What follows belongs to an exercise in optimizing a design on an open flow for small area, a short achievable clock period and few clock cycles per item; a production flow would make more cautious choices.
In this exercise RTL edits were held to simulation tests only and were not proved equivalent to the original.
Not every run is shown, and edits may drop behaviour that the tests do not exercise.

**Run 1: M3 wires**

Scale: 1 px per micron. Cells faint in the background.
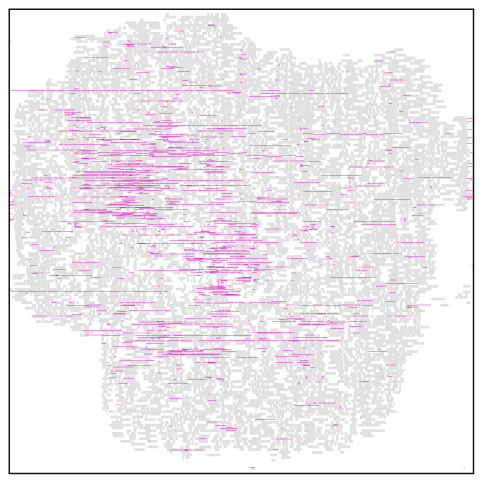
**Run 1: cells by drive strength**

Scale: 1.5 px per micron.
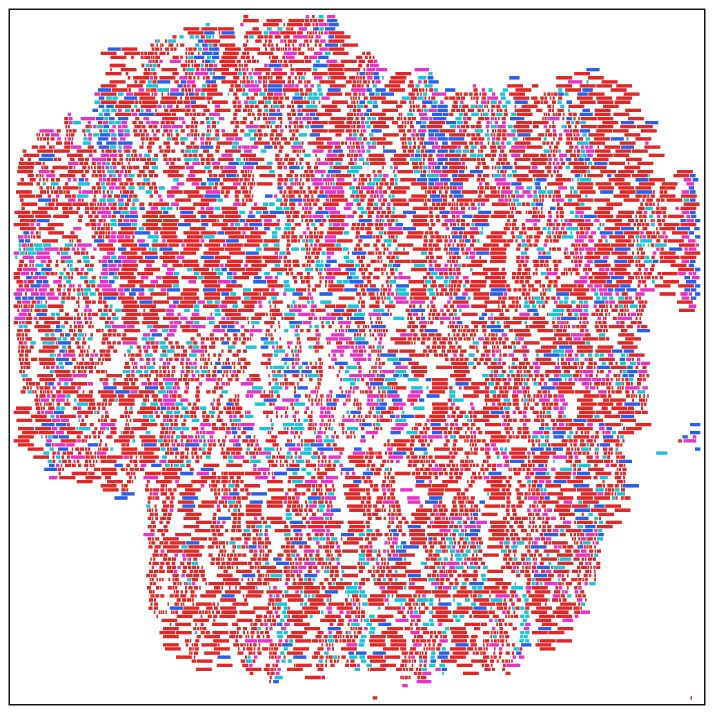
**Run 1: cell area per tile**

23 x 23 tiles, from dark blue (low) to red (high), 0 to 100% covered.
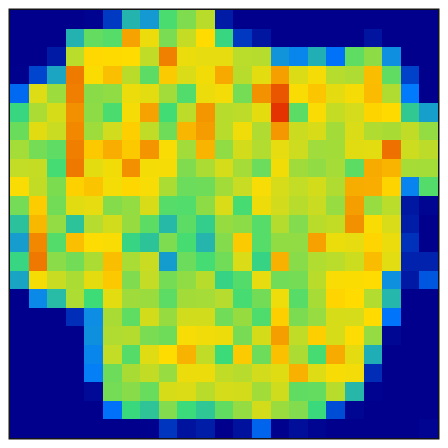
$ cat flow/flow/run.sh
#!/bin/bash
set -euo pipefail
bash standard.sh SETUP_SLACK_MARGIN=7 finish > flow_make.log 2>&1
$ cat flow/design.v
module fcn_prod #(parameter HW = 15) (
  input  logic [HW-1:0] h,
  input  logic          hs,
  input  logic [5:0]    wc,
  output logic [15:0]   t,
  output logic          s
);
  logic          op;
  logic [HW+2:0] a, b, m;
  always_comb begin
    s  = hs ^ wc[5];
    op = wc[4];
    a  = ({(HW+3){wc[3]}} & {1'b0, h, 2'b00}) | ({(HW+3){wc[2]}} & {h, 3'b000});
    b  = ({(HW+3){wc[1]}} & {3'b000, h}) | ({(HW+3){wc[0]}} & {2'b00, h, 1'b0});
    m  = a + (b ^ {(HW+3){op}}) + (HW+3)'(op);
    t  = (m[HW+2:15] != '0) ? 16'h7fff : ({1'b0, m[14:0]} ^ {16{s}});
  end
endmodule
module fcn_acc (
  input  logic [15:0]        t,
  input  logic               s,
  input  logic signed [15:0] acc_in,
  output logic signed [15:0] acc_out
);
  logic [16:0] sum;
  always_comb begin
    sum = {acc_in[15], acc_in} + {s, t} + 17'(s);
    acc_out = (sum[16] != sum[15]) ? {sum[16], {15{~sum[16]}}} : sum[15:0];
  end
endmodule
module net_4_8_12_16_16_1_10 (clk, reset, input_valid, input_ready, input_data, output_valid, output_ready, output_data);
input clk, reset, input_valid, output_ready;
input signed [15:0] input_data;
output logic signed [15:0] output_data;
output output_valid, input_ready;
function automatic logic [6:0] rom_a(input logic [3:0] c, input int j);
  logic [6:0] w;
  w = 7'd0;
  case (j)
    0: case (c)
      4'd0: w = 7'b1000010;   
      4'd1: w = 7'b1000001;   
      4'd2: w = 7'b1001001;   
      4'd3: w = 7'b0100010;   
      4'd4: w = 7'b0001010;   
      4'd5: w = 7'b0000000;   
      4'd6: w = 7'b0101010;   
      4'd7: w = 7'b0011010;   
      4'd8: w = 7'b0000010;   
      4'd9: w = 7'b0001000;   
      4'd10: w = 7'b0001001;   
      4'd11: w = 7'b0101010;   
      4'd12: w = 7'b0000001;   
      4'd13: w = 7'b0000010;   
      4'd14: w = 7'b0100010;   
      4'd15: w = 7'b1000010;   
      default: w = 7'd0;
    endcase
    1: case (c)
      4'd0: w = 7'b1101010;   
      4'd1: w = 7'b1111010;   
      4'd2: w = 7'b1110110;   
      4'd3: w = 7'b1100010;   
      4'd4: w = 7'b0001010;   
      4'd5: w = 7'b0101000;   
      4'd6: w = 7'b0010110;   
      4'd7: w = 7'b0101001;   
      4'd8: w = 7'b0001010;   
      4'd9: w = 7'b0101010;   
      4'd10: w = 7'b0000001;   
      4'd11: w = 7'b0000001;   
      4'd12: w = 7'b0100010;   
      4'd13: w = 7'b0000010;   
      4'd14: w = 7'b0010110;   
      4'd15: w = 7'b0000000;   
      default: w = 7'd0;
    endcase
    2: case (c)
      4'd0: w = 7'b0000000;   
      4'd1: w = 7'b1100100;   
      4'd2: w = 7'b1010110;   
      4'd3: w = 7'b1001010;   
      4'd4: w = 7'b1010110;   
      4'd5: w = 7'b0001010;   
      4'd6: w = 7'b0100010;   
      4'd7: w = 7'b0101010;   
      4'd8: w = 7'b0101010;   
      4'd9: w = 7'b0100100;   
      4'd10: w = 7'b0000001;   
      4'd11: w = 7'b0000000;   
      4'd12: w = 7'b0101010;   
      4'd13: w = 7'b0000001;   
      4'd14: w = 7'b0000000;   
      4'd15: w = 7'b0100001;   
      default: w = 7'd0;
    endcase
    3: case (c)
      4'd0: w = 7'b0111010;   
      4'd1: w = 7'b0010110;   
      4'd2: w = 7'b1110110;   
      4'd3: w = 7'b1001000;   
      4'd4: w = 7'b1010110;   
      4'd5: w = 7'b1001010;   
      4'd6: w = 7'b0101010;   
      4'd7: w = 7'b0100001;   
      4'd8: w = 7'b0100001;   
      4'd9: w = 7'b0101010;   
      4'd10: w = 7'b0100010;   
      4'd11: w = 7'b0101010;   
      4'd12: w = 7'b0101010;   
      4'd13: w = 7'b0010110;   
      4'd14: w = 7'b0000001;   
      4'd15: w = 7'b0101000;   
      default: w = 7'd0;
    endcase
    4: case (c)
      4'd0: w = 7'b0100001;   
      4'd1: w = 7'b0011010;   
      4'd2: w = 7'b0010110;   
      4'd3: w = 7'b1001000;   
      4'd4: w = 7'b1010110;   
      4'd5: w = 7'b1100001;   
      4'd6: w = 7'b1001000;   
      4'd7: w = 7'b0101000;   
      4'd8: w = 7'b0000001;   
      4'd9: w = 7'b0100010;   
      4'd10: w = 7'b0110110;   
      4'd11: w = 7'b0100010;   
      4'd12: w = 7'b0000001;   
      4'd13: w = 7'b0001000;   
      4'd14: w = 7'b0000000;   
      4'd15: w = 7'b0001000;   
      default: w = 7'd0;
    endcase
    5: case (c)
      4'd0: w = 7'b0100010;   
      4'd1: w = 7'b0010110;   
      4'd2: w = 7'b0001010;   
      4'd3: w = 7'b0010110;   
      4'd4: w = 7'b1110110;   
      4'd5: w = 7'b1010110;   
      4'd6: w = 7'b1001000;   
      4'd7: w = 7'b1000001;   
      4'd8: w = 7'b0011010;   
      4'd9: w = 7'b0100001;   
      4'd10: w = 7'b0101001;   
      4'd11: w = 7'b0001001;   
      4'd12: w = 7'b0101000;   
      4'd13: w = 7'b0001010;   
      4'd14: w = 7'b0001000;   
      4'd15: w = 7'b0100001;   
      default: w = 7'd0;
    endcase
    6: case (c)
      4'd0: w = 7'b0100010;   
      4'd1: w = 7'b0001001;   
      4'd2: w = 7'b0100001;   
      4'd3: w = 7'b0111010;   
      4'd4: w = 7'b0101010;   
      4'd5: w = 7'b1001001;   
      4'd6: w = 7'b1011010;   
      4'd7: w = 7'b1000010;   
      4'd8: w = 7'b1101000;   
      4'd9: w = 7'b0000000;   
      4'd10: w = 7'b0101001;   
      4'd11: w = 7'b0101010;   
      4'd12: w = 7'b0101010;   
      4'd13: w = 7'b0001000;   
      4'd14: w = 7'b0100010;   
      4'd15: w = 7'b0100010;   
      default: w = 7'd0;
    endcase
    7: case (c)
      4'd0: w = 7'b0100100;   
      4'd1: w = 7'b0101010;   
      4'd2: w = 7'b0111010;   
      4'd3: w = 7'b0101001;   
      4'd4: w = 7'b0000010;   
      4'd5: w = 7'b0101001;   
      4'd6: w = 7'b1010110;   
      4'd7: w = 7'b1100100;   
      4'd8: w = 7'b1000010;   
      4'd9: w = 7'b1111010;   
      4'd10: w = 7'b0010110;   
      4'd11: w = 7'b0101000;   
      4'd12: w = 7'b0101010;   
      4'd13: w = 7'b0100010;   
      4'd14: w = 7'b0101000;   
      4'd15: w = 7'b0101001;   
      default: w = 7'd0;
    endcase
    default: w = 7'd0;
  endcase
  rom_a = w;
endfunction
function automatic logic [6:0] rom_b(input logic [3:0] c, input int j);
  logic [6:0] w;
  w = 7'd0;
  case (j)
    0: case (c)
      4'd0: w = 7'b0000000;   
      4'd1: w = 7'b0100010;   
      4'd2: w = 7'b0001001;   
      4'd3: w = 7'b0111010;   
      4'd4: w = 7'b0101010;   
      4'd5: w = 7'b0000001;   
      4'd6: w = 7'b0100100;   
      4'd7: w = 7'b0101000;   
      4'd8: w = 7'b0101000;   
      4'd9: w = 7'b0101001;   
      4'd10: w = 7'b0001001;   
      4'd11: w = 7'b0110110;   
      4'd12: w = 7'b0101001;   
      4'd13: w = 7'b0101000;   
      4'd14: w = 7'b0100100;   
      4'd15: w = 7'b0100010;   
      default: w = 7'd0;
    endcase
    1: case (c)
      4'd0: w = 7'b0000001;   
      4'd1: w = 7'b0110110;   
      4'd2: w = 7'b0101001;   
      4'd3: w = 7'b0000000;   
      4'd4: w = 7'b0101000;   
      4'd5: w = 7'b0101010;   
      4'd6: w = 7'b0000001;   
      4'd7: w = 7'b0000010;   
      4'd8: w = 7'b0001001;   
      4'd9: w = 7'b0100100;   
      4'd10: w = 7'b0001001;   
      4'd11: w = 7'b0111010;   
      4'd12: w = 7'b0000001;   
      4'd13: w = 7'b0001001;   
      4'd14: w = 7'b0100100;   
      4'd15: w = 7'b0101010;   
      default: w = 7'd0;
    endcase
    2: case (c)
      4'd0: w = 7'b0001010;   
      4'd1: w = 7'b0010110;   
      4'd2: w = 7'b0001001;   
      4'd3: w = 7'b0101000;   
      4'd4: w = 7'b0011010;   
      4'd5: w = 7'b0000001;   
      4'd6: w = 7'b0111010;   
      4'd7: w = 7'b0110110;   
      4'd8: w = 7'b0000010;   
      4'd9: w = 7'b0000001;   
      4'd10: w = 7'b0010110;   
      4'd11: w = 7'b0010110;   
      4'd12: w = 7'b0100010;   
      4'd13: w = 7'b0001010;   
      4'd14: w = 7'b0110110;   
      4'd15: w = 7'b0101010;   
      default: w = 7'd0;
    endcase
    3: case (c)
      4'd0: w = 7'b0000001;   
      4'd1: w = 7'b0100010;   
      4'd2: w = 7'b0011010;   
      4'd3: w = 7'b0110110;   
      4'd4: w = 7'b0001000;   
      4'd5: w = 7'b0111010;   
      4'd6: w = 7'b0101010;   
      4'd7: w = 7'b0010110;   
      4'd8: w = 7'b0011010;   
      4'd9: w = 7'b0000000;   
      4'd10: w = 7'b0100100;   
      4'd11: w = 7'b0000010;   
      4'd12: w = 7'b0000010;   
      4'd13: w = 7'b0110110;   
      4'd14: w = 7'b0100001;   
      4'd15: w = 7'b0001010;   
      default: w = 7'd0;
    endcase
    4: case (c)
      4'd0: w = 7'b0101010;   
      4'd1: w = 7'b0010110;   
      4'd2: w = 7'b0011010;   
      4'd3: w = 7'b0111010;   
      4'd4: w = 7'b0101000;   
      4'd5: w = 7'b0011010;   
      4'd6: w = 7'b0100001;   
      4'd7: w = 7'b0100001;   
      4'd8: w = 7'b0000001;   
      4'd9: w = 7'b0101010;   
      4'd10: w = 7'b0011010;   
      4'd11: w = 7'b0000010;   
      4'd12: w = 7'b0011010;   
      4'd13: w = 7'b0010110;   
      4'd14: w = 7'b0000010;   
      4'd15: w = 7'b0000000;   
      default: w = 7'd0;
    endcase
    5: case (c)
      4'd0: w = 7'b0100100;   
      4'd1: w = 7'b0101000;   
      4'd2: w = 7'b0000001;   
      4'd3: w = 7'b0111010;   
      4'd4: w = 7'b0100010;   
      4'd5: w = 7'b0011010;   
      4'd6: w = 7'b0110110;   
      4'd7: w = 7'b0010110;   
      4'd8: w = 7'b0111010;   
      4'd9: w = 7'b0101010;   
      4'd10: w = 7'b0100100;   
      4'd11: w = 7'b0101000;   
      4'd12: w = 7'b0000010;   
      4'd13: w = 7'b0011010;   
      4'd14: w = 7'b0001010;   
      4'd15: w = 7'b0100001;   
      default: w = 7'd0;
    endcase
    6: case (c)
      4'd0: w = 7'b0100010;   
      4'd1: w = 7'b0100001;   
      4'd2: w = 7'b0110110;   
      4'd3: w = 7'b0001010;   
      4'd4: w = 7'b0100001;   
      4'd5: w = 7'b0000001;   
      4'd6: w = 7'b0111010;   
      4'd7: w = 7'b0000000;   
      4'd8: w = 7'b0011010;   
      4'd9: w = 7'b0001010;   
      4'd10: w = 7'b0100100;   
      4'd11: w = 7'b0110110;   
      4'd12: w = 7'b0011010;   
      4'd13: w = 7'b0101001;   
      4'd14: w = 7'b0101000;   
      4'd15: w = 7'b0000001;   
      default: w = 7'd0;
    endcase
    7: case (c)
      4'd0: w = 7'b0101010;   
      4'd1: w = 7'b0001010;   
      4'd2: w = 7'b0000001;   
      4'd3: w = 7'b0110110;   
      4'd4: w = 7'b0000000;   
      4'd5: w = 7'b0000001;   
      4'd6: w = 7'b0000001;   
      4'd7: w = 7'b0101000;   
      4'd8: w = 7'b0101001;   
      4'd9: w = 7'b0001001;   
      4'd10: w = 7'b0001001;   
      4'd11: w = 7'b0000010;   
      4'd12: w = 7'b0000000;   
      4'd13: w = 7'b0010110;   
      4'd14: w = 7'b0101010;   
      4'd15: w = 7'b0011010;   
      default: w = 7'd0;
    endcase
    8: case (c)
      4'd0: w = 7'b0101000;   
      4'd1: w = 7'b0011010;   
      4'd2: w = 7'b0100001;   
      4'd3: w = 7'b0010110;   
      4'd4: w = 7'b0000010;   
      4'd5: w = 7'b0000010;   
      4'd6: w = 7'b0111010;   
      4'd7: w = 7'b0100010;   
      4'd8: w = 7'b0001001;   
      4'd9: w = 7'b0011010;   
      4'd10: w = 7'b0110110;   
      4'd11: w = 7'b0100010;   
      4'd12: w = 7'b0001000;   
      4'd13: w = 7'b0111010;   
      4'd14: w = 7'b0100010;   
      4'd15: w = 7'b0101010;   
      default: w = 7'd0;
    endcase
    9: case (c)
      4'd0: w = 7'b0101010;   
      4'd1: w = 7'b0001001;   
      4'd2: w = 7'b0111010;   
      4'd3: w = 7'b0100001;   
      4'd4: w = 7'b0111010;   
      4'd5: w = 7'b0000000;   
      4'd6: w = 7'b0101010;   
      4'd7: w = 7'b0000010;   
      4'd8: w = 7'b0001001;   
      4'd9: w = 7'b0101001;   
      4'd10: w = 7'b0100010;   
      4'd11: w = 7'b0000010;   
      4'd12: w = 7'b0101001;   
      4'd13: w = 7'b0011010;   
      4'd14: w = 7'b0011010;   
      4'd15: w = 7'b0100100;   
      default: w = 7'd0;
    endcase
    10: case (c)
      4'd0: w = 7'b0001001;   
      4'd1: w = 7'b0010110;   
      4'd2: w = 7'b0101010;   
      4'd3: w = 7'b0101010;   
      4'd4: w = 7'b0100001;   
      4'd5: w = 7'b0101010;   
      4'd6: w = 7'b0101001;   
      4'd7: w = 7'b0001010;   
      4'd8: w = 7'b0001010;   
      4'd9: w = 7'b0101000;   
      4'd10: w = 7'b0011010;   
      4'd11: w = 7'b0001001;   
      4'd12: w = 7'b0010110;   
      4'd13: w = 7'b0000001;   
      4'd14: w = 7'b0001001;   
      4'd15: w = 7'b0001000;   
      default: w = 7'd0;
    endcase
    11: case (c)
      4'd0: w = 7'b0110110;   
      4'd1: w = 7'b0111010;   
      4'd2: w = 7'b0101010;   
      4'd3: w = 7'b0101001;   
      4'd4: w = 7'b0011010;   
      4'd5: w = 7'b0110110;   
      4'd6: w = 7'b0100001;   
      4'd7: w = 7'b0100100;   
      4'd8: w = 7'b0101000;   
      4'd9: w = 7'b0110110;   
      4'd10: w = 7'b0001001;   
      4'd11: w = 7'b0101001;   
      4'd12: w = 7'b0101000;   
      4'd13: w = 7'b0001000;   
      4'd14: w = 7'b0100001;   
      4'd15: w = 7'b0000001;   
      default: w = 7'd0;
    endcase
    default: w = 7'd0;
  endcase
  rom_b = w;
endfunction
  logic [3:0] c;            
  logic       v0, v1, v2;   
  logic [2:0] wcnt;         
  logic       pvalid;       
  logic       skv;          
  logic       adv;          
  logic       empty, take, launch;
  assign pvalid = (c >= 4'd14) ? v1 : v2;
  assign adv    = ~skv;
  assign empty  = ~(v0 | v1 | v2);
  assign input_ready = ~wcnt[2] & ~(v0 & ({1'b0, c} < 5'(wcnt) + 5'd8));
  assign take   = input_valid & input_ready;
  assign launch = adv & wcnt[2] & (c == 4'd15);
  logic [3:0] c_n;
  logic       v0_n, v1_n, v2_n, skv_n;
  always_comb begin
    c_n = c; v0_n = v0; v1_n = v1; v2_n = v2;
    if (adv) begin
      c_n = (empty & ~launch) ? 4'd15 : c + 4'd1;
      if (c == 4'd15) begin
        v0_n = launch; v1_n = v0; v2_n = v1;
      end
    end
    skv_n = skv ? ~output_ready : (pvalid & ~output_ready);
  end
  logic ov;       
  logic skv_o;    
  always_ff @(posedge clk) begin
    if (reset) begin
      c <= 4'd15;
      v0 <= 1'b0; v1 <= 1'b0; v2 <= 1'b0;
      wcnt <= 3'd0;
      skv <= 1'b0;
      skv_o <= 1'b0;
      ov <= 1'b0;
    end else begin
      if (launch)
        wcnt <= 3'd0;
      else if (take)
        wcnt <= wcnt + 3'd1;
      c <= c_n;
      v0 <= v0_n; v1 <= v1_n; v2 <= v2_n;
      skv <= skv_n;
      skv_o <= skv_o ? ~output_ready : (ov & ~output_ready);
      ov <= skv_n | ((c_n >= 4'd14) ? v1_n : v2_n);
    end
  end
  logic [15:0] xm [4];
  logic        xs [4];
  always_ff @(posedge clk)
    if (take) begin
      xm[wcnt[1:0]] <= input_data[15] ? 16'(-input_data) : input_data;
      xs[wcnt[1:0]] <= input_data[15];
    end
  logic signed [15:0] aa [8];    
  logic signed [15:0] ra [7];    
  logic [14:0] h1 [8];           
  logic [6:0] a0_w; logic [15:0] a0_pm, a0_qm; logic a0_s, a0_qs;
  assign a0_w = rom_a(c, 0);
  logic [15:0] a0_h; logic a0_hs;
  assign a0_h  = a0_w[6] ? xm[0] : {1'b0, h1[0]};
  assign a0_hs = a0_w[6] & xs[0];
  fcn_prod #(16) a0_p (.h(a0_h), .hs(a0_hs), .wc(a0_w[5:0]), .t(a0_pm), .s(a0_s));
  always_ff @(posedge clk) if (adv) begin a0_qm <= a0_pm; a0_qs <= a0_s; end
  assign aa[0] = a0_qm + 16'(a0_qs);
  always_ff @(posedge clk) if (adv) ra[0] <= aa[0];
  logic [6:0] a1_w; logic [15:0] a1_pm, a1_qm; logic a1_s, a1_qs;
  assign a1_w = rom_a(c, 1);
  logic [15:0] a1_h; logic a1_hs;
  assign a1_h  = a1_w[6] ? xm[1] : {1'b0, h1[1]};
  assign a1_hs = a1_w[6] & xs[1];
  fcn_prod #(16) a1_p (.h(a1_h), .hs(a1_hs), .wc(a1_w[5:0]), .t(a1_pm), .s(a1_s));
  always_ff @(posedge clk) if (adv) begin a1_qm <= a1_pm; a1_qs <= a1_s; end
  fcn_acc a1_a (.t(a1_qm), .s(a1_qs), .acc_in(ra[0]), .acc_out(aa[1]));
  always_ff @(posedge clk) if (adv) ra[1] <= aa[1];
  logic [6:0] a2_w; logic [15:0] a2_pm, a2_qm; logic a2_s, a2_qs;
  assign a2_w = rom_a(c, 2);
  logic [15:0] a2_h; logic a2_hs;
  assign a2_h  = a2_w[6] ? xm[2] : {1'b0, h1[2]};
  assign a2_hs = a2_w[6] & xs[2];
  fcn_prod #(16) a2_p (.h(a2_h), .hs(a2_hs), .wc(a2_w[5:0]), .t(a2_pm), .s(a2_s));
  always_ff @(posedge clk) if (adv) begin a2_qm <= a2_pm; a2_qs <= a2_s; end
  fcn_acc a2_a (.t(a2_qm), .s(a2_qs), .acc_in(ra[1]), .acc_out(aa[2]));
  always_ff @(posedge clk) if (adv) ra[2] <= aa[2];
  logic [6:0] a3_w; logic [15:0] a3_pm, a3_qm; logic a3_s, a3_qs;
  assign a3_w = rom_a(c, 3);
  logic [15:0] a3_h; logic a3_hs;
  assign a3_h  = a3_w[6] ? xm[3] : {1'b0, h1[3]};
  assign a3_hs = a3_w[6] & xs[3];
  fcn_prod #(16) a3_p (.h(a3_h), .hs(a3_hs), .wc(a3_w[5:0]), .t(a3_pm), .s(a3_s));
  always_ff @(posedge clk) if (adv) begin a3_qm <= a3_pm; a3_qs <= a3_s; end
  fcn_acc a3_a (.t(a3_qm), .s(a3_qs), .acc_in(ra[2]), .acc_out(aa[3]));
  always_ff @(posedge clk) if (adv) ra[3] <= aa[3];
  logic [6:0] a4_w; logic [15:0] a4_pm, a4_qm; logic a4_s, a4_qs;
  assign a4_w = rom_a(c, 4);
  logic [15:0] a4_h; logic a4_hs;
  assign a4_h  = a4_w[6] ? xm[0] : {1'b0, h1[4]};
  assign a4_hs = a4_w[6] & xs[0];
  logic a4_z;
  always_ff @(posedge clk) if (adv) a4_z <= a4_w[6];
  fcn_prod #(16) a4_p (.h(a4_h), .hs(a4_hs), .wc(a4_w[5:0]), .t(a4_pm), .s(a4_s));
  always_ff @(posedge clk) if (adv) begin a4_qm <= a4_pm; a4_qs <= a4_s; end
  fcn_acc a4_a (.t(a4_qm), .s(a4_qs), .acc_in((a4_z ? 16'sd0 : ra[3])), .acc_out(aa[4]));
  always_ff @(posedge clk) if (adv) ra[4] <= aa[4];
  logic [6:0] a5_w; logic [15:0] a5_pm, a5_qm; logic a5_s, a5_qs;
  assign a5_w = rom_a(c, 5);
  logic [15:0] a5_h; logic a5_hs;
  assign a5_h  = a5_w[6] ? xm[1] : {1'b0, h1[5]};
  assign a5_hs = a5_w[6] & xs[1];
  fcn_prod #(16) a5_p (.h(a5_h), .hs(a5_hs), .wc(a5_w[5:0]), .t(a5_pm), .s(a5_s));
  always_ff @(posedge clk) if (adv) begin a5_qm <= a5_pm; a5_qs <= a5_s; end
  fcn_acc a5_a (.t(a5_qm), .s(a5_qs), .acc_in(ra[4]), .acc_out(aa[5]));
  always_ff @(posedge clk) if (adv) ra[5] <= aa[5];
  logic [6:0] a6_w; logic [15:0] a6_pm, a6_qm; logic a6_s, a6_qs;
  assign a6_w = rom_a(c, 6);
  logic [15:0] a6_h; logic a6_hs;
  assign a6_h  = a6_w[6] ? xm[2] : {1'b0, h1[6]};
  assign a6_hs = a6_w[6] & xs[2];
  fcn_prod #(16) a6_p (.h(a6_h), .hs(a6_hs), .wc(a6_w[5:0]), .t(a6_pm), .s(a6_s));
  always_ff @(posedge clk) if (adv) begin a6_qm <= a6_pm; a6_qs <= a6_s; end
  fcn_acc a6_a (.t(a6_qm), .s(a6_qs), .acc_in(ra[5]), .acc_out(aa[6]));
  always_ff @(posedge clk) if (adv) ra[6] <= aa[6];
  logic [6:0] a7_w; logic [15:0] a7_pm, a7_qm; logic a7_s, a7_qs;
  assign a7_w = rom_a(c, 7);
  logic [15:0] a7_h; logic a7_hs;
  assign a7_h  = a7_w[6] ? xm[3] : {1'b0, h1[7]};
  assign a7_hs = a7_w[6] & xs[3];
  fcn_prod #(16) a7_p (.h(a7_h), .hs(a7_hs), .wc(a7_w[5:0]), .t(a7_pm), .s(a7_s));
  always_ff @(posedge clk) if (adv) begin a7_qm <= a7_pm; a7_qs <= a7_s; end
  fcn_acc a7_a (.t(a7_qm), .s(a7_qs), .acc_in(ra[6]), .acc_out(aa[7]));
  logic [14:0] rl3, rl7;    
  assign rl3 = aa[3][15] ? 15'd0 : aa[3][14:0];
  assign rl7 = aa[7][15] ? 15'd0 : aa[7][14:0];
  always_ff @(posedge clk) if (adv && c == 4'd3) h1[0] <= rl3;
  always_ff @(posedge clk) if (adv && c == 4'd4) h1[1] <= rl3;
  always_ff @(posedge clk) if (adv && c == 4'd5) h1[2] <= rl3;
  always_ff @(posedge clk) if (adv && c == 4'd6) h1[3] <= rl3;
  always_ff @(posedge clk) if (adv && c == 4'd7) h1[4] <= rl7;
  always_ff @(posedge clk) if (adv && c == 4'd8) h1[5] <= rl7;
  always_ff @(posedge clk) if (adv && c == 4'd9) h1[6] <= rl7;
  always_ff @(posedge clk) if (adv && c == 4'd10) h1[7] <= rl7;
  logic signed [15:0] ab [12];   
  logic signed [15:0] rb [11];   
  logic signed [15:0] dl [4];    
  logic [14:0] h2 [12];          
  always_ff @(posedge clk) if (adv && c == 4'd12) h2[0] <= rl7;
  always_ff @(posedge clk) if (adv && c == 4'd13) h2[1] <= rl7;
  always_ff @(posedge clk) if (adv && c == 4'd14) h2[2] <= rl7;
  always_ff @(posedge clk) if (adv && c == 4'd15) h2[3] <= rl7;
  always_ff @(posedge clk) if (adv && c == 4'd0) h2[4] <= rl7;
  always_ff @(posedge clk) if (adv && c == 4'd1) h2[5] <= rl7;
  always_ff @(posedge clk) if (adv && c == 4'd2) h2[6] <= rl7;
  always_ff @(posedge clk) if (adv && c == 4'd3) h2[7] <= rl7;
  always_ff @(posedge clk) if (adv && c == 4'd4) h2[8] <= rl7;
  always_ff @(posedge clk) if (adv && c == 4'd5) h2[9] <= rl7;
  always_ff @(posedge clk) if (adv && c == 4'd6) h2[10] <= rl7;
  always_ff @(posedge clk) if (adv && c == 4'd11) h2[11] <= rl7;
  logic [6:0] b0_w; logic [15:0] b0_pm, b0_qm; logic b0_s, b0_qs;
  assign b0_w = rom_b(c, 0);
  fcn_prod #(15) b0_p (.h(h2[0]), .hs(1'b0), .wc(b0_w[5:0]), .t(b0_pm), .s(b0_s));
  always_ff @(posedge clk) if (adv) begin b0_qm <= b0_pm; b0_qs <= b0_s; end
  assign ab[0] = b0_qm + 16'(b0_qs);
  always_ff @(posedge clk) if (adv) rb[0] <= ab[0];
  logic [6:0] b1_w; logic [15:0] b1_pm, b1_qm; logic b1_s, b1_qs;
  assign b1_w = rom_b(c, 1);
  fcn_prod #(15) b1_p (.h(h2[1]), .hs(1'b0), .wc(b1_w[5:0]), .t(b1_pm), .s(b1_s));
  always_ff @(posedge clk) if (adv) begin b1_qm <= b1_pm; b1_qs <= b1_s; end
  fcn_acc b1_a (.t(b1_qm), .s(b1_qs), .acc_in(rb[0]), .acc_out(ab[1]));
  always_ff @(posedge clk) if (adv) rb[1] <= ab[1];
  logic [6:0] b2_w; logic [15:0] b2_pm, b2_qm; logic b2_s, b2_qs;
  assign b2_w = rom_b(c, 2);
  fcn_prod #(15) b2_p (.h(h2[2]), .hs(1'b0), .wc(b2_w[5:0]), .t(b2_pm), .s(b2_s));
  always_ff @(posedge clk) if (adv) begin b2_qm <= b2_pm; b2_qs <= b2_s; end
  fcn_acc b2_a (.t(b2_qm), .s(b2_qs), .acc_in(rb[1]), .acc_out(ab[2]));
  always_ff @(posedge clk) if (adv) rb[2] <= ab[2];
  logic [6:0] b3_w; logic [15:0] b3_pm, b3_qm; logic b3_s, b3_qs;
  assign b3_w = rom_b(c, 3);
  fcn_prod #(15) b3_p (.h(h2[3]), .hs(1'b0), .wc(b3_w[5:0]), .t(b3_pm), .s(b3_s));
  always_ff @(posedge clk) if (adv) begin b3_qm <= b3_pm; b3_qs <= b3_s; end
  fcn_acc b3_a (.t(b3_qm), .s(b3_qs), .acc_in(rb[2]), .acc_out(ab[3]));
  always_ff @(posedge clk) if (adv) rb[3] <= ab[3];
  logic [6:0] b4_w; logic [15:0] b4_pm, b4_qm; logic b4_s, b4_qs;
  assign b4_w = rom_b(c, 4);
  fcn_prod #(15) b4_p (.h(h2[4]), .hs(1'b0), .wc(b4_w[5:0]), .t(b4_pm), .s(b4_s));
  always_ff @(posedge clk) if (adv) begin b4_qm <= b4_pm; b4_qs <= b4_s; end
  fcn_acc b4_a (.t(b4_qm), .s(b4_qs), .acc_in(rb[3]), .acc_out(ab[4]));
  always_ff @(posedge clk) if (adv) rb[4] <= ab[4];
  logic [6:0] b5_w; logic [15:0] b5_pm, b5_qm; logic b5_s, b5_qs;
  assign b5_w = rom_b(c, 5);
  fcn_prod #(15) b5_p (.h(h2[5]), .hs(1'b0), .wc(b5_w[5:0]), .t(b5_pm), .s(b5_s));
  always_ff @(posedge clk) if (adv) begin b5_qm <= b5_pm; b5_qs <= b5_s; end
  fcn_acc b5_a (.t(b5_qm), .s(b5_qs), .acc_in(rb[4]), .acc_out(ab[5]));
  always_ff @(posedge clk) if (adv) rb[5] <= ab[5];
  logic [6:0] b6_w; logic [15:0] b6_pm, b6_qm; logic b6_s, b6_qs;
  assign b6_w = rom_b(c, 6);
  fcn_prod #(15) b6_p (.h(h2[6]), .hs(1'b0), .wc(b6_w[5:0]), .t(b6_pm), .s(b6_s));
  always_ff @(posedge clk) if (adv) begin b6_qm <= b6_pm; b6_qs <= b6_s; end
  fcn_acc b6_a (.t(b6_qm), .s(b6_qs), .acc_in(rb[5]), .acc_out(ab[6]));
  always_ff @(posedge clk) if (adv) rb[6] <= ab[6];
  logic [6:0] b7_w; logic [15:0] b7_pm, b7_qm; logic b7_s, b7_qs;
  assign b7_w = rom_b(c, 7);
  fcn_prod #(15) b7_p (.h(h2[7]), .hs(1'b0), .wc(b7_w[5:0]), .t(b7_pm), .s(b7_s));
  always_ff @(posedge clk) if (adv) begin b7_qm <= b7_pm; b7_qs <= b7_s; end
  fcn_acc b7_a (.t(b7_qm), .s(b7_qs), .acc_in(rb[6]), .acc_out(ab[7]));
  always_ff @(posedge clk) if (adv) rb[7] <= ab[7];
  logic [6:0] b8_w; logic [15:0] b8_pm, b8_qm; logic b8_s, b8_qs;
  assign b8_w = rom_b(c, 8);
  fcn_prod #(15) b8_p (.h(h2[8]), .hs(1'b0), .wc(b8_w[5:0]), .t(b8_pm), .s(b8_s));
  always_ff @(posedge clk) if (adv) begin b8_qm <= b8_pm; b8_qs <= b8_s; end
  fcn_acc b8_a (.t(b8_qm), .s(b8_qs), .acc_in(rb[7]), .acc_out(ab[8]));
  always_ff @(posedge clk) if (adv) rb[8] <= ab[8];
  logic [6:0] b9_w; logic [15:0] b9_pm, b9_qm; logic b9_s, b9_qs;
  assign b9_w = rom_b(c, 9);
  fcn_prod #(15) b9_p (.h(h2[9]), .hs(1'b0), .wc(b9_w[5:0]), .t(b9_pm), .s(b9_s));
  always_ff @(posedge clk) if (adv) begin b9_qm <= b9_pm; b9_qs <= b9_s; end
  fcn_acc b9_a (.t(b9_qm), .s(b9_qs), .acc_in(rb[8]), .acc_out(ab[9]));
  always_ff @(posedge clk) if (adv) rb[9] <= ab[9];
  logic [6:0] b10_w; logic [15:0] b10_pm, b10_qm; logic b10_s, b10_qs;
  assign b10_w = rom_b(c, 10);
  fcn_prod #(15) b10_p (.h(h2[10]), .hs(1'b0), .wc(b10_w[5:0]), .t(b10_pm), .s(b10_s));
  always_ff @(posedge clk) if (adv) begin b10_qm <= b10_pm; b10_qs <= b10_s; end
  fcn_acc b10_a (.t(b10_qm), .s(b10_qs), .acc_in(rb[9]), .acc_out(ab[10]));
  always_ff @(posedge clk) if (adv) rb[10] <= ab[10];
  logic [6:0] b11_w; logic [15:0] b11_pm, b11_qm; logic b11_s, b11_qs;
  assign b11_w = rom_b(c, 11);
  fcn_prod #(15) b11_p (.h(h2[11]), .hs(1'b0), .wc(b11_w[5:0]), .t(b11_pm), .s(b11_s));
  always_ff @(posedge clk) if (adv) begin b11_qm <= b11_pm; b11_qs <= b11_s; end
  fcn_acc b11_a (.t(b11_qm), .s(b11_qs), .acc_in(dl[3]), .acc_out(ab[11]));
  always_ff @(posedge clk) if (adv) begin dl[0] <= rb[10]; dl[1] <= dl[0]; dl[2] <= dl[1]; dl[3] <= dl[2]; end
  logic [14:0] yreg, skd;
  always_ff @(posedge clk) if (adv) yreg <= ab[11][15] ? 15'd0 : ab[11][14:0];
  always_ff @(posedge clk) if (~skv) skd <= yreg;
  assign output_valid = ov;
  assign output_data  = {1'b0, skv_o ? skd : yreg};
endmodule
$ cat flow/config.mk
export PLATFORM = sky130hd
export DESIGN_NAME = net_4_8_12_16_16_1_10
export DESIGN_NICKNAME = net_4_8_12_16_16_1_10
export VERILOG_FILES = /design/flow/design.v
export SDC_FILE = /design/flow/constraint.sdc
export NUM_CORES = 4
export LEC_CHECK = 0
export ABC_CLOCK_PERIOD_IN_PS = 4000
export CAP_MARGIN = 20
export CORE_MARGIN = 2
export CORE_UTILIZATION = 40
export SETUP_SLACK_MARGIN = 5
export SLEW_MARGIN = 20
$ cat flow/standard.sh
#!/bin/bash
# synth_recipe.tcl (not shown) runs the flow's synth.tcl, then flattens the netlist and writes it again
# the make line also repeats each setting of config.mk as NAME=value (left out here)
make -C /OpenROAD-flow-scripts/flow DESIGN_CONFIG=/design/flow/config.mk WORK_HOME=/design/flow/orfs CLKGATE_MAP_FILE= SYNTH_SCRIPT=/design/flow/synth_recipe.tcl "${@:-finish}"
$ cat flow/constraint.sdc
create_clock -name core_clock -period 10.0 [get_ports {clk}]
set_input_delay 2.0000 -clock core_clock [delete_from_list [all_inputs] [get_ports {clk}]]
set_output_delay 2.0000 -clock core_clock [all_outputs]
set_load 0.01 [all_outputs]
==> results.yml, run 1 <==
run_status:
  outcome: "no timing/DRC/antenna violations"
timing:
  period_minus_slack_ns: 4.164
  worstMarginPinSlew_ns: 1.160
  unrepaired_setup_endpoints_after_global_routing: "true"
  min_period_over_period_pct: 41.64
  maxClockFrequency_mhz: 240.2
  slew-limit-headroom_pct: 22.64
  number_of_pins_exceeding_their_max_slew_limit_in_the_final_report: 0
  setup_total_negative_slack_ns: 0
  report.final.setup_viol: 0
  timing.clock.skew_ns: 0.03368
clocking:
  clkLatencyLatePin_ns: 0.81
  tritoncts: "done"
  post_cts.repair.setup_buffers: 545
  cts_resized: 1691
  clockBufferDepth: 3
  numClockSinks: 1229
  clock_root_buffer: "sky130_fd_sc_hd__clkbuf_16"
  worst_setup_hold_path_clk_slew_ns: 0.06
  numCtsBuffers: 140
floorplanning:
  die-width_microns: 462.7
  placement_rows: 168
  effective_utilization_at_floorplan_pct: 40.20
  die_area_sq_um: 214100
  pin_count: 38
  die_height_microns: 462.7
route:
  number_of_drc_markers_after_the_initial_detailed_route_iteration: 5172
  route.vias.total: 66460
  route.detailed.drc: 0
  post_drt_wl_per_cell_microns: 21.39
  via_per_inst: 5.661
  postRouteWirelength_microns: 251200
finish:
  layout.area.seq_sq_um: 35730
  drive_gt1_share_pct: 30.56
  multi_input_area_sq_um: 54440
  nNetsFinal: 9521
  final_cell_count_no_fill: 11740
  area.growth.synth_to_final_pct: 29.59
  post_layout_utilization_of_the_core_pct: 52.09
place:
  numPortBuffers: 36
  post-dp-hpwl_microns: 164600
  globalplace.congestion: 0.9042
synthesis:
  post_synth_and_or_nand_nor_area_fraction_pct: 10.22
  number_of_enable_type_register_cells_in_the_synthesized_netlist: 1091
  synth-warning-count: 18
  synth_adder_area_share_pct: 10.99
  synthesis.instances: 8058
  async_flop_share_pct: 0
  syn_avg_cell_area_sq_um: 10.44
  yosys_most_used_dff: "sky130_fd_sc_hd__edfxtp_1"
  syn_area_sq_um: 84160
  synth_mux_area_share_pct: 1.991
  syn_nets: 8761
  synth_compound_area_share_pct: 18.88
  yosys.cell_types.count: 104
  share_of_the_yosys_chip_area_belonging_to_registers_pct: 42.21
  synth_xor_area_share_pct: 12.78
  synth-seq-cells: 1229
  synth_top_family_by_area: "compound AO/OA/AOI/OAI gates"
grt:
  first_pass_grt_wire_length_microns: 372900
  grt_start_max_net_pins: 177
  global_route.usage.total_pct: 22.02
  antenna_violations_before_repair: 15
flow_run:
  total_of_max_cap_violations: 0
min_path:
  hold_path.class: "reg2reg"
critical_path:
  setup.worst_path.start_class: "flip-flop"
  worst_ep_arrival_time_ns: 2.16
  worst_setup_path_end_kind: "output pin"
  reg2reg_setup_slack_ns: 5.94
Testbench counts for the RTL of run 1, summed over its fixed seeds: cycles 3,352, items 192.
Notes on 'M3 wires' above:
share of all routed wire = 5.2%
main direction = horizontal
wire length on this layer = 13,000 microns
longest straight run = 158 microns

Notes on 'cells by drive strength' above:
red -> x1 and smaller  # cells 6,200, share 69%
magenta -> x3 and x4  # cells 1,178, share 13%
blue -> x6 and larger  # cells 523, share 5.9%
cyan -> x2  # cells 1,028, share 12%

Notes on 'cell area per tile' above:
emptiest ninth of the die = south-west
mean over tiles = 49%
fullest tile = 94%
nearly empty tiles = 19%
tiles over 75% full = 13%

[run 1: stage by stage]
step	setup slack, ns	hold WS [ns]	instance area, sq um
finish	5.836	0.4130	109100
global route	5.736	0.4190	109100
CTS	5.789	0.4126	104000
detailed placement	4.940	0.4045	87600
global placement	4.995	0.4011	87550
floorplan	5.661	0.4003	84530
[run 1: Yosys cell counts, types with 68 or more instances]
cell | n | area (sq um)
sky130_fd_sc_hd__a21o_1 | 159 | 1194
sky130_fd_sc_hd__a21oi_1 | 642 | 3213
sky130_fd_sc_hd__a22o_1 | 253 | 2216
sky130_fd_sc_hd__a22oi_1 | 274 | 2057
sky130_fd_sc_hd__a31oi_1 | 68 | 425.4
sky130_fd_sc_hd__and2_1 | 90 | 563.0
sky130_fd_sc_hd__and3_1 | 94 | 588.1
sky130_fd_sc_hd__clkbuf_1 | 212 | 795.8
sky130_fd_sc_hd__dfxtp_1 | 138 | 2763
sky130_fd_sc_hd__edfxtp_1 | 1091 | 32760
sky130_fd_sc_hd__ha_1 | 647 | 8095
sky130_fd_sc_hd__inv_1 | 291 | 1092
sky130_fd_sc_hd__mux2_2 | 133 | 1498
sky130_fd_sc_hd__nand2_1 | 637 | 2391
sky130_fd_sc_hd__nand3_1 | 178 | 890.9
sky130_fd_sc_hd__nor2_1 | 309 | 1160
sky130_fd_sc_hd__nor3_1 | 146 | 730.7
sky130_fd_sc_hd__o211ai_1 | 72 | 540.5
sky130_fd_sc_hd__o21a_1 | 78 | 585.6
sky130_fd_sc_hd__o21ai_0 | 330 | 1652
sky130_fd_sc_hd__o21bai_1 | 77 | 578.1
sky130_fd_sc_hd__xnor2_1 | 958 | 8391
sky130_fd_sc_hd__xor2_1 | 266 | 2330
[run 1: registers in the layout (all words and copies together) (netlist names), 64 cells and up]
signal and cells:
h2 180, rb 176, h1 120, ra 112
dl 64, xm 64
[run 1: layout make-up]
class	instances	area share [%]
Timing Repair inverter	3	0.04474
Clock inverter	86	0.9867
Clock buffer	167	3.358
Tap cell	2805	3.218
Inverter	294	1.084
Antenna cell	7	0.01606
Multi-Input combinational cell	6240	49.92
Sequential cell	1229	32.77
Timing Repair Buffer	910	8.607
[run 1: worst paths after layout]
check	startpoint	endpoint	cells after the start
hold / removal	dl[1][1]$_DFFE_PN_	dl[2][1]$_DFFE_PN_	0
setup reg to reg	a2_w[6]$_SDFF_PN0_	a2_qm[6]$_SDFFCE_PP1N_	17
hold reg to reg	dl[1][1]$_DFFE_PN_	dl[2][1]$_DFFE_PN_	0
setup / recovery	c[2]$_SDFF_PP1_	input_ready	5
[run 1: per-layer routing]
metal | track usage [%] | up-vias | part of all wire, %
li1 | - | 31600 | -
met1 | 28.55 | 32600 | 43
met2 | 37.85 | 1816 | 49
met3 | 2.905 | 443 | 5.2
met4 | 7.125 | 4 | 3.5
met5 | 0 | - | 0.011
[run 1: placed cells by master (no fill, tap or decap), types with 183 or more instances in the layout]
master                     count
sky130_fd_sc_hd__a21oi_1     396
sky130_fd_sc_hd__a21oi_2     183
sky130_fd_sc_hd__a22o_1      253
sky130_fd_sc_hd__buf_4       577
sky130_fd_sc_hd__edfxtp_1   1091
sky130_fd_sc_hd__ha_1        596
sky130_fd_sc_hd__inv_1       217
sky130_fd_sc_hd__nand2_1     420
sky130_fd_sc_hd__nor2_1      247
sky130_fd_sc_hd__o21ai_0     195
sky130_fd_sc_hd__xnor2_1     932
sky130_fd_sc_hd__xor2_1      246
[run 1: kinds of logic after synthesis]
| family | Yosys count |
|---|---|
| compound gates | 2327 |
| simple gates | 1791 |
| flops | 1229 |
| xor+xnor | 1226 |
| fa+ha+maj | 726 |
| buf+inv | 610 |
| mux | 148 |
| other cells | 1 |
[run 1: critical path, cell delays in order, from the launching register on]
cell	delay, ns
sky130_fd_sc_hd__dfxtp_2	0.57
sky130_fd_sc_hd__ha_1	0.20
sky130_fd_sc_hd__o21a_1	0.14
sky130_fd_sc_hd__o21ai_2	0.06
sky130_fd_sc_hd__a21oi_2	0.23
sky130_fd_sc_hd__buf_6	0.17
**Run 1: clock wiring as the flow saved it**

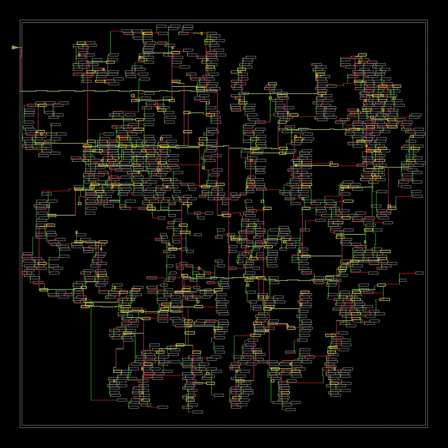

## Run 2: what changed since run 1
==> flow/flow/run.sh (replaced) <==
#!/bin/bash
set -euo pipefail
bash standard.sh SETUP_SLACK_MARGIN=6 finish > flow_make.log 2>&1
**Run 2: clock wiring as the flow saved it**

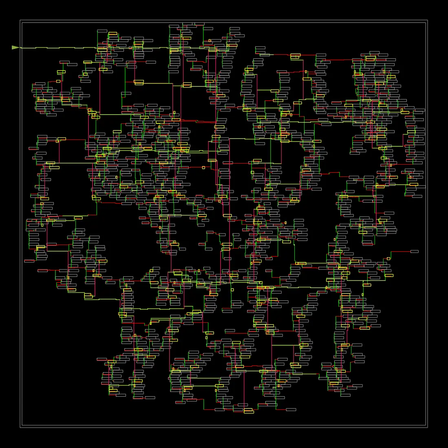
total clock sinks: 1,229
clock latency on the worst-skew pair: 0.81 ns

**Run 2: M3 wires**

Scale: 1 px per micron. Cells faint in the background.
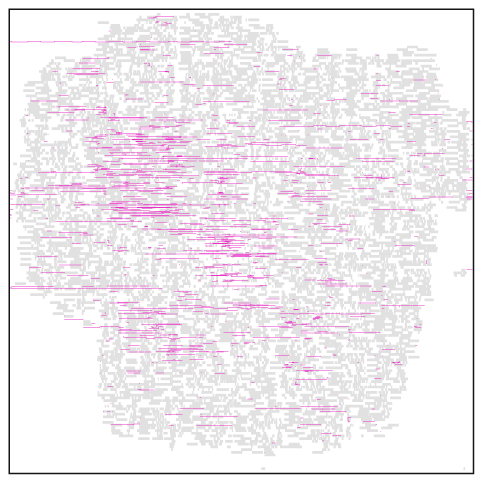
share of all routed wire = 5.3%
nets with wire on the layer = 582
longest straight run = 152 microns
wire length on this layer = 12,100 microns
main direction = horizontal

**Run 2: cell area per tile**

23 x 23 tiles, from dark blue (low) to red (high), 0 to 100% covered.
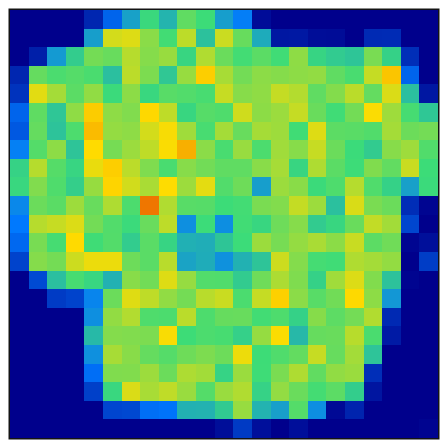
nearly empty tiles = 18%
mean over tiles = 43%
tiles over 75% full = 2.5%
fullest tile = 87%

==> run 2 against run 1 <==
Compared with the run above: setup slack worse by 0.025 ns; critical path type unchanged; count of clock-buffer cells in the layout rose by 8; clock skew grew 0.0044 ns; final cell count decreased by 6.1%; global-route usage shrank 1.7 points; sequential share of layout area increased by 4.9 points; fmax is 0.59% lower; synthesized area unchanged.
==> results.yml, run 2 <==
run_status:
  outcome: "no timing/DRC/antenna violations"
synthesis:
  share_of_the_yosys_chip_area_belonging_to_registers_pct: 42.21
  number_of_enable_type_register_cells_in_the_synthesized_netlist: 1091
  syn_nets: 8761
  synth-warning-count: 18
  synthTopCellsByArea: "sky130_fd_sc_hd__edfxtp_1 (39%), sky130_fd_sc_hd__xnor2_1 (10%), sky130_fd_sc_hd__ha_1 (9.6%), sky130_fd_sc_hd__a21oi_1 (3.8%), sky130_fd_sc_hd__dfxtp_1 (3.3%)"
  top_cells_by_count_synth: "sky130_fd_sc_hd__edfxtp_1 (1,091), sky130_fd_sc_hd__xnor2_1 (958), sky130_fd_sc_hd__ha_1 (647), sky130_fd_sc_hd__a21oi_1 (642), sky130_fd_sc_hd__nand2_1 (637)"
  synthesis.instances: 8058
  async_flop_share_pct: 0
  syn_avg_cell_area_sq_um: 10.44
  yosysMostFrequentCell: "sky130_fd_sc_hd__edfxtp_1"
  yosys.cell_types.count: 104
  synthDominantAreaCellType: "sky130_fd_sc_hd__edfxtp_1"
  netlist.area_leader.share_pct: 38.93
  syn_area_sq_um: 84160
  synth-seq-cells: 1229
  yosys_most_used_dff: "sky130_fd_sc_hd__edfxtp_1"
place:
  numPortBuffers: 36
  post-dp-hpwl_microns: 164500
  placed_cells: 10650
  globalplace.congestion: 0.9303
grt:
  global_route.usage.total_pct: 20.30
  antenna_violations_before_repair: 25
  first_pass_grt_wire_length_microns: 344800
  grt_start_max_net_pins: 142
  first_global_vias: 59660
  grt.overflow.total: 0
floorplanning:
  placeableCoreArea_sq_um: 209400
  die_area_sq_um: 214100
  pin_count: 38
  die-width_microns: 462.7
  placement_rows: 168
  die_height_microns: 462.7
  effective_utilization_at_floorplan_pct: 40.20
finish:
  regMostFlops: "h2"
  fillerInstances: 19550
  drive_gt1_share_pct: 11.44
  area.growth.synth_to_final_pct: 12.60
  largestRegisters: "h2 x180, rb x176, h1 x120"
  most-common-layout-cells: "sky130_fd_sc_hd__edfxtp_1 (1,091), sky130_fd_sc_hd__xnor2_1 (952), sky130_fd_sc_hd__ha_1 (627)"
  final_cell_count_no_fill: 11030
  final_common_cell: "sky130_fd_sc_hd__edfxtp_1"
  post_layout_utilization_of_the_core_pct: 45.26
  largest_reg_flops: 180
  nNetsFinal: 8808
critical_path:
  setup.worst_path.start_class: "flip-flop"
  crit_path_max_fanout: 3
  timing.reg2reg.worst_path_depth: 16
  crit_buf_inv: 2
  slowest_delay_ns: 0.35
  worst_setup_path_end_kind: "output pin"
  cp_slowest_cell: "sky130_fd_sc_hd__dfxtp_2"
  worst_ep_arrival_time_ns: 2.19
  reg2reg_setup_slack_ns: 5.92
  cell_breakdown_of_the_critical_path: "inv_2 > ha_4 > a21boi_2 > o21a_1 > o21ai_2 > a21oi_2 > buf_6"
  r2r-start: "a2_w[6]$_SDFF_PN0_"
  timing.critical_path.max_delay_family: "compound AO/OA/AOI/OAI gates"
  worstPathRequired_ns: 8.00
  criticalPathCategory: "reg2out"
  critical_path.reg2reg.endpoint: "a2_qm[15]$_SDFFCE_PP0N_"
timing:
  unrepaired_setup_endpoints_after_global_routing: "true"
  setup_total_negative_slack_ns: 0
  worstMarginPinSlew_ns: 1.093
  maxClockFrequency_mhz: 238.7
  number_of_pins_exceeding_their_max_slew_limit_in_the_final_report: 0
  min_period_over_period_pct: 41.89
  slew-limit-headroom_pct: 27.05
  timing.clock.skew_ns: 0.03806
  report.final.setup_viol: 0
  period_minus_slack_ns: 4.189
  final_hold_viol_count: 0
route:
  route.detailed.drc: 0
  detail_route.first_pass.iterations: 6
  post_drt_wl_per_cell_microns: 20.55
  detail-route-antenna-nets: 0
  route.vias.total: 62450
  postRouteWirelength_microns: 226600
  number_of_drc_markers_after_the_initial_detailed_route_iteration: 5579
  via_per_inst: 5.664
clocking:
  h-tree-depth: 4
  clockBufferDepth: 3
  worst_setup_hold_path_clk_slew_ns: 0.06
  numCtsBuffers: 142
  clock_root_buffer: "sky130_fd_sc_hd__clkbuf_16"
  tritoncts: "done"
min_path:
  min_path_cells: 0
  hold_path.class: "reg2reg"
  min_from: "dl[1][9]$_DFFE_PN_"
  hold_path_end: "dl[2][9]$_DFFE_PN_"
flow_run:
  total_of_max_cap_violations: 0
-- run 2: cell counts after synthesis --
No cell type changed its count.
-- run 2: through the flow --
stage                     cell area, sq um  setup slack, ns  hold slack, ns
final                                94770            5.811          0.4164
after global routing                 94760            5.704          0.4207
after CTS                            93300            5.683          0.4173
after detailed placement             87570            4.985          0.4045
after global placement               87500            4.991          0.4010
after floorplan                      84420            5.699          0.4003
-- run 2: cells by family after synthesis --
family	Yosys count	synth area share (%)
multiplexers	148	1.991
AO/OA/AOI/OAI	2327	18.88
adder cells (fa/ha/maj)	726	10.99
XOR/XNOR	1226	12.78
buffers and inverters	610	2.923
AND/OR/NAND/NOR	1791	10.22
flip-flops	1229	42.21
other	1	0.004456
-- run 2: metal layers --
metal,GRT usage [%],up-vias,wire (microns)
met5,0,-,63
met4,6.724,10,7349
met3,2.609,374,12070
met2,33.63,1702,106400
met1,27.38,30160,100700
li1,-,30200,-
-- run 2: worst max-delay path by stage --
stage / from / endpoint / slack (ns) / depth (start not counted)
finish: wcnt[1]$_SDFFE_PP0P_ / input_ready / 5.81 / 7
detailed placement: a3_w[6]$_SDFF_PN0_ / a3_qm[10]$_SDFFCE_PP1N_ / 4.99 / 13
global route: wcnt[1]$_SDFFE_PP0P_ / input_ready / 5.70 / 7
CTS: wcnt[1]$_SDFFE_PP0P_ / input_ready / 5.68 / 7
global placement: reset / b5_w[4]$_DFF_P_ / 4.99 / 9
floorplan: skv$_SDFF_PP0_ / b8_w[4]$_DFF_P_ / 5.70 / 14
-- run 2: final cells by class --
| cell class | count | area, sq um | area share, % |
|---|---|---|---|
| antenna | 3 | 7.507 | 0.007922 |
| clock buffer | 175 | 3825 | 4.036 |
| clock inverter | 82 | 952.2 | 1.005 |
| inverter | 294 | 1149 | 1.212 |
| multi-input combinational | 6219 | 47610 | 50.24 |
| sequential | 1229 | 35680 | 37.65 |
| tap | 2805 | 3510 | 3.703 |
| timing repair buffer | 217 | 2004 | 2.115 |
| timing repair inverter | 2 | 32.53 | 0.03433 |
-- run 2: worst register-to-register path: stages (launching register included) --
cell,delay (ns)
sky130_fd_sc_hd__dfxtp_4,0.43
sky130_fd_sc_hd__buf_8,0.15
sky130_fd_sc_hd__mux2_4,0.34
sky130_fd_sc_hd__a22oi_2,0.17
sky130_fd_sc_hd__xnor2_1,0.15
sky130_fd_sc_hd__ha_1,0.29
sky130_fd_sc_hd__a211oi_2,0.26
sky130_fd_sc_hd__o21ai_1,0.11
sky130_fd_sc_hd__a21oi_2,0.18
sky130_fd_sc_hd__o211ai_1,0.13
sky130_fd_sc_hd__a41o_1,0.23
sky130_fd_sc_hd__o41a_1,0.40
sky130_fd_sc_hd__buf_4,0.15
sky130_fd_sc_hd__o32ai_2,0.35
sky130_fd_sc_hd__a2111oi_4,0.13
sky130_fd_sc_hd__buf_6,0.19
sky130_fd_sc_hd__o21a_1,0.17
-- run 2: repair_timing --
action | CTS | global route
pin swaps | 24 | 80
hold buffers | 0 | 0
endpoints found under the setup margin | 714 | 842
cloned | 3 | 1
buffers inserted | 44 | 67
gates resized for setup | 143 | 255
**Run 2: the whole layout, all layers**

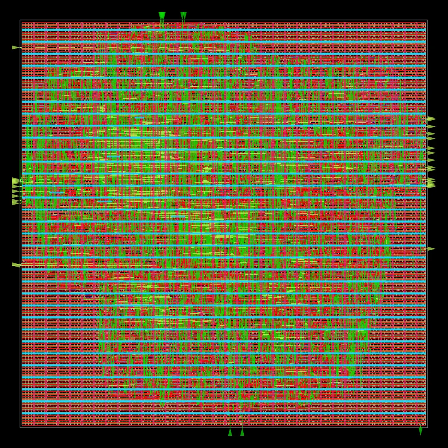

## Run 3: what changed since run 2
--- a/flow/design.v
+++ b/flow/design.v
@@ -439,13 +439,16 @@
   assign pvalid = (c >= 4'd14) ? v1 : v2;
   assign adv    = ~skv;
   assign empty  = ~(v0 | v1 | v2);
-  assign input_ready = ~wcnt[2] & ~(v0 & ({1'b0, c} < 5'(wcnt) + 5'd8));
-  assign take   = input_valid & input_ready;
+  logic       ir;           
+  assign input_ready = ir;
+  assign take   = input_valid & ir;
   assign launch = adv & wcnt[2] & (c == 4'd15);
   logic [3:0] c_n;
+  logic [2:0] wcnt_n;
   logic       v0_n, v1_n, v2_n, skv_n;
   always_comb begin
     c_n = c; v0_n = v0; v1_n = v1; v2_n = v2;
+    wcnt_n = launch ? 3'd0 : take ? wcnt + 3'd1 : wcnt;
     if (adv) begin
       c_n = (empty & ~launch) ? 4'd15 : c + 4'd1;
       if (c == 4'd15) begin
@@ -456,21 +459,19 @@
   end
   logic ov;       
   logic skv_o;    
+  always_ff @(posedge clk) c <= c_n;
   always_ff @(posedge clk) begin
     if (reset) begin
-      c <= 4'd15;
       v0 <= 1'b0; v1 <= 1'b0; v2 <= 1'b0;
       wcnt <= 3'd0;
+      ir <= 1'b1;
       skv <= 1'b0;
       skv_o <= 1'b0;
       ov <= 1'b0;
     end else begin
-      if (launch)
-        wcnt <= 3'd0;
-      else if (take)
-        wcnt <= wcnt + 3'd1;
-      c <= c_n;
+      wcnt <= wcnt_n;
       v0 <= v0_n; v1 <= v1_n; v2 <= v2_n;
+      ir <= ~wcnt_n[2] & ~(v0_n & ({1'b0, c_n} < 5'(wcnt_n) + 5'd8));
       skv <= skv_n;
       skv_o <= skv_o ? ~output_ready : (ov & ~output_ready);
       ov <= skv_n | ((c_n >= 4'd14) ? v1_n : v2_n);
--- a/flow/config.mk
+++ b/flow/config.mk
@@ -8,6 +8,6 @@
 export ABC_CLOCK_PERIOD_IN_PS = 4000
 export CAP_MARGIN = 20
 export CORE_MARGIN = 2
-export CORE_UTILIZATION = 40
+export CORE_UTILIZATION = 65
 export SETUP_SLACK_MARGIN = 5
 export SLEW_MARGIN = 20
**Run 3: the whole layout, all layers**

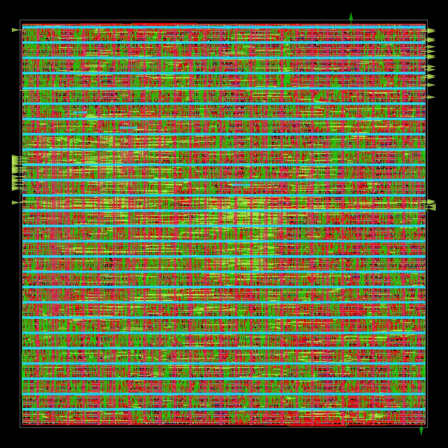
Die X-Extent: 362.8 microns
Die ar.: 131,600 sq um
io pins: 38

**Run 3: cells by drive strength**

Scale: 2 px per micron.
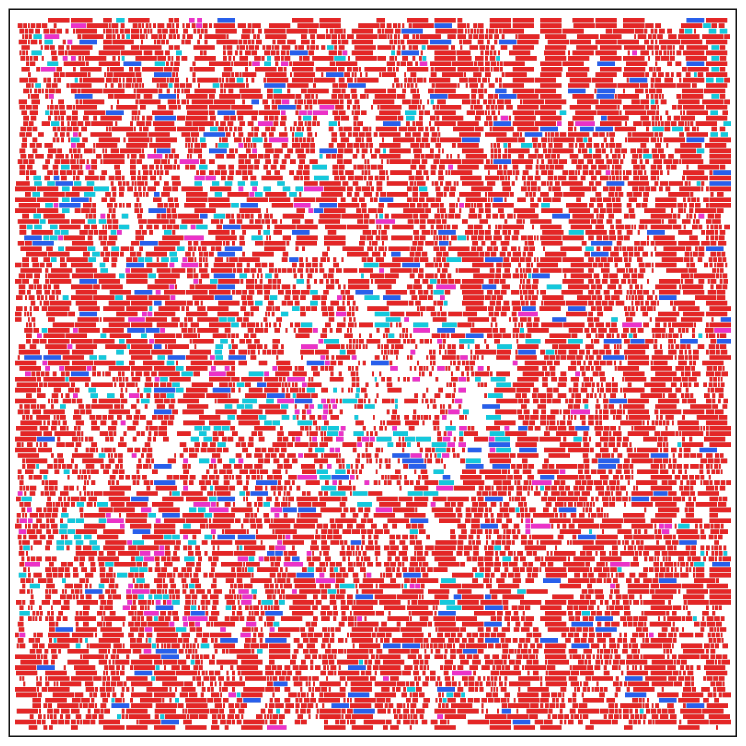
post-route setup slack: 6.026 ns
count of non-CTS buffers in the layout: 192
final std cell area, no fill: 92,310 sq um

==> run 3 against run 2 <==
Compared with the run above: still clean; utilization rose by 27 points; worst hold slack lost 0.0053 ns; wire length fell by 3.7%; fmax increased by 5.4%; non-clock buffer count is 25 lower; global-route usage is 12 points higher; critical path depth is 8 higher; final cell count fell by 12%; synthesized cell count shrank 2.3%; critical path type is now reg2reg.
==> results.yml, run 3 <==
floorplanning:
  placement_rows: 131
  effective_utilization_at_floorplan_pct: 65.54
  placeableCoreArea_sq_um: 127700
synthesis:
  synthTopCellsByArea: "sky130_fd_sc_hd__edfxtp_1 (39%), sky130_fd_sc_hd__ha_1 (9.7%), sky130_fd_sc_hd__xnor2_1 (9.7%), sky130_fd_sc_hd__a21oi_1 (3.4%), sky130_fd_sc_hd__dfxtp_1 (3.3%)"
  synth-warning-count: 18
  yosys.cell_types.count: 92
  async_flop_share_pct: 0
  number_of_enable_type_register_cells_in_the_synthesized_netlist: 1091
  share_of_the_yosys_chip_area_belonging_to_registers_pct: 42.47
  syn_avg_cell_area_sq_um: 10.63
  syn_nets: 8580
  syn_area_sq_um: 83680
  yosysMostFrequentCell: "sky130_fd_sc_hd__edfxtp_1"
  netlist.area_leader.share_pct: 39.15
  synthDominantAreaCellType: "sky130_fd_sc_hd__edfxtp_1"
  synthesis.instances: 7876
  yosys_most_used_dff: "sky130_fd_sc_hd__edfxtp_1"
  synth-seq-cells: 1230
  top_cells_by_count_synth: "sky130_fd_sc_hd__edfxtp_1 (1,091), sky130_fd_sc_hd__xnor2_1 (925), sky130_fd_sc_hd__ha_1 (648), sky130_fd_sc_hd__nand2_1 (613), sky130_fd_sc_hd__a21oi_1 (564)"
timing:
  min_period_over_period_pct: 39.74
  worst_hold_slack_ns: 0.4111
  worstMarginPinSlew_ns: 1.093
  number_of_pins_exceeding_their_max_slew_limit_in_the_final_report: 0
  final_hold_viol_count: 0
  slew-limit-headroom_pct: 26.87
  report.final.setup_viol: 0
  period_minus_slack_ns: 3.974
  maxClockFrequency_mhz: 251.6
  setup_total_negative_slack_ns: 0
  timing.clock.skew_ns: 0.04416
  unrepaired_setup_endpoints_after_global_routing: "true"
route:
  detail-route-antenna-nets: 0
  route.vias.total: 61850
  number_of_drc_markers_after_the_initial_detailed_route_iteration: 6050
  detail_route.first_pass.iterations: 6
  post_drt_wl_per_cell_microns: 22.56
  met3WireLength_microns: 15030
  route.top_layer_used: "met5"
  postRouteWirelength_microns: 218100
  m1WireLength_microns: 89940
  via_per_inst: 6.396
  detailroute.wirelength.met2_microns: 102800
  route.detailed.drc: 0
grt:
  first_pass_grt_wire_length_microns: 329800
  grt.overflow.total: 0
  first_global_vias: 58430
  global_route.usage.total_pct: 32.27
  grt_start_max_net_pins: 195
  antenna_violations_before_repair: 17
clocking:
  clkLatencyLatePin_ns: 0.82
  clockBufferDepth: 3
  tritoncts: "done"
  h-tree-depth: 4
  hold_buffers: 0
  clock_root_buffer: "sky130_fd_sc_hd__clkbuf_16"
place:
  globalplace.congestion: 0.9524
  placedInstanceArea_sq_um: 85550
  post-dp-hpwl_microns: 156900
  numPortBuffers: 36
  placed_cells: 9303
critical_path:
  reg2reg_setup_slack_ns: 6.03
  timing.reg2reg.worst_path_depth: 15
  critical_path.reg2reg.endpoint: "a6_qm[5]$_SDFFCE_PP1N_"
  setup.worst_path.start: "a6_w[6]$_DFF_P_"
  worst_setup_path_end_kind: "flip-flop"
  worstPathRequired_ns: 10.54
  setup.worst_path.start_class: "flip-flop"
  crit_path_max_fanout: 9
  worst_ep_arrival_time_ns: 4.51
  r2r-start: "a6_w[6]$_DFF_P_"
  criticalPathCategory: "reg2reg"
finish:
  area.growth.synth_to_final_pct: 10.31
  fillerInstances: 9159
  final_common_cell: "sky130_fd_sc_hd__edfxtp_1"
  final_cell_count_no_fill: 9669
  largestRegisters: "h2 x180, rb x176, h1 x120"
  drive_gt1_share_pct: 10.54
  most-common-layout-cells: "sky130_fd_sc_hd__edfxtp_1 (1,091), sky130_fd_sc_hd__xnor2_1 (915), sky130_fd_sc_hd__ha_1 (636)"
  nNetsFinal: 8594
  largest_reg_flops: 180
run_status:
  outcome: "no timing/DRC/antenna violations"
min_path:
  hold_path_end: "dl[0][11]$_DFFE_PN_"
  min_path_cells: 0
  hold_path.class: "reg2reg"
flow_run:
  total_of_max_cap_violations: 0
Testbench counts for the RTL of run 3, summed over its fixed seeds: cycles 3,352, items 192.
**Run 3: clock wiring as the flow saved it**

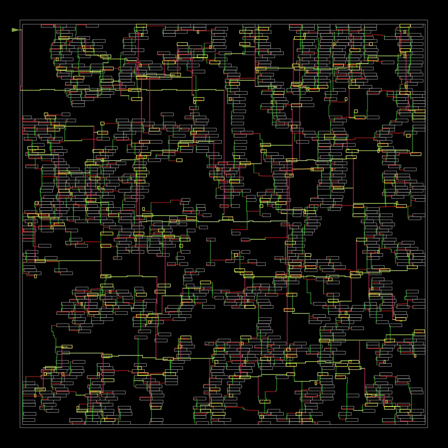
number of sequential cells: 1,230
total clock sinks: 1,230
number of clock buffers inserted by TritonCTS: 137

==> run 3: changes by cell type in the layout (fill, tap and decap cells not counted), moves of 37 or more <==
cell                       previous run  this run
sky130_fd_sc_hd__nand2b_1            50       123
sky130_fd_sc_hd__nor3_1             140        68
sky130_fd_sc_hd__a21oi_1            604       549
sky130_fd_sc_hd__inv_1              285       232
sky130_fd_sc_hd__o21bai_1            76        25
sky130_fd_sc_hd__o21ai_0            299       253
sky130_fd_sc_hd__a21o_1             159       203
sky130_fd_sc_hd__xor2_1             257       301
sky130_fd_sc_hd__mux2i_1              7        44
sky130_fd_sc_hd__xnor2_1            952       915
==> run 3: worst max-delay path by stage <==
stage                     slack, ns  depth (start not counted)                endpoint
after floorplan               -2.52                         10           ir$_SDFF_PP1_
after global placement         5.22                         13  a7_qm[0]$_SDFFCE_PP1N_
after CTS                      5.99                         13  a2_qm[5]$_SDFFCE_PP1N_
after detailed placement       5.14                         13  a7_qm[0]$_SDFFCE_PP1N_
after global routing           5.90                         15  a6_qm[3]$_SDFFCE_PP1N_
final                          6.03                         15  a6_qm[5]$_SDFFCE_PP1N_
==> run 3: final cells by class <==
type / instances / area (sq um) / share of cell area, %
multi-input cells: 6090 / 47090 / 51.01
diodes: 2 / 5.005 / 0.005422
repair inverters: 2 / 10.01 / 0.01084
repair buffers: 192 / 1760 / 1.907
inverters: 237 / 900.9 / 0.9759
well taps: 1662 / 2079 / 2.253
clock inverters: 77 / 1075 / 1.164
clock buffers: 177 / 3745 / 4.057
flip-flops and latches: 1230 / 35650 / 38.62
==> run 3: routing by layer <==
layer,vias up,track usage (%)
met3,485,5.000
li1,29330,-
met1,29890,42.18
met4,6,14.14
met2,2138,53.26
met5,-,0
==> run 3: cells by family (layout without fill, tap and decap cells) <==
kind of cell	after synthesis	after routing	synth area share, %
other	1	3	0.004481
flip-flops	1230	1230	42.47
buffers and inverters	564	685	2.630
adder cells (fa/ha/maj)	734	734	11.15
AND/OR/NAND/NOR	1789	1794	10.64
multiplexers	184	185	2.413
XOR/XNOR	1238	1238	12.96
AO/OA/AOI/OAI	2136	2138	17.74
==> run 3: stage by stage <==
stage | setup slack, ns | utilization (%)
2_1_floorplan | -2.517 | -
3_3_place_gp | 5.217 | 67.00
3_5_place_dp | 5.143 | 67.00
4_1_cts | 5.993 | 71.36
5_1_grt | 5.902 | 72.29
6_report | 6.026 | 72.29
==> run 3: critical path: stages (launching register included) <==
cell                        delay (ns)
sky130_fd_sc_hd__dfxtp_4          0.42
sky130_fd_sc_hd__buf_2            0.22
sky130_fd_sc_hd__mux2_2           0.39
sky130_fd_sc_hd__a22oi_1          0.22
sky130_fd_sc_hd__xnor2_1          0.16
sky130_fd_sc_hd__ha_1             0.32
sky130_fd_sc_hd__a21o_1           0.20
sky130_fd_sc_hd__a21oi_2          0.19
sky130_fd_sc_hd__a21boi_2         0.21
sky130_fd_sc_hd__a311oi_2         0.07
sky130_fd_sc_hd__o31a_1           0.35
sky130_fd_sc_hd__o32a_1           0.21
sky130_fd_sc_hd__a2111oi_4        0.34
sky130_fd_sc_hd__buf_4            0.19
sky130_fd_sc_hd__clkbuf_16        0.16
sky130_fd_sc_hd__nand2_2          0.04
==> run 3: timing repair <==
action / CTS / global route
pin swaps: 23 / 38
buffers inserted: 43 / 56
cloned: 4 / 7
gates resized for setup: 95 / 187
endpoints found under the setup margin: 726 / 813
**Run 3: cell area per tile**

Scale: 1 px per micron. 36 x 36 tiles, from dark blue (low) to red (high), 0 to 100% covered.
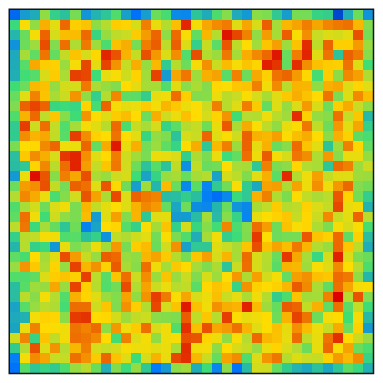

## Run 4: what changed since run 3
--- a/flow/config.mk
+++ b/flow/config.mk
@@ -8,6 +8,6 @@
 export ABC_CLOCK_PERIOD_IN_PS = 4000
 export CAP_MARGIN = 20
 export CORE_MARGIN = 2
-export CORE_UTILIZATION = 65
+export CORE_UTILIZATION = 55
 export SETUP_SLACK_MARGIN = 5
 export SLEW_MARGIN = 20
**Run 4: cell area per tile**

Scale: 1 px per micron. 39 x 39 tiles, from dark blue (low) to red (high), 0 to 100% covered.
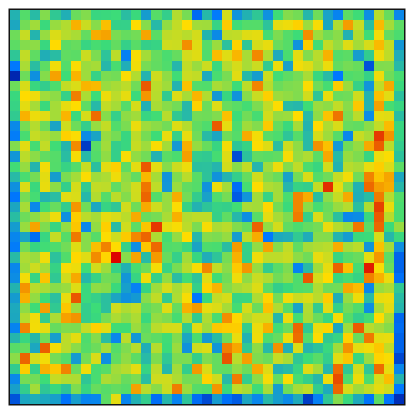
floorplan core area: 151,500 sq um
post-layout utilization of the core: 61.26%

**Run 4: routed metal, one colour a layer**

Scale: 1.5 px per micron. Two of the layers only.
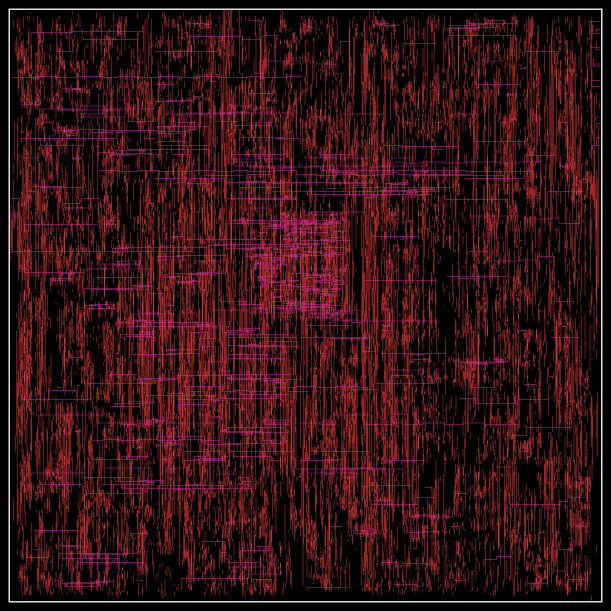
magenta -> M3  # wire length 12,100 microns
red -> M2  # wire length 107 mm

**Run 4: the whole layout, all layers**

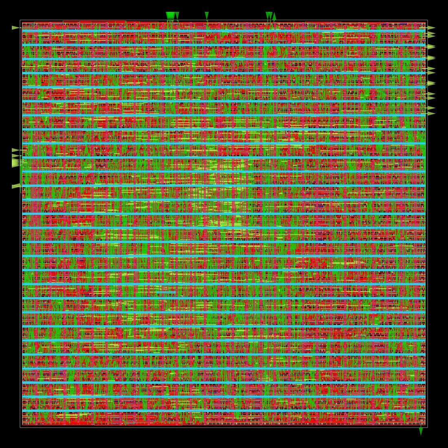
non-filler instance count after layout: 10,050
y dimension of the die: 394.1 microns
row count: 143
final std cell area, no fill: 92,830 sq um
Final Routed Wirelength: 226,100 microns

==> run 4 against run 3 <==
Compared with the run above: critical path type unchanged; final cell count up 3.9%; setup slack better by 0.041 ns; still clean; fmax grew 1.0%; cell area rose by 0.57%.
==> results.yml, run 4 <==
run_status:
  outcome: "no timing/DRC/antenna violations"
route:
  detail-route-antenna-nets: 0
  post_drt_wl_per_cell_microns: 22.51
  via_per_inst: 6.060
  number_of_drc_markers_after_the_initial_detailed_route_iteration: 4971
  detail_route.first_pass.iterations: 6
  route.vias.total: 60870
  route.detailed.drc: 0
finish:
  largestRegisters: "h2 x180, rb x176, h1 x120"
  fillerInstances: 12650
  multi_input_area_sq_um: 47120
  largest_reg_flops: 180
  nNetsFinal: 8594
  drive_gt1_share_pct: 10.40
  area.growth.synth_to_final_pct: 10.93
  regMostFlops: "h2"
  most-common-layout-cells: "sky130_fd_sc_hd__edfxtp_1 (1,091), sky130_fd_sc_hd__xnor2_1 (916), sky130_fd_sc_hd__ha_1 (634)"
  layout.area.seq_sq_um: 35640
  final_common_cell: "sky130_fd_sc_hd__edfxtp_1"
floorplanning:
  die-width_microns: 394.1
  pin_count: 38
  effective_utilization_at_floorplan_pct: 55.22
  die_area_sq_um: 155300
critical_path:
  crit_path_max_fanout: 15
  slowest_delay_ns: 0.56
  cell_breakdown_of_the_critical_path: "mux2_2 > a22oi_2 > xnor2_1 > ha_1 > a21o_1 > a211oi_2 > a21oi_2 > a41o_1 > o41a_1 > a211o_1 > mux2i_1 > nor3_4 > buf_12 > nand2_1"
  worstPathRequired_ns: 10.49
  setup.worst_path.start_class: "flip-flop"
  timing.reg2reg.worst_path_depth: 14
  worst_setup_path_end_kind: "flip-flop"
  worst_ep_arrival_time_ns: 4.42
  critical_path.reg2reg.endpoint: "a7_qm[13]$_SDFFCE_PP1N_"
  setup.worst_path.start: "xm[3][0]$_DFFE_PP_"
  r2r-start: "xm[3][0]$_DFFE_PP_"
  criticalPathCategory: "reg2reg"
  cp_slowest_cell: "sky130_fd_sc_hd__edfxtp_1"
  reg2reg_setup_slack_ns: 6.07
timing:
  final_hold_viol_count: 0
  number_of_pins_exceeding_their_max_slew_limit_in_the_final_report: 0
  worstMarginPinSlew_ns: 1.170
  min_period_over_period_pct: 39.34
  report.final.setup_viol: 0
  maxClockFrequency_mhz: 254.2
  timing.clock.skew_ns: 0.03194
  period_minus_slack_ns: 3.934
  setup_total_negative_slack_ns: 0
  slew-limit-headroom_pct: 22.02
  finalWorstSetupSlack_ns: 6.066
  unrepaired_setup_endpoints_after_global_routing: "true"
place:
  placedInstanceArea_sq_um: 86030
  post_place_worst_slack_ns: 5.069
  post-dp-hpwl_microns: 165300
  globalplace.congestion: 0.9507
  numPortBuffers: 36
grt:
  first_global_vias: 57570
  global_route.usage.met2_pct: 47.45
  gr-max-usage-layer: "met2"
  groute.layer.met3.usage_pct: 3.245
  antenna_violations_before_repair: 20
  first_pass_grt_wire_length_microns: 342400
  global_route.usage.total_pct: 28.33
  grt.met1_usage_pct: 38.54
  grt.overflow.total: 0
  grt_start_max_net_pins: 183
synthesis:
  yosysMostFrequentCell: "sky130_fd_sc_hd__edfxtp_1"
  async_flop_share_pct: 0
  post_synth_and_or_nand_nor_area_fraction_pct: 10.64
  synth-seq-cells: 1230
  synthDominantAreaCellType: "sky130_fd_sc_hd__edfxtp_1"
  yosys_most_used_dff: "sky130_fd_sc_hd__edfxtp_1"
  synthTopCellsByArea: "sky130_fd_sc_hd__edfxtp_1 (39%), sky130_fd_sc_hd__ha_1 (9.7%), sky130_fd_sc_hd__xnor2_1 (9.7%), sky130_fd_sc_hd__a21oi_1 (3.4%), sky130_fd_sc_hd__dfxtp_1 (3.3%)"
  synth_adder_area_share_pct: 11.15
  netlist.area_leader.share_pct: 39.15
  synth_mux_area_share_pct: 2.413
  synthesis.instances: 7876
  syn_avg_cell_area_sq_um: 10.63
  yosys.cell_types.count: 92
  syn_nets: 8580
  share_of_the_yosys_chip_area_belonging_to_registers_pct: 42.47
  synth_compound_area_share_pct: 17.74
  synth_xor_area_share_pct: 12.96
  synth-warning-count: 18
  syn_area_sq_um: 83680
  number_of_enable_type_register_cells_in_the_synthesized_netlist: 1091
  top_cells_by_count_synth: "sky130_fd_sc_hd__edfxtp_1 (1,091), sky130_fd_sc_hd__xnor2_1 (925), sky130_fd_sc_hd__ha_1 (648), sky130_fd_sc_hd__nand2_1 (613), sky130_fd_sc_hd__a21oi_1 (564)"
  synth_top_family_by_area: "compound AO/OA/AOI/OAI gates"
clocking:
  hold_buffers: 0
  h-tree-depth: 4
  numCtsBuffers: 140
  tritoncts: "done"
  clkLatencyLatePin_ns: 0.77
  clockBufferDepth: 3
  numClockSinks: 1230
  worst_setup_hold_path_clk_slew_ns: 0.06
  clock_root_buffer: "sky130_fd_sc_hd__clkbuf_16"
min_path:
  min_from: "dl[0][11]$_DFFE_PN_"
  min_path_cells: 0
  hold_path_end: "dl[1][11]$_DFFE_PN_"
  hold_path.class: "reg2reg"
flow_run:
  total_of_max_cap_violations: 0
-- run 4: stage by stage --
stage	std cells	hold WS [ns]	util, %
6_report	10050	0.4165	61.26
5_1_grt	10040	0.4227	61.24
4_1_cts	9970	0.4189	60.46
3_5_place_dp	9669	0.4045	56.77
3_3_place_gp	9669	0.4060	56.76
2_1_floorplan	7876	0.4003	-
-- run 4: area by class of cell --
cell class                 instances  area share [%]
timing repair buffer             191           2.016
inverter                         237          0.9651
multi-input combinational       6088           50.76
timing repair inverter             2         0.01078
antenna                            9         0.02426
clock buffer                     172           4.072
clock inverter                    86           1.018
sequential                      1230           38.39
tap                             2030           2.736
-- run 4: repair_timing --
item / CTS / global route
gates cloned: 5 / 5
endpoints found under the setup margin: 720 / 604
pin swaps: 22 / 32
gates resized for setup: 113 / 152
buffers inserted: 38 / 59
-- run 4: metal layers --
metal | wire length [microns] | vias up
met5 | 16 | -
met4 | 8085 | 2
met3 | 12100 | 385
met2 | 106800 | 1718
met1 | 99030 | 29420
li1 | - | 29350
-- run 4: worst max path at each step --
stage | cells past startpoint | to
4_1_cts | 13 | a2_qm[9]$_SDFFCE_PP1N_
3_3_place_gp | 13 | a7_qm[0]$_SDFFCE_PP1N_
2_1_floorplan | 10 | ir$_SDFF_PP1_
6_report | 14 | a7_qm[13]$_SDFFCE_PP1N_
5_1_grt | 16 | a1_qm[14]$_SDFFCE_PP1N_
3_5_place_dp | 13 | a7_qm[13]$_SDFFCE_PP1N_
-- run 4: worst max-delay path, delay by kind of cell (launching register included) --
| kind | cells | cell delay (ns) |
|---|---|---|
| flip-flops | 1 | 0.56 |
| AND/OR/NAND/NOR | 2 | 0.30 |
| AO/OA/AOI/OAI | 7 | 1.70 |
| buffers and inverters | 1 | 0.17 |
| multiplexers | 2 | 0.58 |
| XOR/XNOR | 1 | 0.12 |
| adder cells (fa/ha/maj) | 1 | 0.23 |
-- run 4: cell families (layout without fill, tap and decap cells) --
family / Yosys count / after routing
AOI/OAI and AO/OA: 2136 / 2137
and+or+nand+nor: 1789 / 1794
xor gates and xnor gates: 1238 / 1238
DFF: 1230 / 1230
adders and majority gates: 734 / 734
buffers and inverters: 564 / 688
muxes: 184 / 184
other: 1 / 10
**Run 4: cells by drive strength**

Scale: 1.5 px per micron.
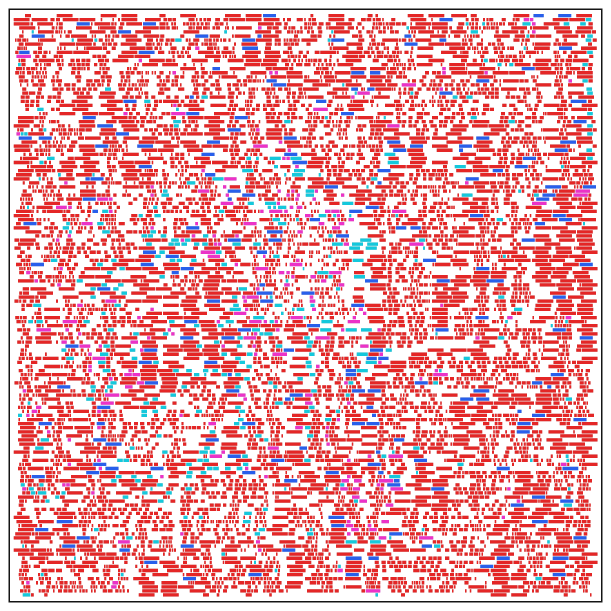

## Run 5: what changed since run 4
==> flow/flow/run.sh (replaced) <==
#!/bin/bash
set -euo pipefail
bash standard.sh SETUP_SLACK_MARGIN=6.5 finish > flow_make.log 2>&1
**Run 5: cells by drive strength**

Scale: 1.5 px per micron.
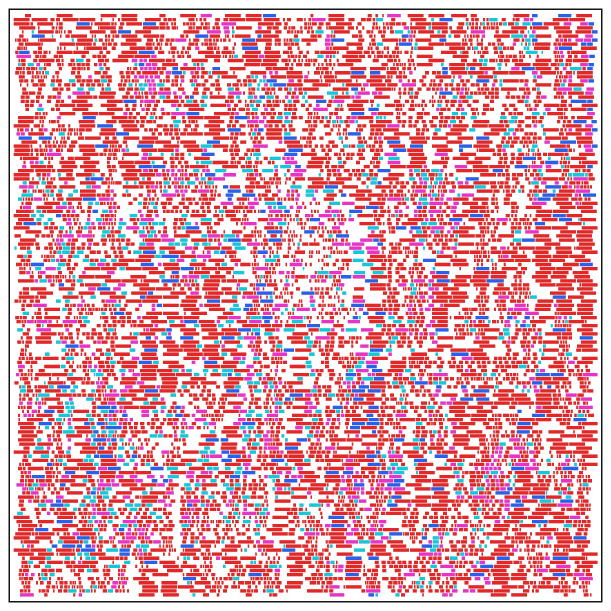
post-route setup slack: 6.152 ns
final std cell area, no fill: 101,500 sq um
post-synthesis to final-layout area growth: 21.32%
count of non-CTS buffers in the layout: 633

**Run 5: routed metal, one colour a layer**

Scale: 1.5 px per micron. Two of the layers only.
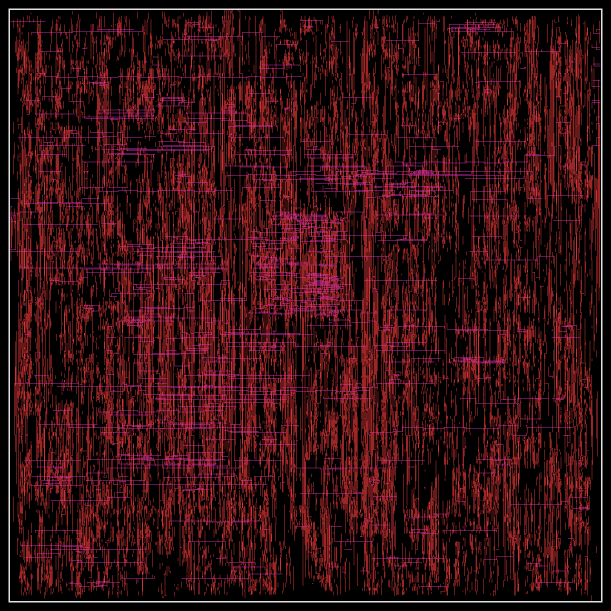
detailed-route via count: 63,670
average wire per cell in the routed design: 22.82 microns
total routing resource utilization after global routing: 29.70%
Final Routed Wirelength: 239,600 microns

==> run 5 against run 4 <==
Compared with the run above: setup slack better by 0.085 ns; critical path type unchanged; highest routed layer unchanged; largest cell class unchanged; still clean on timing, DRC and antenna; clock skew down 0.0018 ns; wire length up 6.0%.
==> results.yml, run 5 <==
run_status:
  outcome: "no timing/DRC/antenna violations"
timing:
  number_of_pins_exceeding_their_max_slew_limit_in_the_final_report: 0
  min_period_over_period_pct: 38.48
  report.final.setup_viol: 0
  unrepaired_setup_endpoints_after_global_routing: "true"
  final_hold_viol_count: 0
  timing.clock.skew_ns: 0.03018
  maxClockFrequency_mhz: 259.9
  worst_hold_slack_ns: 0.4172
  period_minus_slack_ns: 3.848
  slew-limit-headroom_pct: 24.28
  worstMarginPinSlew_ns: 1.136
grt:
  antenna_violations_before_repair: 20
  first_global_vias: 60760
  grt.overflow.total: 0
  grt_start_max_net_pins: 183
  first_pass_grt_wire_length_microns: 359500
synthesis:
  synth_xor_area_share_pct: 12.96
  netlist.area_leader.share_pct: 39.15
  synthTopCellsByArea: "sky130_fd_sc_hd__edfxtp_1 (39%), sky130_fd_sc_hd__ha_1 (9.7%), sky130_fd_sc_hd__xnor2_1 (9.7%), sky130_fd_sc_hd__a21oi_1 (3.4%), sky130_fd_sc_hd__dfxtp_1 (3.3%)"
  synthDominantAreaCellType: "sky130_fd_sc_hd__edfxtp_1"
  synth-seq-cells: 1230
  synth_compound_area_share_pct: 17.74
  syn_area_sq_um: 83680
  top_cells_by_count_synth: "sky130_fd_sc_hd__edfxtp_1 (1,091), sky130_fd_sc_hd__xnor2_1 (925), sky130_fd_sc_hd__ha_1 (648), sky130_fd_sc_hd__nand2_1 (613), sky130_fd_sc_hd__a21oi_1 (564)"
  number_of_enable_type_register_cells_in_the_synthesized_netlist: 1091
  syn_avg_cell_area_sq_um: 10.63
  share_of_the_yosys_chip_area_belonging_to_registers_pct: 42.47
  yosys_most_used_dff: "sky130_fd_sc_hd__edfxtp_1"
  async_flop_share_pct: 0
  syn_nets: 8580
  post_synth_and_or_nand_nor_area_fraction_pct: 10.64
  yosysMostFrequentCell: "sky130_fd_sc_hd__edfxtp_1"
  synth_adder_area_share_pct: 11.15
  synth-warning-count: 18
  yosys.cell_types.count: 92
  synth_mux_area_share_pct: 2.413
  synth_top_family_by_area: "compound AO/OA/AOI/OAI gates"
floorplanning:
  pin_count: 38
  die-width_microns: 394.1
  die_height_microns: 394.1
  effective_utilization_at_floorplan_pct: 55.22
  die_area_sq_um: 155300
  placement_rows: 143
  placeableCoreArea_sq_um: 151500
route:
  detail_route.first_pass.iterations: 6
  detail-route-antenna-nets: 0
  route.detailed.drc: 0
  via_per_inst: 6.065
  number_of_drc_markers_after_the_initial_detailed_route_iteration: 4816
clocking:
  clock_root_buffer: "sky130_fd_sc_hd__clkbuf_16"
  numClockSinks: 1230
  worst_setup_hold_path_clk_slew_ns: 0.06
  h-tree-depth: 4
  clkLatencyLatePin_ns: 0.77
  hold_buffers: 0
  clockBufferDepth: 3
  tritoncts: "done"
  numCtsBuffers: 140
finish:
  largest_reg_flops: 180
  largestRegisters: "h2 x180, rb x176, h1 x120"
  final_common_cell: "sky130_fd_sc_hd__edfxtp_1"
  most-common-layout-cells: "sky130_fd_sc_hd__edfxtp_1 (1,091), sky130_fd_sc_hd__xnor2_1 (898), sky130_fd_sc_hd__ha_1 (600)"
  nNetsFinal: 9050
  regMostFlops: "h2"
  post_layout_utilization_of_the_core_pct: 66.99
  drive_gt1_share_pct: 24.13
critical_path:
  crit_path_max_fanout: 8
  worst_setup_path_end_kind: "flip-flop"
  setup.worst_path.start: "xm[2][4]$_DFFE_PP_"
  worst_ep_arrival_time_ns: 4.35
  r2r-start: "xm[2][4]$_DFFE_PP_"
  criticalPathCategory: "reg2reg"
  worstPathRequired_ns: 10.50
  setup.worst_path.start_class: "flip-flop"
flow_run:
  total_of_max_cap_violations: 0
place:
  placedInstanceArea_sq_um: 86030
  post_place_worst_slack_ns: 5.069
  globalplace.congestion: 0.9507
  post-dp-hpwl_microns: 165300
  numPortBuffers: 36
min_path:
  min_from: "dl[2][5]$_DFFE_PN_"
  hold_path.class: "reg2reg"
**Run 5: M3 wires**

Scale: 1.5 px per micron. Cells faint in the background.
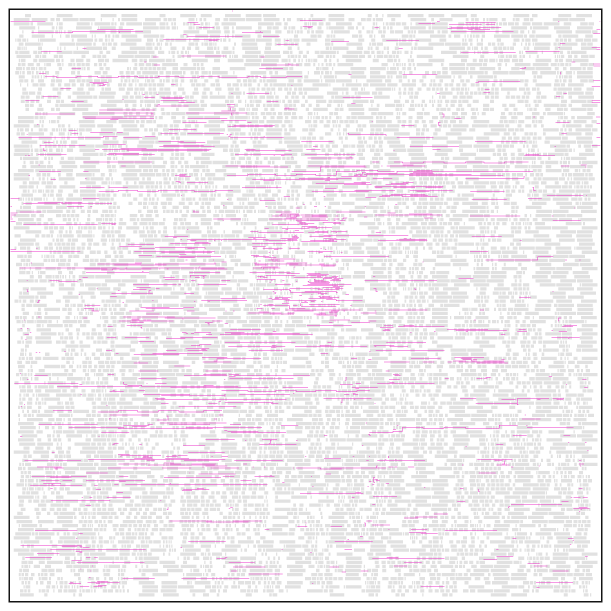
longest straight run = 94.5 microns
wire length on this layer = 12,800 microns

-- run 5: metal layers --
metal / track usage [%] / vias to the layer above / wire (microns)
met1: 39.75 / 31110 / 102700
met2: 49.32 / 1798 / 113400
met3: 3.675 / 458 / 12810
li1: - / 30300 / -
met4: 11.20 / 4 / 10640
met5: 0 / - / 27
-- run 5: final timing paths --
| kind | endpoint | slack [ns] | cells after the start |
|---|---|---|---|
| setup reg to reg | a6_qm[10]$_SDFFCE_PP1N_ | 6.15 | 15 |
| hold reg to reg | dl[3][5]$_DFFE_PN_ | 0.42 | 0 |
| hold / removal | dl[3][5]$_DFFE_PN_ | 0.42 | 0 |
| setup / recovery | a6_qm[10]$_SDFFCE_PP1N_ | 6.15 | 15 |
-- run 5: area by class of cell --
class,instances,area [sq um]
sequential,1230,35750
timing repair inverter,2,10.01
clock buffer,172,3780
inverter,237,899.6
antenna,5,12.51
multi-input combinational,6102,51510
timing repair buffer,633,6087
tap,2030,2540
fill,11720,50020
clock inverter,86,944.7
-- run 5: kinds of logic after synthesis --
family,count (synthesis)
AO/OA/AOI/OAI,2136
multiplexers,184
adder cells (fa/ha/maj),734
flip-flops,1230
XOR/XNOR,1238
AND/OR/NAND/NOR,1789
other,1
buffers and inverters,564
-- run 5: worst max-delay path, cell delays in order, from the launching register on --
cell and delay (ns):
sky130_fd_sc_hd__edfxtp_1 0.48, sky130_fd_sc_hd__mux2_4 0.33, sky130_fd_sc_hd__a22oi_2 0.20, sky130_fd_sc_hd__xnor2_1 0.09
sky130_fd_sc_hd__ha_1 0.35, sky130_fd_sc_hd__a21o_1 0.20, sky130_fd_sc_hd__a21oi_4 0.15, sky130_fd_sc_hd__nand2_1 0.11
sky130_fd_sc_hd__a31oi_4 0.21, sky130_fd_sc_hd__a311oi_2 0.15, sky130_fd_sc_hd__o31a_1 0.35, sky130_fd_sc_hd__o32a_1 0.21
sky130_fd_sc_hd__a2111oi_4 0.35, sky130_fd_sc_hd__buf_4 0.21, sky130_fd_sc_hd__buf_12 0.15, sky130_fd_sc_hd__nand2_2 0.05
-- run 5: timing repair --
item,in CTS,in global routing
buffers inserted,364,156
cloned,26,17
pin swaps,282,258
setup endpoints to repair,1031,942
gates resized for setup,857,629
-- run 5: per-stage QoR --
stage	TNS, ns	instances
floorplan	-1538.32	7876
global placement	0	9669
detailed placement	0	9669
CTS	0	10320
global route	0	10490
finish	0	10500
**Run 5: the whole layout, all layers**

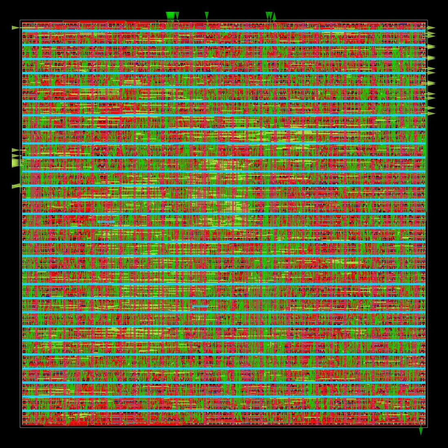

## Run 6: what changed since run 5
--- a/flow/design.v
+++ b/flow/design.v
@@ -432,49 +432,63 @@
   logic [3:0] c;            
   logic       v0, v1, v2;   
   logic [2:0] wcnt;         
+  logic       lch;          
   logic       pvalid;       
+  logic       used;         
   logic       skv;          
+  logic       starve;       
   logic       adv;          
+  logic       ir;           
+  logic       ov;           
   logic       empty, take, launch;
   assign pvalid = (c >= 4'd14) ? v1 : v2;
-  assign adv    = ~skv;
+  assign starve = lch & (((c == 4'd0) & (wcnt <= 3'd1)) | ((c == 4'd1) & (wcnt <= 3'd2)) |
+                         ((c == 4'd2) & (wcnt <= 3'd3)));
+  assign adv    = ~skv & ~starve;
   assign empty  = ~(v0 | v1 | v2);
-  logic       ir;           
   assign input_ready = ir;
   assign take   = input_valid & ir;
-  assign launch = adv & wcnt[2] & (c == 4'd15);
+  assign launch = adv & ~lch & (wcnt[2] | (empty & (wcnt != 3'd0))) & (c == 4'd15);
   logic [3:0] c_n;
-  logic [2:0] wcnt_n;
-  logic       v0_n, v1_n, v2_n, skv_n;
+  logic [2:0] wcnt_n, w1;
+  logic       v0_n, v1_n, v2_n, skv_n, lch_n, used_n;
   always_comb begin
     c_n = c; v0_n = v0; v1_n = v1; v2_n = v2;
-    wcnt_n = launch ? 3'd0 : take ? wcnt + 3'd1 : wcnt;
+    w1 = wcnt + 3'(take);
+    wcnt_n = w1; lch_n = lch;
+    if (launch | lch) begin
+      if (w1 == 3'd4) begin
+        wcnt_n = 3'd0; lch_n = 1'b0;
+      end else
+        lch_n = 1'b1;
+    end
     if (adv) begin
       c_n = (empty & ~launch) ? 4'd15 : c + 4'd1;
       if (c == 4'd15) begin
         v0_n = launch; v1_n = v0; v2_n = v1;
       end
     end
-    skv_n = skv ? ~output_ready : (pvalid & ~output_ready);
+    skv_n  = skv ? ~output_ready : (adv & pvalid & ~used & ~output_ready);
+    used_n = adv ? 1'b0 : skv ? used : (used | (pvalid & output_ready));
   end
-  logic ov;       
-  logic skv_o;    
   always_ff @(posedge clk) c <= c_n;
   always_ff @(posedge clk) begin
     if (reset) begin
       v0 <= 1'b0; v1 <= 1'b0; v2 <= 1'b0;
       wcnt <= 3'd0;
+      lch <= 1'b0;
       ir <= 1'b1;
       skv <= 1'b0;
-      skv_o <= 1'b0;
+      used <= 1'b0;
       ov <= 1'b0;
     end else begin
       wcnt <= wcnt_n;
+      lch <= lch_n;
       v0 <= v0_n; v1 <= v1_n; v2 <= v2_n;
-      ir <= ~wcnt_n[2] & ~(v0_n & ({1'b0, c_n} < 5'(wcnt_n) + 5'd8));
+      ir <= ~wcnt_n[2] & (lch_n | ~(v0_n & ({1'b0, c_n} < 5'(wcnt_n) + 5'd8)));
       skv <= skv_n;
-      skv_o <= skv_o ? ~output_ready : (ov & ~output_ready);
-      ov <= skv_n | ((c_n >= 4'd14) ? v1_n : v2_n);
+      used <= used_n;
+      ov <= skv_n | (((c_n >= 4'd14) ? v1_n : v2_n) & ~used_n);
     end
   end
   logic [15:0] xm [4];
@@ -659,9 +673,15 @@
   always_ff @(posedge clk) if (adv) begin b11_qm <= b11_pm; b11_qs <= b11_s; end
   fcn_acc b11_a (.t(b11_qm), .s(b11_qs), .acc_in(dl[3]), .acc_out(ab[11]));
   always_ff @(posedge clk) if (adv) begin dl[0] <= rb[10]; dl[1] <= dl[0]; dl[2] <= dl[1]; dl[3] <= dl[2]; end
-  logic [14:0] yreg, skd;
-  always_ff @(posedge clk) if (adv) yreg <= ab[11][15] ? 15'd0 : ab[11][14:0];
-  always_ff @(posedge clk) if (~skv) skd <= yreg;
+  logic [14:0] ynew, oreg, skd;
+  assign ynew = ab[11][15] ? 15'd0 : ab[11][14:0];
+  always_ff @(posedge clk) begin
+    if (skv) begin
+      if (output_ready) oreg <= skd;
+    end else if (adv & ~(pvalid & ~used & ~output_ready))
+      oreg <= ynew;
+  end
+  always_ff @(posedge clk) if (~skv) skd <= ynew;
   assign output_valid = ov;
-  assign output_data  = {1'b0, skv_o ? skd : yreg};
+  assign output_data  = {1'b0, oreg};
 endmodule
==> flow/flow/run.sh (replaced) <==
#!/bin/bash
set -euo pipefail
bash standard.sh SETUP_SLACK_MARGIN=5.7 finish > flow_make.log 2>&1
**Run 6: the whole layout, all layers**

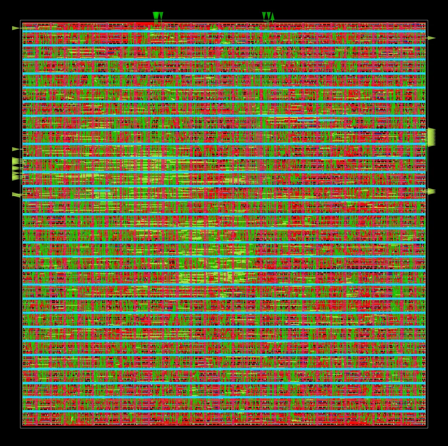
Die ar.: 155,500 sq um
Die X-Extent: 394.3 microns
non-filler instance count after layout: 10,190
y dimension of the die: 394.3 microns

**Run 6: cells by drive strength**

Scale: 1.5 px per micron.
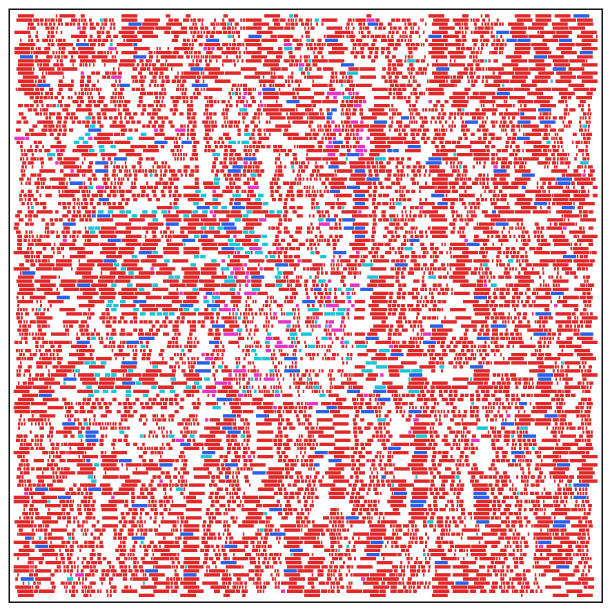
red -> x1 and smaller  # cells 7,501, share 92%
magenta -> x3 and x4  # cells 149, share 1.8%
blue -> x6 and larger  # cells 210, share 2.6%
cyan -> x2  # cells 293, share 3.6%

==> run 6 against run 5 <==
Compared with the run above: still clean; non-clock buffer count fell by 495; cell area decreased by 9.3%; setup slack lost 0.41 ns; count of clock-buffer cells in the layout decreased by 8; utilization shrank 6.3 points; final cell count decreased by 3.0%; worst hold slack lost 0.0034 ns; largest cell class unchanged.
==> results.yml, run 6 <==
critical_path:
  crit_buf_inv: 1
  reg2reg_setup_slack_ns: 5.74
  cell_breakdown_of_the_critical_path: "inv_2 > ha_4 > nor2b_1 > a2bb2oi_1 > o2111ai_2 > and2_4 > a21oi_1 > nand2_2 > ha_4 > nand2_1 > o21ai_0 > a22oi_1 > o21ai_0"
  timing.reg2reg.worst_path_depth: 13
  slowest_delay_ns: 0.82
  r2r-start: "c[0]$_DFF_P_"
  cp_slowest_cell: "sky130_fd_sc_hd__o21ai_0"
  crit_path_max_fanout: 19
  worst_setup_path_end_kind: "flip-flop"
  worst_ep_arrival_time_ns: 4.82
  critical_path.reg2reg.endpoint: "b10_w[1]$_DFF_P_"
  timing.critical_path.max_delay_family: "compound AO/OA/AOI/OAI gates"
  setup.worst_path.start_class: "flip-flop"
  worstPathRequired_ns: 10.57
  criticalPathCategory: "reg2reg"
grt:
  global_route.usage.total_pct: 27.42
  first_pass_grt_wire_length_microns: 335700
  grt.overflow.total: 0
  antenna_violations_before_repair: 11
  grt_start_max_net_pins: 153
  first_global_vias: 57950
timing:
  min_period_over_period_pct: 42.56
  maxClockFrequency_mhz: 235.0
  worstMarginPinSlew_ns: 1.146
  worst_hold_slack_ns: 0.4138
  setup_total_negative_slack_ns: 0
  report.final.setup_viol: 0
  final_hold_viol_count: 0
  period_minus_slack_ns: 4.256
  finalWorstSetupSlack_ns: 5.744
  number_of_pins_exceeding_their_max_slew_limit_in_the_final_report: 0
  unrepaired_setup_endpoints_after_global_routing: "true"
  slew-limit-headroom_pct: 23.59
  timing.clock.skew_ns: 0.02655
synthesis:
  number_of_enable_type_register_cells_in_the_synthesized_netlist: 1091
  share_of_the_yosys_chip_area_belonging_to_registers_pct: 42.45
  synth-seq-cells: 1231
  netlist.area_leader.share_pct: 39.10
  yosysMostFrequentCell: "sky130_fd_sc_hd__edfxtp_1"
  top_cells_by_count_synth: "sky130_fd_sc_hd__edfxtp_1 (1,091), sky130_fd_sc_hd__xnor2_1 (987), sky130_fd_sc_hd__nand2_1 (690), sky130_fd_sc_hd__a21oi_1 (679), sky130_fd_sc_hd__ha_1 (646)"
  syn_nets: 8774
  syn_avg_cell_area_sq_um: 10.38
  async_flop_share_pct: 0
  synth-warning-count: 18
  synthTopCellsByArea: "sky130_fd_sc_hd__edfxtp_1 (39%), sky130_fd_sc_hd__xnor2_1 (10%), sky130_fd_sc_hd__ha_1 (9.6%), sky130_fd_sc_hd__a21oi_1 (4.1%), sky130_fd_sc_hd__dfxtp_1 (3.3%)"
  yosys.cell_types.count: 104
  synthesis.instances: 8072
  syn_area_sq_um: 83780
  yosys_most_used_dff: "sky130_fd_sc_hd__edfxtp_1"
  synthDominantAreaCellType: "sky130_fd_sc_hd__edfxtp_1"
route:
  number_of_drc_markers_after_the_initial_detailed_route_iteration: 5128
  postRouteWirelength_microns: 217500
  post_drt_wl_per_cell_microns: 21.35
  detail_route.first_pass.iterations: 6
  via_per_inst: 5.992
  detail-route-antenna-nets: 0
  route.vias.total: 61040
  route.detailed.drc: 0
min_path:
  hold_path.class: "reg2reg"
  hold_path_end: "dl[3][6]$_DFFE_PN_"
  min_path_cells: 0
  min_from: "dl[2][6]$_DFFE_PN_"
floorplanning:
  placement_rows: 143
  effective_utilization_at_floorplan_pct: 55.29
  placeableCoreArea_sq_um: 151500
  pin_count: 38
place:
  placed_cells: 9883
  post_place_worst_slack_ns: 4.283
  globalplace.congestion: 0.9208
  placedInstanceArea_sq_um: 86300
  numPortBuffers: 36
  post-dp-hpwl_microns: 162200
finish:
  largest_reg_flops: 180
  largestRegisters: "h2 x180, rb x176, h1 x120"
  nNetsFinal: 8740
  drive_gt1_share_pct: 7.997
  most-common-layout-cells: "sky130_fd_sc_hd__edfxtp_1 (1,091), sky130_fd_sc_hd__xnor2_1 (984), sky130_fd_sc_hd__nand2_1 (676)"
  regMostFlops: "h2"
  final_common_cell: "sky130_fd_sc_hd__edfxtp_1"
  final_area_sq_um: 92050
  area.growth.synth_to_final_pct: 9.862
flow_run:
  total_of_max_cap_violations: 0
clocking:
  worst_setup_hold_path_clk_slew_ns: 0.07
  clock_root_buffer: "sky130_fd_sc_hd__clkbuf_16"
  tritoncts: "done"
  h-tree-depth: 4
  clockBufferDepth: 3
  clkLatencyLatePin_ns: 0.78
  hold_buffers: 0
run_status:
  outcome: "no timing/DRC/antenna violations"
Testbench counts for the RTL of run 6, summed over its fixed seeds: cycles 3,328, items 192.
**Run 6: clock wiring as the flow saved it**

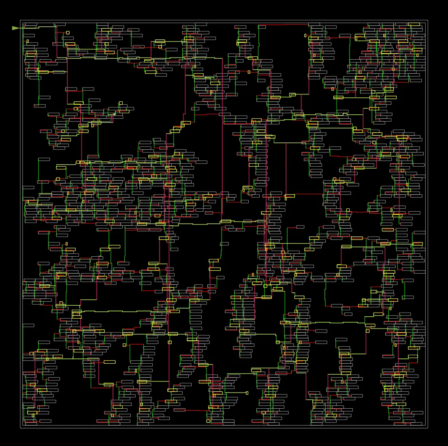
total clock sinks: 1,231
number of clock buffers inserted by TritonCTS: 140

run 6: cell count changes in the layout (fill, tap and decap cells not counted), moves of 86 or more:
cell                      previous run  this run
sky130_fd_sc_hd__xnor2_1           898       984
sky130_fd_sc_hd__a22oi_2           114         5
sky130_fd_sc_hd__buf_4             458        76
sky130_fd_sc_hd__nand2_1           388       676
sky130_fd_sc_hd__a21oi_1           451       672
sky130_fd_sc_hd__a22oi_1           172       286
sky130_fd_sc_hd__nor2_1            276       413
sky130_fd_sc_hd__a21oi_2           102         5
sky130_fd_sc_hd__nand2_2           128         9
sky130_fd_sc_hd__nand2_4            98         6
run 6: worst max-delay path by stage:
stage                       start                       end  slack (ns)  cells past startpoint
6_report             c[0]$_DFF_P_          b10_w[1]$_DFF_P_        5.74                     13
5_1_grt           a0_w[6]$_DFF_P_    a0_qm[8]$_SDFFCE_PP1N_        5.67                     14
4_1_cts        a5_w[6]$_SDFF_PN0_   a5_qm[10]$_SDFFCE_PP1N_        5.70                     14
3_5_place_dp         c[0]$_DFF_P_        dl[3][6]$_DFFE_PN_        4.28                     10
3_3_place_gp         c[0]$_DFF_P_  b11_qm[11]$_SDFFCE_PP1N_        4.38                     10
2_1_floorplan        c[0]$_DFF_P_             ov$_SDFF_PP0_        5.23                     15
run 6: what timing repair did:
item,in CTS,in global routing
resized for setup,44,52
endpoints found under the hold margin,0,0
setup endpoints to repair,680,605
buffers inserted,22,20
pin swaps,10,7
gates cloned,0,1
run 6: layout make-up:
class,instances,area (sq um)
flip-flops and latches,1231,35610
diodes,4,10.01
multi-input cells,6281,46690
repair buffers,138,1394
repair inverters,1,5.005
inverters,245,927.1
fillers,12850,59500
clock inverters,93,1135
clock buffers,164,3740
well taps,2030,2540
run 6: metal layers:
metal | vias up | track usage (%) | routed length, microns
li1 | 29870 | - | -
met5 | - | 0 | 41
met3 | 402 | 3.262 | 10710
met2 | 1629 | 45.21 | 101900
met4 | 6 | 10.51 | 8501
met1 | 29130 | 37.00 | 96420
run 6: cells by family (layout without fill, tap and decap cells):
family / count (synthesis) / count (layout) / share of synthesized area (%)
mux: 150 / 150 / 1.983
buf+inv: 560 / 641 / 2.612
compound gates: 2322 / 2322 / 18.62
simple gates: 1833 / 1833 / 10.22
xor+xnor: 1247 / 1247 / 13.05
fa+ha+maj: 728 / 728 / 11.06
flops: 1231 / 1231 / 42.45
other cells: 1 / 5 / 0.004476
run 6: metrics by stage:
| step | utilization [%] |
|---|---|
| floorplan | - |
| global placement | 56.92 |
| detailed placement | 56.94 |
| CTS | 60.46 |
| global route | 60.73 |
| finish | 60.74 |
**Run 6: routed metal, one colour a layer**

Scale: 1.5 px per micron. Two of the layers only.
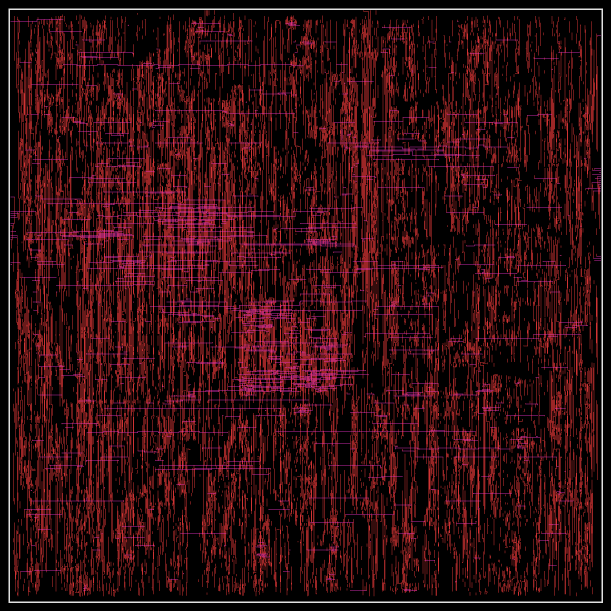

## Run 7: what changed since run 6
==> flow/flow/run.sh (replaced) <==
#!/bin/bash
set -euo pipefail
bash standard.sh SETUP_SLACK_MARGIN=6 finish > flow_make.log 2>&1
**Run 7: routed metal, one colour a layer**

Scale: 1.5 px per micron. Two of the layers only.
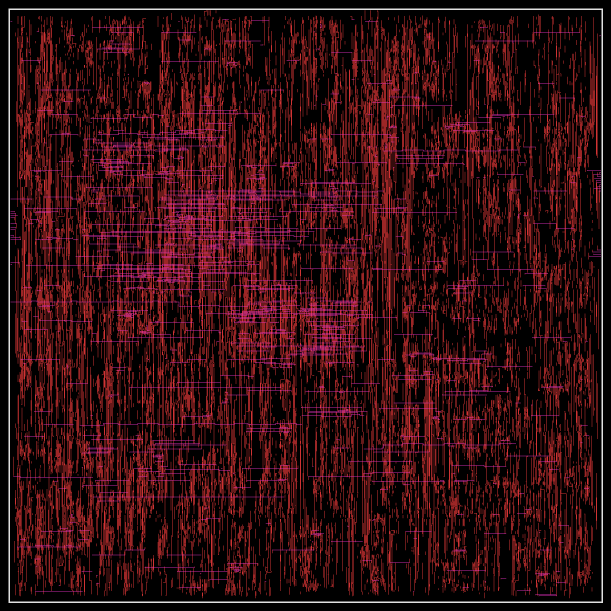
magenta -> M3  # wire length 12,100 microns
red -> M2  # wire length 106 mm

**Run 7: the whole layout, all layers**

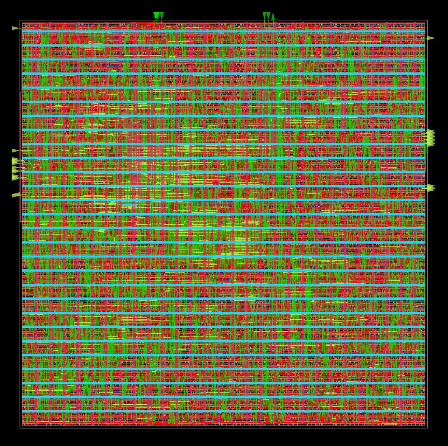
post-layout utilization of the core: 61.43%
non-filler instance count after layout: 10,240

**Run 7: clock wiring as the flow saved it**

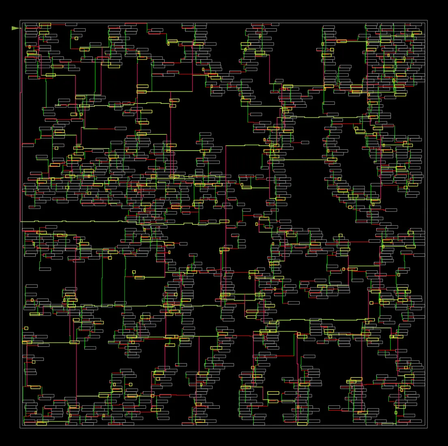
setup clock skew after layout: 0.03302 ns
number of sequential cells: 1,231
clock latency on the worst-skew pair: 0.79 ns

==> run 7 against run 6 <==
Compared with the run above: setup slack improved by 0.26 ns; flip-flop and latch count did not move; register-to-register slack improved by 0.26 ns; fmax rose by 6.4%; first-iteration DRC count fell by 12%; synthesized area did not move; utilization rose by 0.69 points; count of clock-buffer cells in the layout rose by 10; synthesized cell count did not move; critical endpoint is now a2_qm[7]$_SDFFCE_PP1N_.
==> results.yml, run 7 <==
run_status:
  outcome: "no timing/DRC/antenna violations"
place:
  numPortBuffers: 36
  globalplace.congestion: 0.9259
  post-dp-hpwl_microns: 165100
route:
  post_drt_wl_per_cell_microns: 21.74
  detail_route.first_pass.iterations: 6
  via_per_inst: 6.023
  postRouteWirelength_microns: 222700
  route.detailed.drc: 0
  route.vias.total: 61690
  number_of_drc_markers_after_the_initial_detailed_route_iteration: 4523
  detail-route-antenna-nets: 0
timing:
  report.final.setup_viol: 0
  min_period_over_period_pct: 40.00
  worst_hold_slack_ns: 0.4102
  number_of_pins_exceeding_their_max_slew_limit_in_the_final_report: 0
  period_minus_slack_ns: 4.000
  unrepaired_setup_endpoints_after_global_routing: "true"
  slew-limit-headroom_pct: 27.20
  final_hold_viol_count: 0
  maxClockFrequency_mhz: 250.0
  setup_total_negative_slack_ns: 0
  worstMarginPinSlew_ns: 1.092
synthesis:
  synth-warning-count: 18
  async_flop_share_pct: 0
  yosys.cell_types.count: 104
  netlist.area_leader.share_pct: 39.10
  syn_area_sq_um: 83780
  synthTopCellsByArea: "sky130_fd_sc_hd__edfxtp_1 (39%), sky130_fd_sc_hd__xnor2_1 (10%), sky130_fd_sc_hd__ha_1 (9.6%), sky130_fd_sc_hd__a21oi_1 (4.1%), sky130_fd_sc_hd__dfxtp_1 (3.3%)"
  yosysMostFrequentCell: "sky130_fd_sc_hd__edfxtp_1"
  synth-seq-cells: 1231
  top_cells_by_count_synth: "sky130_fd_sc_hd__edfxtp_1 (1,091), sky130_fd_sc_hd__xnor2_1 (987), sky130_fd_sc_hd__nand2_1 (690), sky130_fd_sc_hd__a21oi_1 (679), sky130_fd_sc_hd__ha_1 (646)"
  number_of_enable_type_register_cells_in_the_synthesized_netlist: 1091
  syn_avg_cell_area_sq_um: 10.38
  yosys_most_used_dff: "sky130_fd_sc_hd__edfxtp_1"
  share_of_the_yosys_chip_area_belonging_to_registers_pct: 42.45
  synthesis.instances: 8072
  synthDominantAreaCellType: "sky130_fd_sc_hd__edfxtp_1"
  syn_nets: 8774
clocking:
  clockBufferDepth: 3
  worst_setup_hold_path_clk_slew_ns: 0.07
  numClockSinks: 1231
  tritoncts: "done"
  h-tree-depth: 4
  numCtsBuffers: 140
  clock_root_buffer: "sky130_fd_sc_hd__clkbuf_16"
floorplanning:
  die_height_microns: 394.3
  die_area_sq_um: 155500
  pin_count: 38
  die-width_microns: 394.3
  placement_rows: 143
  effective_utilization_at_floorplan_pct: 55.29
  placeableCoreArea_sq_um: 151500
critical_path:
  worst_setup_path_end_kind: "flip-flop"
  worstPathRequired_ns: 10.52
  reg2reg_setup_slack_ns: 6.00
  r2r-start: "a2_w[6]$_SDFF_PN0_"
  slowest_delay_ns: 0.49
  critical_path.reg2reg.endpoint: "a2_qm[7]$_SDFFCE_PP1N_"
  criticalPathCategory: "reg2reg"
  crit_path_max_fanout: 8
  cp_slowest_cell: "sky130_fd_sc_hd__or4b_4"
  cpMostUsedCell: "sky130_fd_sc_hd__a21oi_4"
  setup.worst_path.start_class: "flip-flop"
  worst_ep_arrival_time_ns: 4.52
  cell_breakdown_of_the_critical_path: "buf_8 > mux2_4 > a22oi_2 > xnor2_1 > ha_1 > a21oi_4 > o211ai_1 > a21bo_2 > nand4_1 > a31oi_4 > or4b_4 > o32a_1 > a21oi_4 > clkbuf_16 > nand2_1"
  timing.reg2reg.worst_path_depth: 15
min_path:
  hold_path_end: "dl[0][8]$_DFFE_PN_"
  min_from: "rb[10][8]$_DFFE_PN_"
  hold_path.class: "reg2reg"
  min_path_cells: 0
finish:
  most-common-layout-cells: "sky130_fd_sc_hd__edfxtp_1 (1,091), sky130_fd_sc_hd__xnor2_1 (976), sky130_fd_sc_hd__nand2_1 (673)"
  fillerInstances: 12710
  largest_reg_flops: 180
  nNetsFinal: 8795
  drive_gt1_share_pct: 9.828
  largestRegisters: "h2 x180, rb x176, h1 x120"
  regMostFlops: "h2"
  area.growth.synth_to_final_pct: 11.12
  final_common_cell: "sky130_fd_sc_hd__edfxtp_1"
grt:
  grt.overflow.total: 0
  first_global_vias: 58810
  global_route.usage.total_pct: 27.75
  antenna_violations_before_repair: 13
  grt_start_max_net_pins: 184
  first_pass_grt_wire_length_microns: 339200
flow_run:
  total_of_max_cap_violations: 0
==> run 7: area by class of cell <==
cell class                 instances  area (sq um)  share of cell area (%)
clock inverter                    86         922.1                  0.9905
timing repair buffer             187          1883                   2.023
timing repair inverter             1         5.005                0.005376
multi-input combinational       6287         47390                   50.90
inverter                         245         925.9                  0.9945
antenna                            2         5.005                0.005376
tap                             2030          2540                   2.728
sequential                      1231         35640                   38.28
clock buffer                     174          3787                   4.068
==> run 7: repair_timing <==
action	in CTS	in global routing
buffers inserted	43	48
pin swaps	13	51
cloned	4	6
resized for setup	76	185
setup endpoints to repair	745	771
hold buffers	0	0
==> run 7: worst max-delay path by stage <==
stage,cells past startpoint,start,slack [ns],endpoint
5_1_grt,15,a2_w[6]$_SDFF_PN0_,5.94,a2_qm[9]$_SDFFCE_PP1N_
3_5_place_dp,13,a2_w[6]$_SDFF_PN0_,4.88,a2_qm[7]$_SDFFCE_PP1N_
6_report,15,a2_w[6]$_SDFF_PN0_,6.00,a2_qm[7]$_SDFFCE_PP1N_
2_1_floorplan,15,c[0]$_DFF_P_,5.23,ov$_SDFF_PP0_
3_3_place_gp,13,a1_w[6]$_SDFF_PN0_,4.91,a1_qm[1]$_SDFFCE_PP1N_
4_1_cts,12,b2_w[1]$_DFF_P_,6.00,b2_qm[14]$_SDFFCE_PP1N_
==> run 7: cell families (layout without fill, tap and decap cells) <==
family                   after synthesis  count (layout)  synth area share (%)
AO/OA/AOI/OAI                       2322            2323                 18.62
XOR/XNOR                            1247            1247                 13.05
adder cells (fa/ha/maj)              728             728                 11.06
buffers and inverters                560             693                 2.612
flip-flops                          1231            1231                 42.45
multiplexers                         150             150                 1.983
other                                  1               3              0.004476
AND/OR/NAND/NOR                     1833            1838                 10.22
==> run 7: critical path, delay by kind of cell, from the launching register on <==
kind | cells | cell delay, ns
compound gates | 7 | 1.44
xor+xnor | 1 | 0.12
fa+ha+maj | 1 | 0.36
buf+inv | 2 | 0.35
flops | 1 | 0.43
mux | 1 | 0.33
simple gates | 3 | 0.69
==> run 7: per-stage QoR <==
stage	utilization (%)	cells	instance area [sq um]	setup slack (ns)
after global routing	61.43	10240	93090	5.941
after floorplan	-	8072	84150	5.234
after CTS	60.63	10190	91880	6.002
after detailed placement	56.93	9880	86270	4.883
final	61.43	10240	93100	6.000
after global placement	56.92	9880	86250	4.914
==> run 7: routing by layer <==
layer | vias to the layer above | wire [microns] | GRT usage, %
met5 | - | 12 | 0
met4 | 2 | 9140 | 10.50
met3 | 401 | 12080 | 3.621
met2 | 1691 | 105500 | 46.49
met1 | 29590 | 95920 | 36.65
li1 | 30000 | - | -

==> screenshots <==
Cell area per tile.
Scale: 1 px per micron. 39 x 39 tiles, from dark blue (low) to red (high), 0 to 100% covered.
Plate I
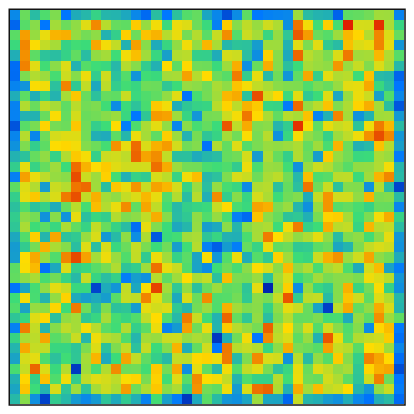
Plate II
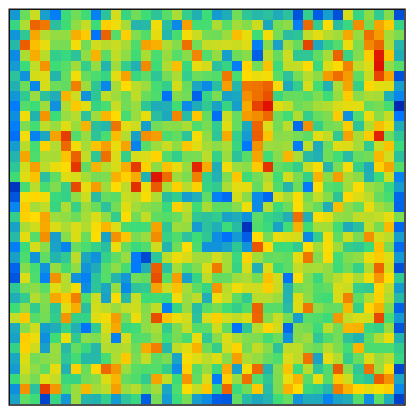
Plate III
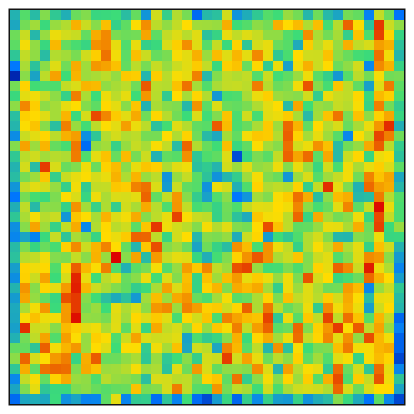
run 7: Plate II
run 6: Plate I
run 5: Plate III

Key to Plate I:
tiles over 75% full = 14%
fullest tile = 96%
mean over tiles = 58%


==> gallery <==
Routed metal, one colour a layer.
(a)
Scale: 1.5 px per micron. Two of the layers only.
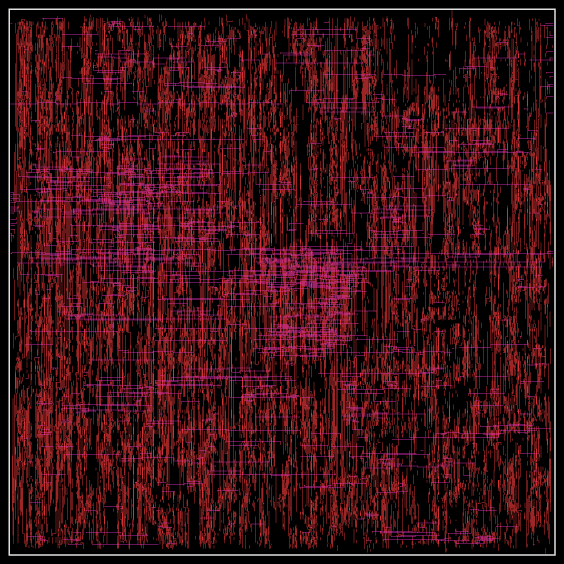
(b)
Scale: 1 px per micron. Two of the layers only.
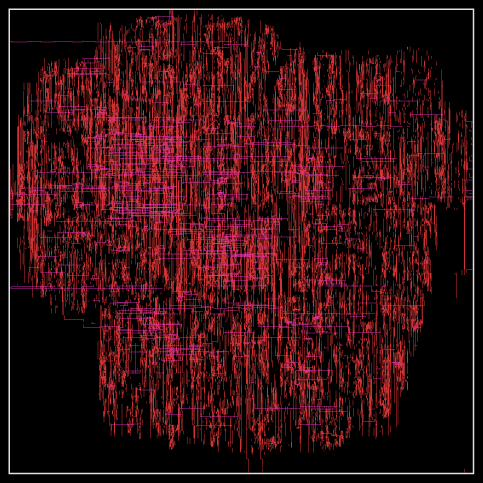
run 2 -> (b)
run 3 -> (a)
The one with the largest die is (b).

[separate check: timing with driven ports]
The results above use ideal ports. As a check the final layouts listed here were re-extracted and re-timed, cells and wires unchanged. Step 1: set_driving_cell puts a clkbuf_16 on clk and a buf_2 on each other input, an assumption about the parent block. Step 2 times the ports against the registers' clock, not the clock port: input delays grow and output delays shrink by t, the midpoint of the rising clock arrivals with the driver on. a / b / c = ideal / step 1 / step 2; a / b = the first two.
| run | t, ns | slack for setup (ns) | worst hold slack (ns) | worst setup path at the end |
|---|---|---|---|---|
| run 1 | 0.887 | 5.836 / 5.740 / 5.935 | 0.413 / 0.413 / 0.413 | input to register |
| run 2 | 0.881 | 5.811 / 5.718 / 5.144 | 0.416 / 0.416 / 0.416 | input to register |
| run 3 | 0.887 | 6.026 / 5.978 / 5.341 | 0.411 / 0.411 / 0.411 | input to register |
| run 4 | 0.841 | 6.066 / 5.991 / 5.328 | 0.416 / 0.416 / 0.416 | input to register |
| run 5 | 0.847 | 6.152 / 6.152 / 5.698 | 0.417 / 0.417 / 0.417 | input to register |
| run 6 | 0.851 | 5.744 / 5.744 / 5.286 | 0.414 / 0.414 / 0.414 | input to register |
| run 7 | 0.853 | 6.000 / 5.979 / 5.329 | 0.410 / 0.410 / 0.410 | input to register |
After both steps setup and hold are still met in every run listed. The setup slack of run 4, which loses most, moves by -0.075 ns with the drivers and by -0.738 ns with both steps.
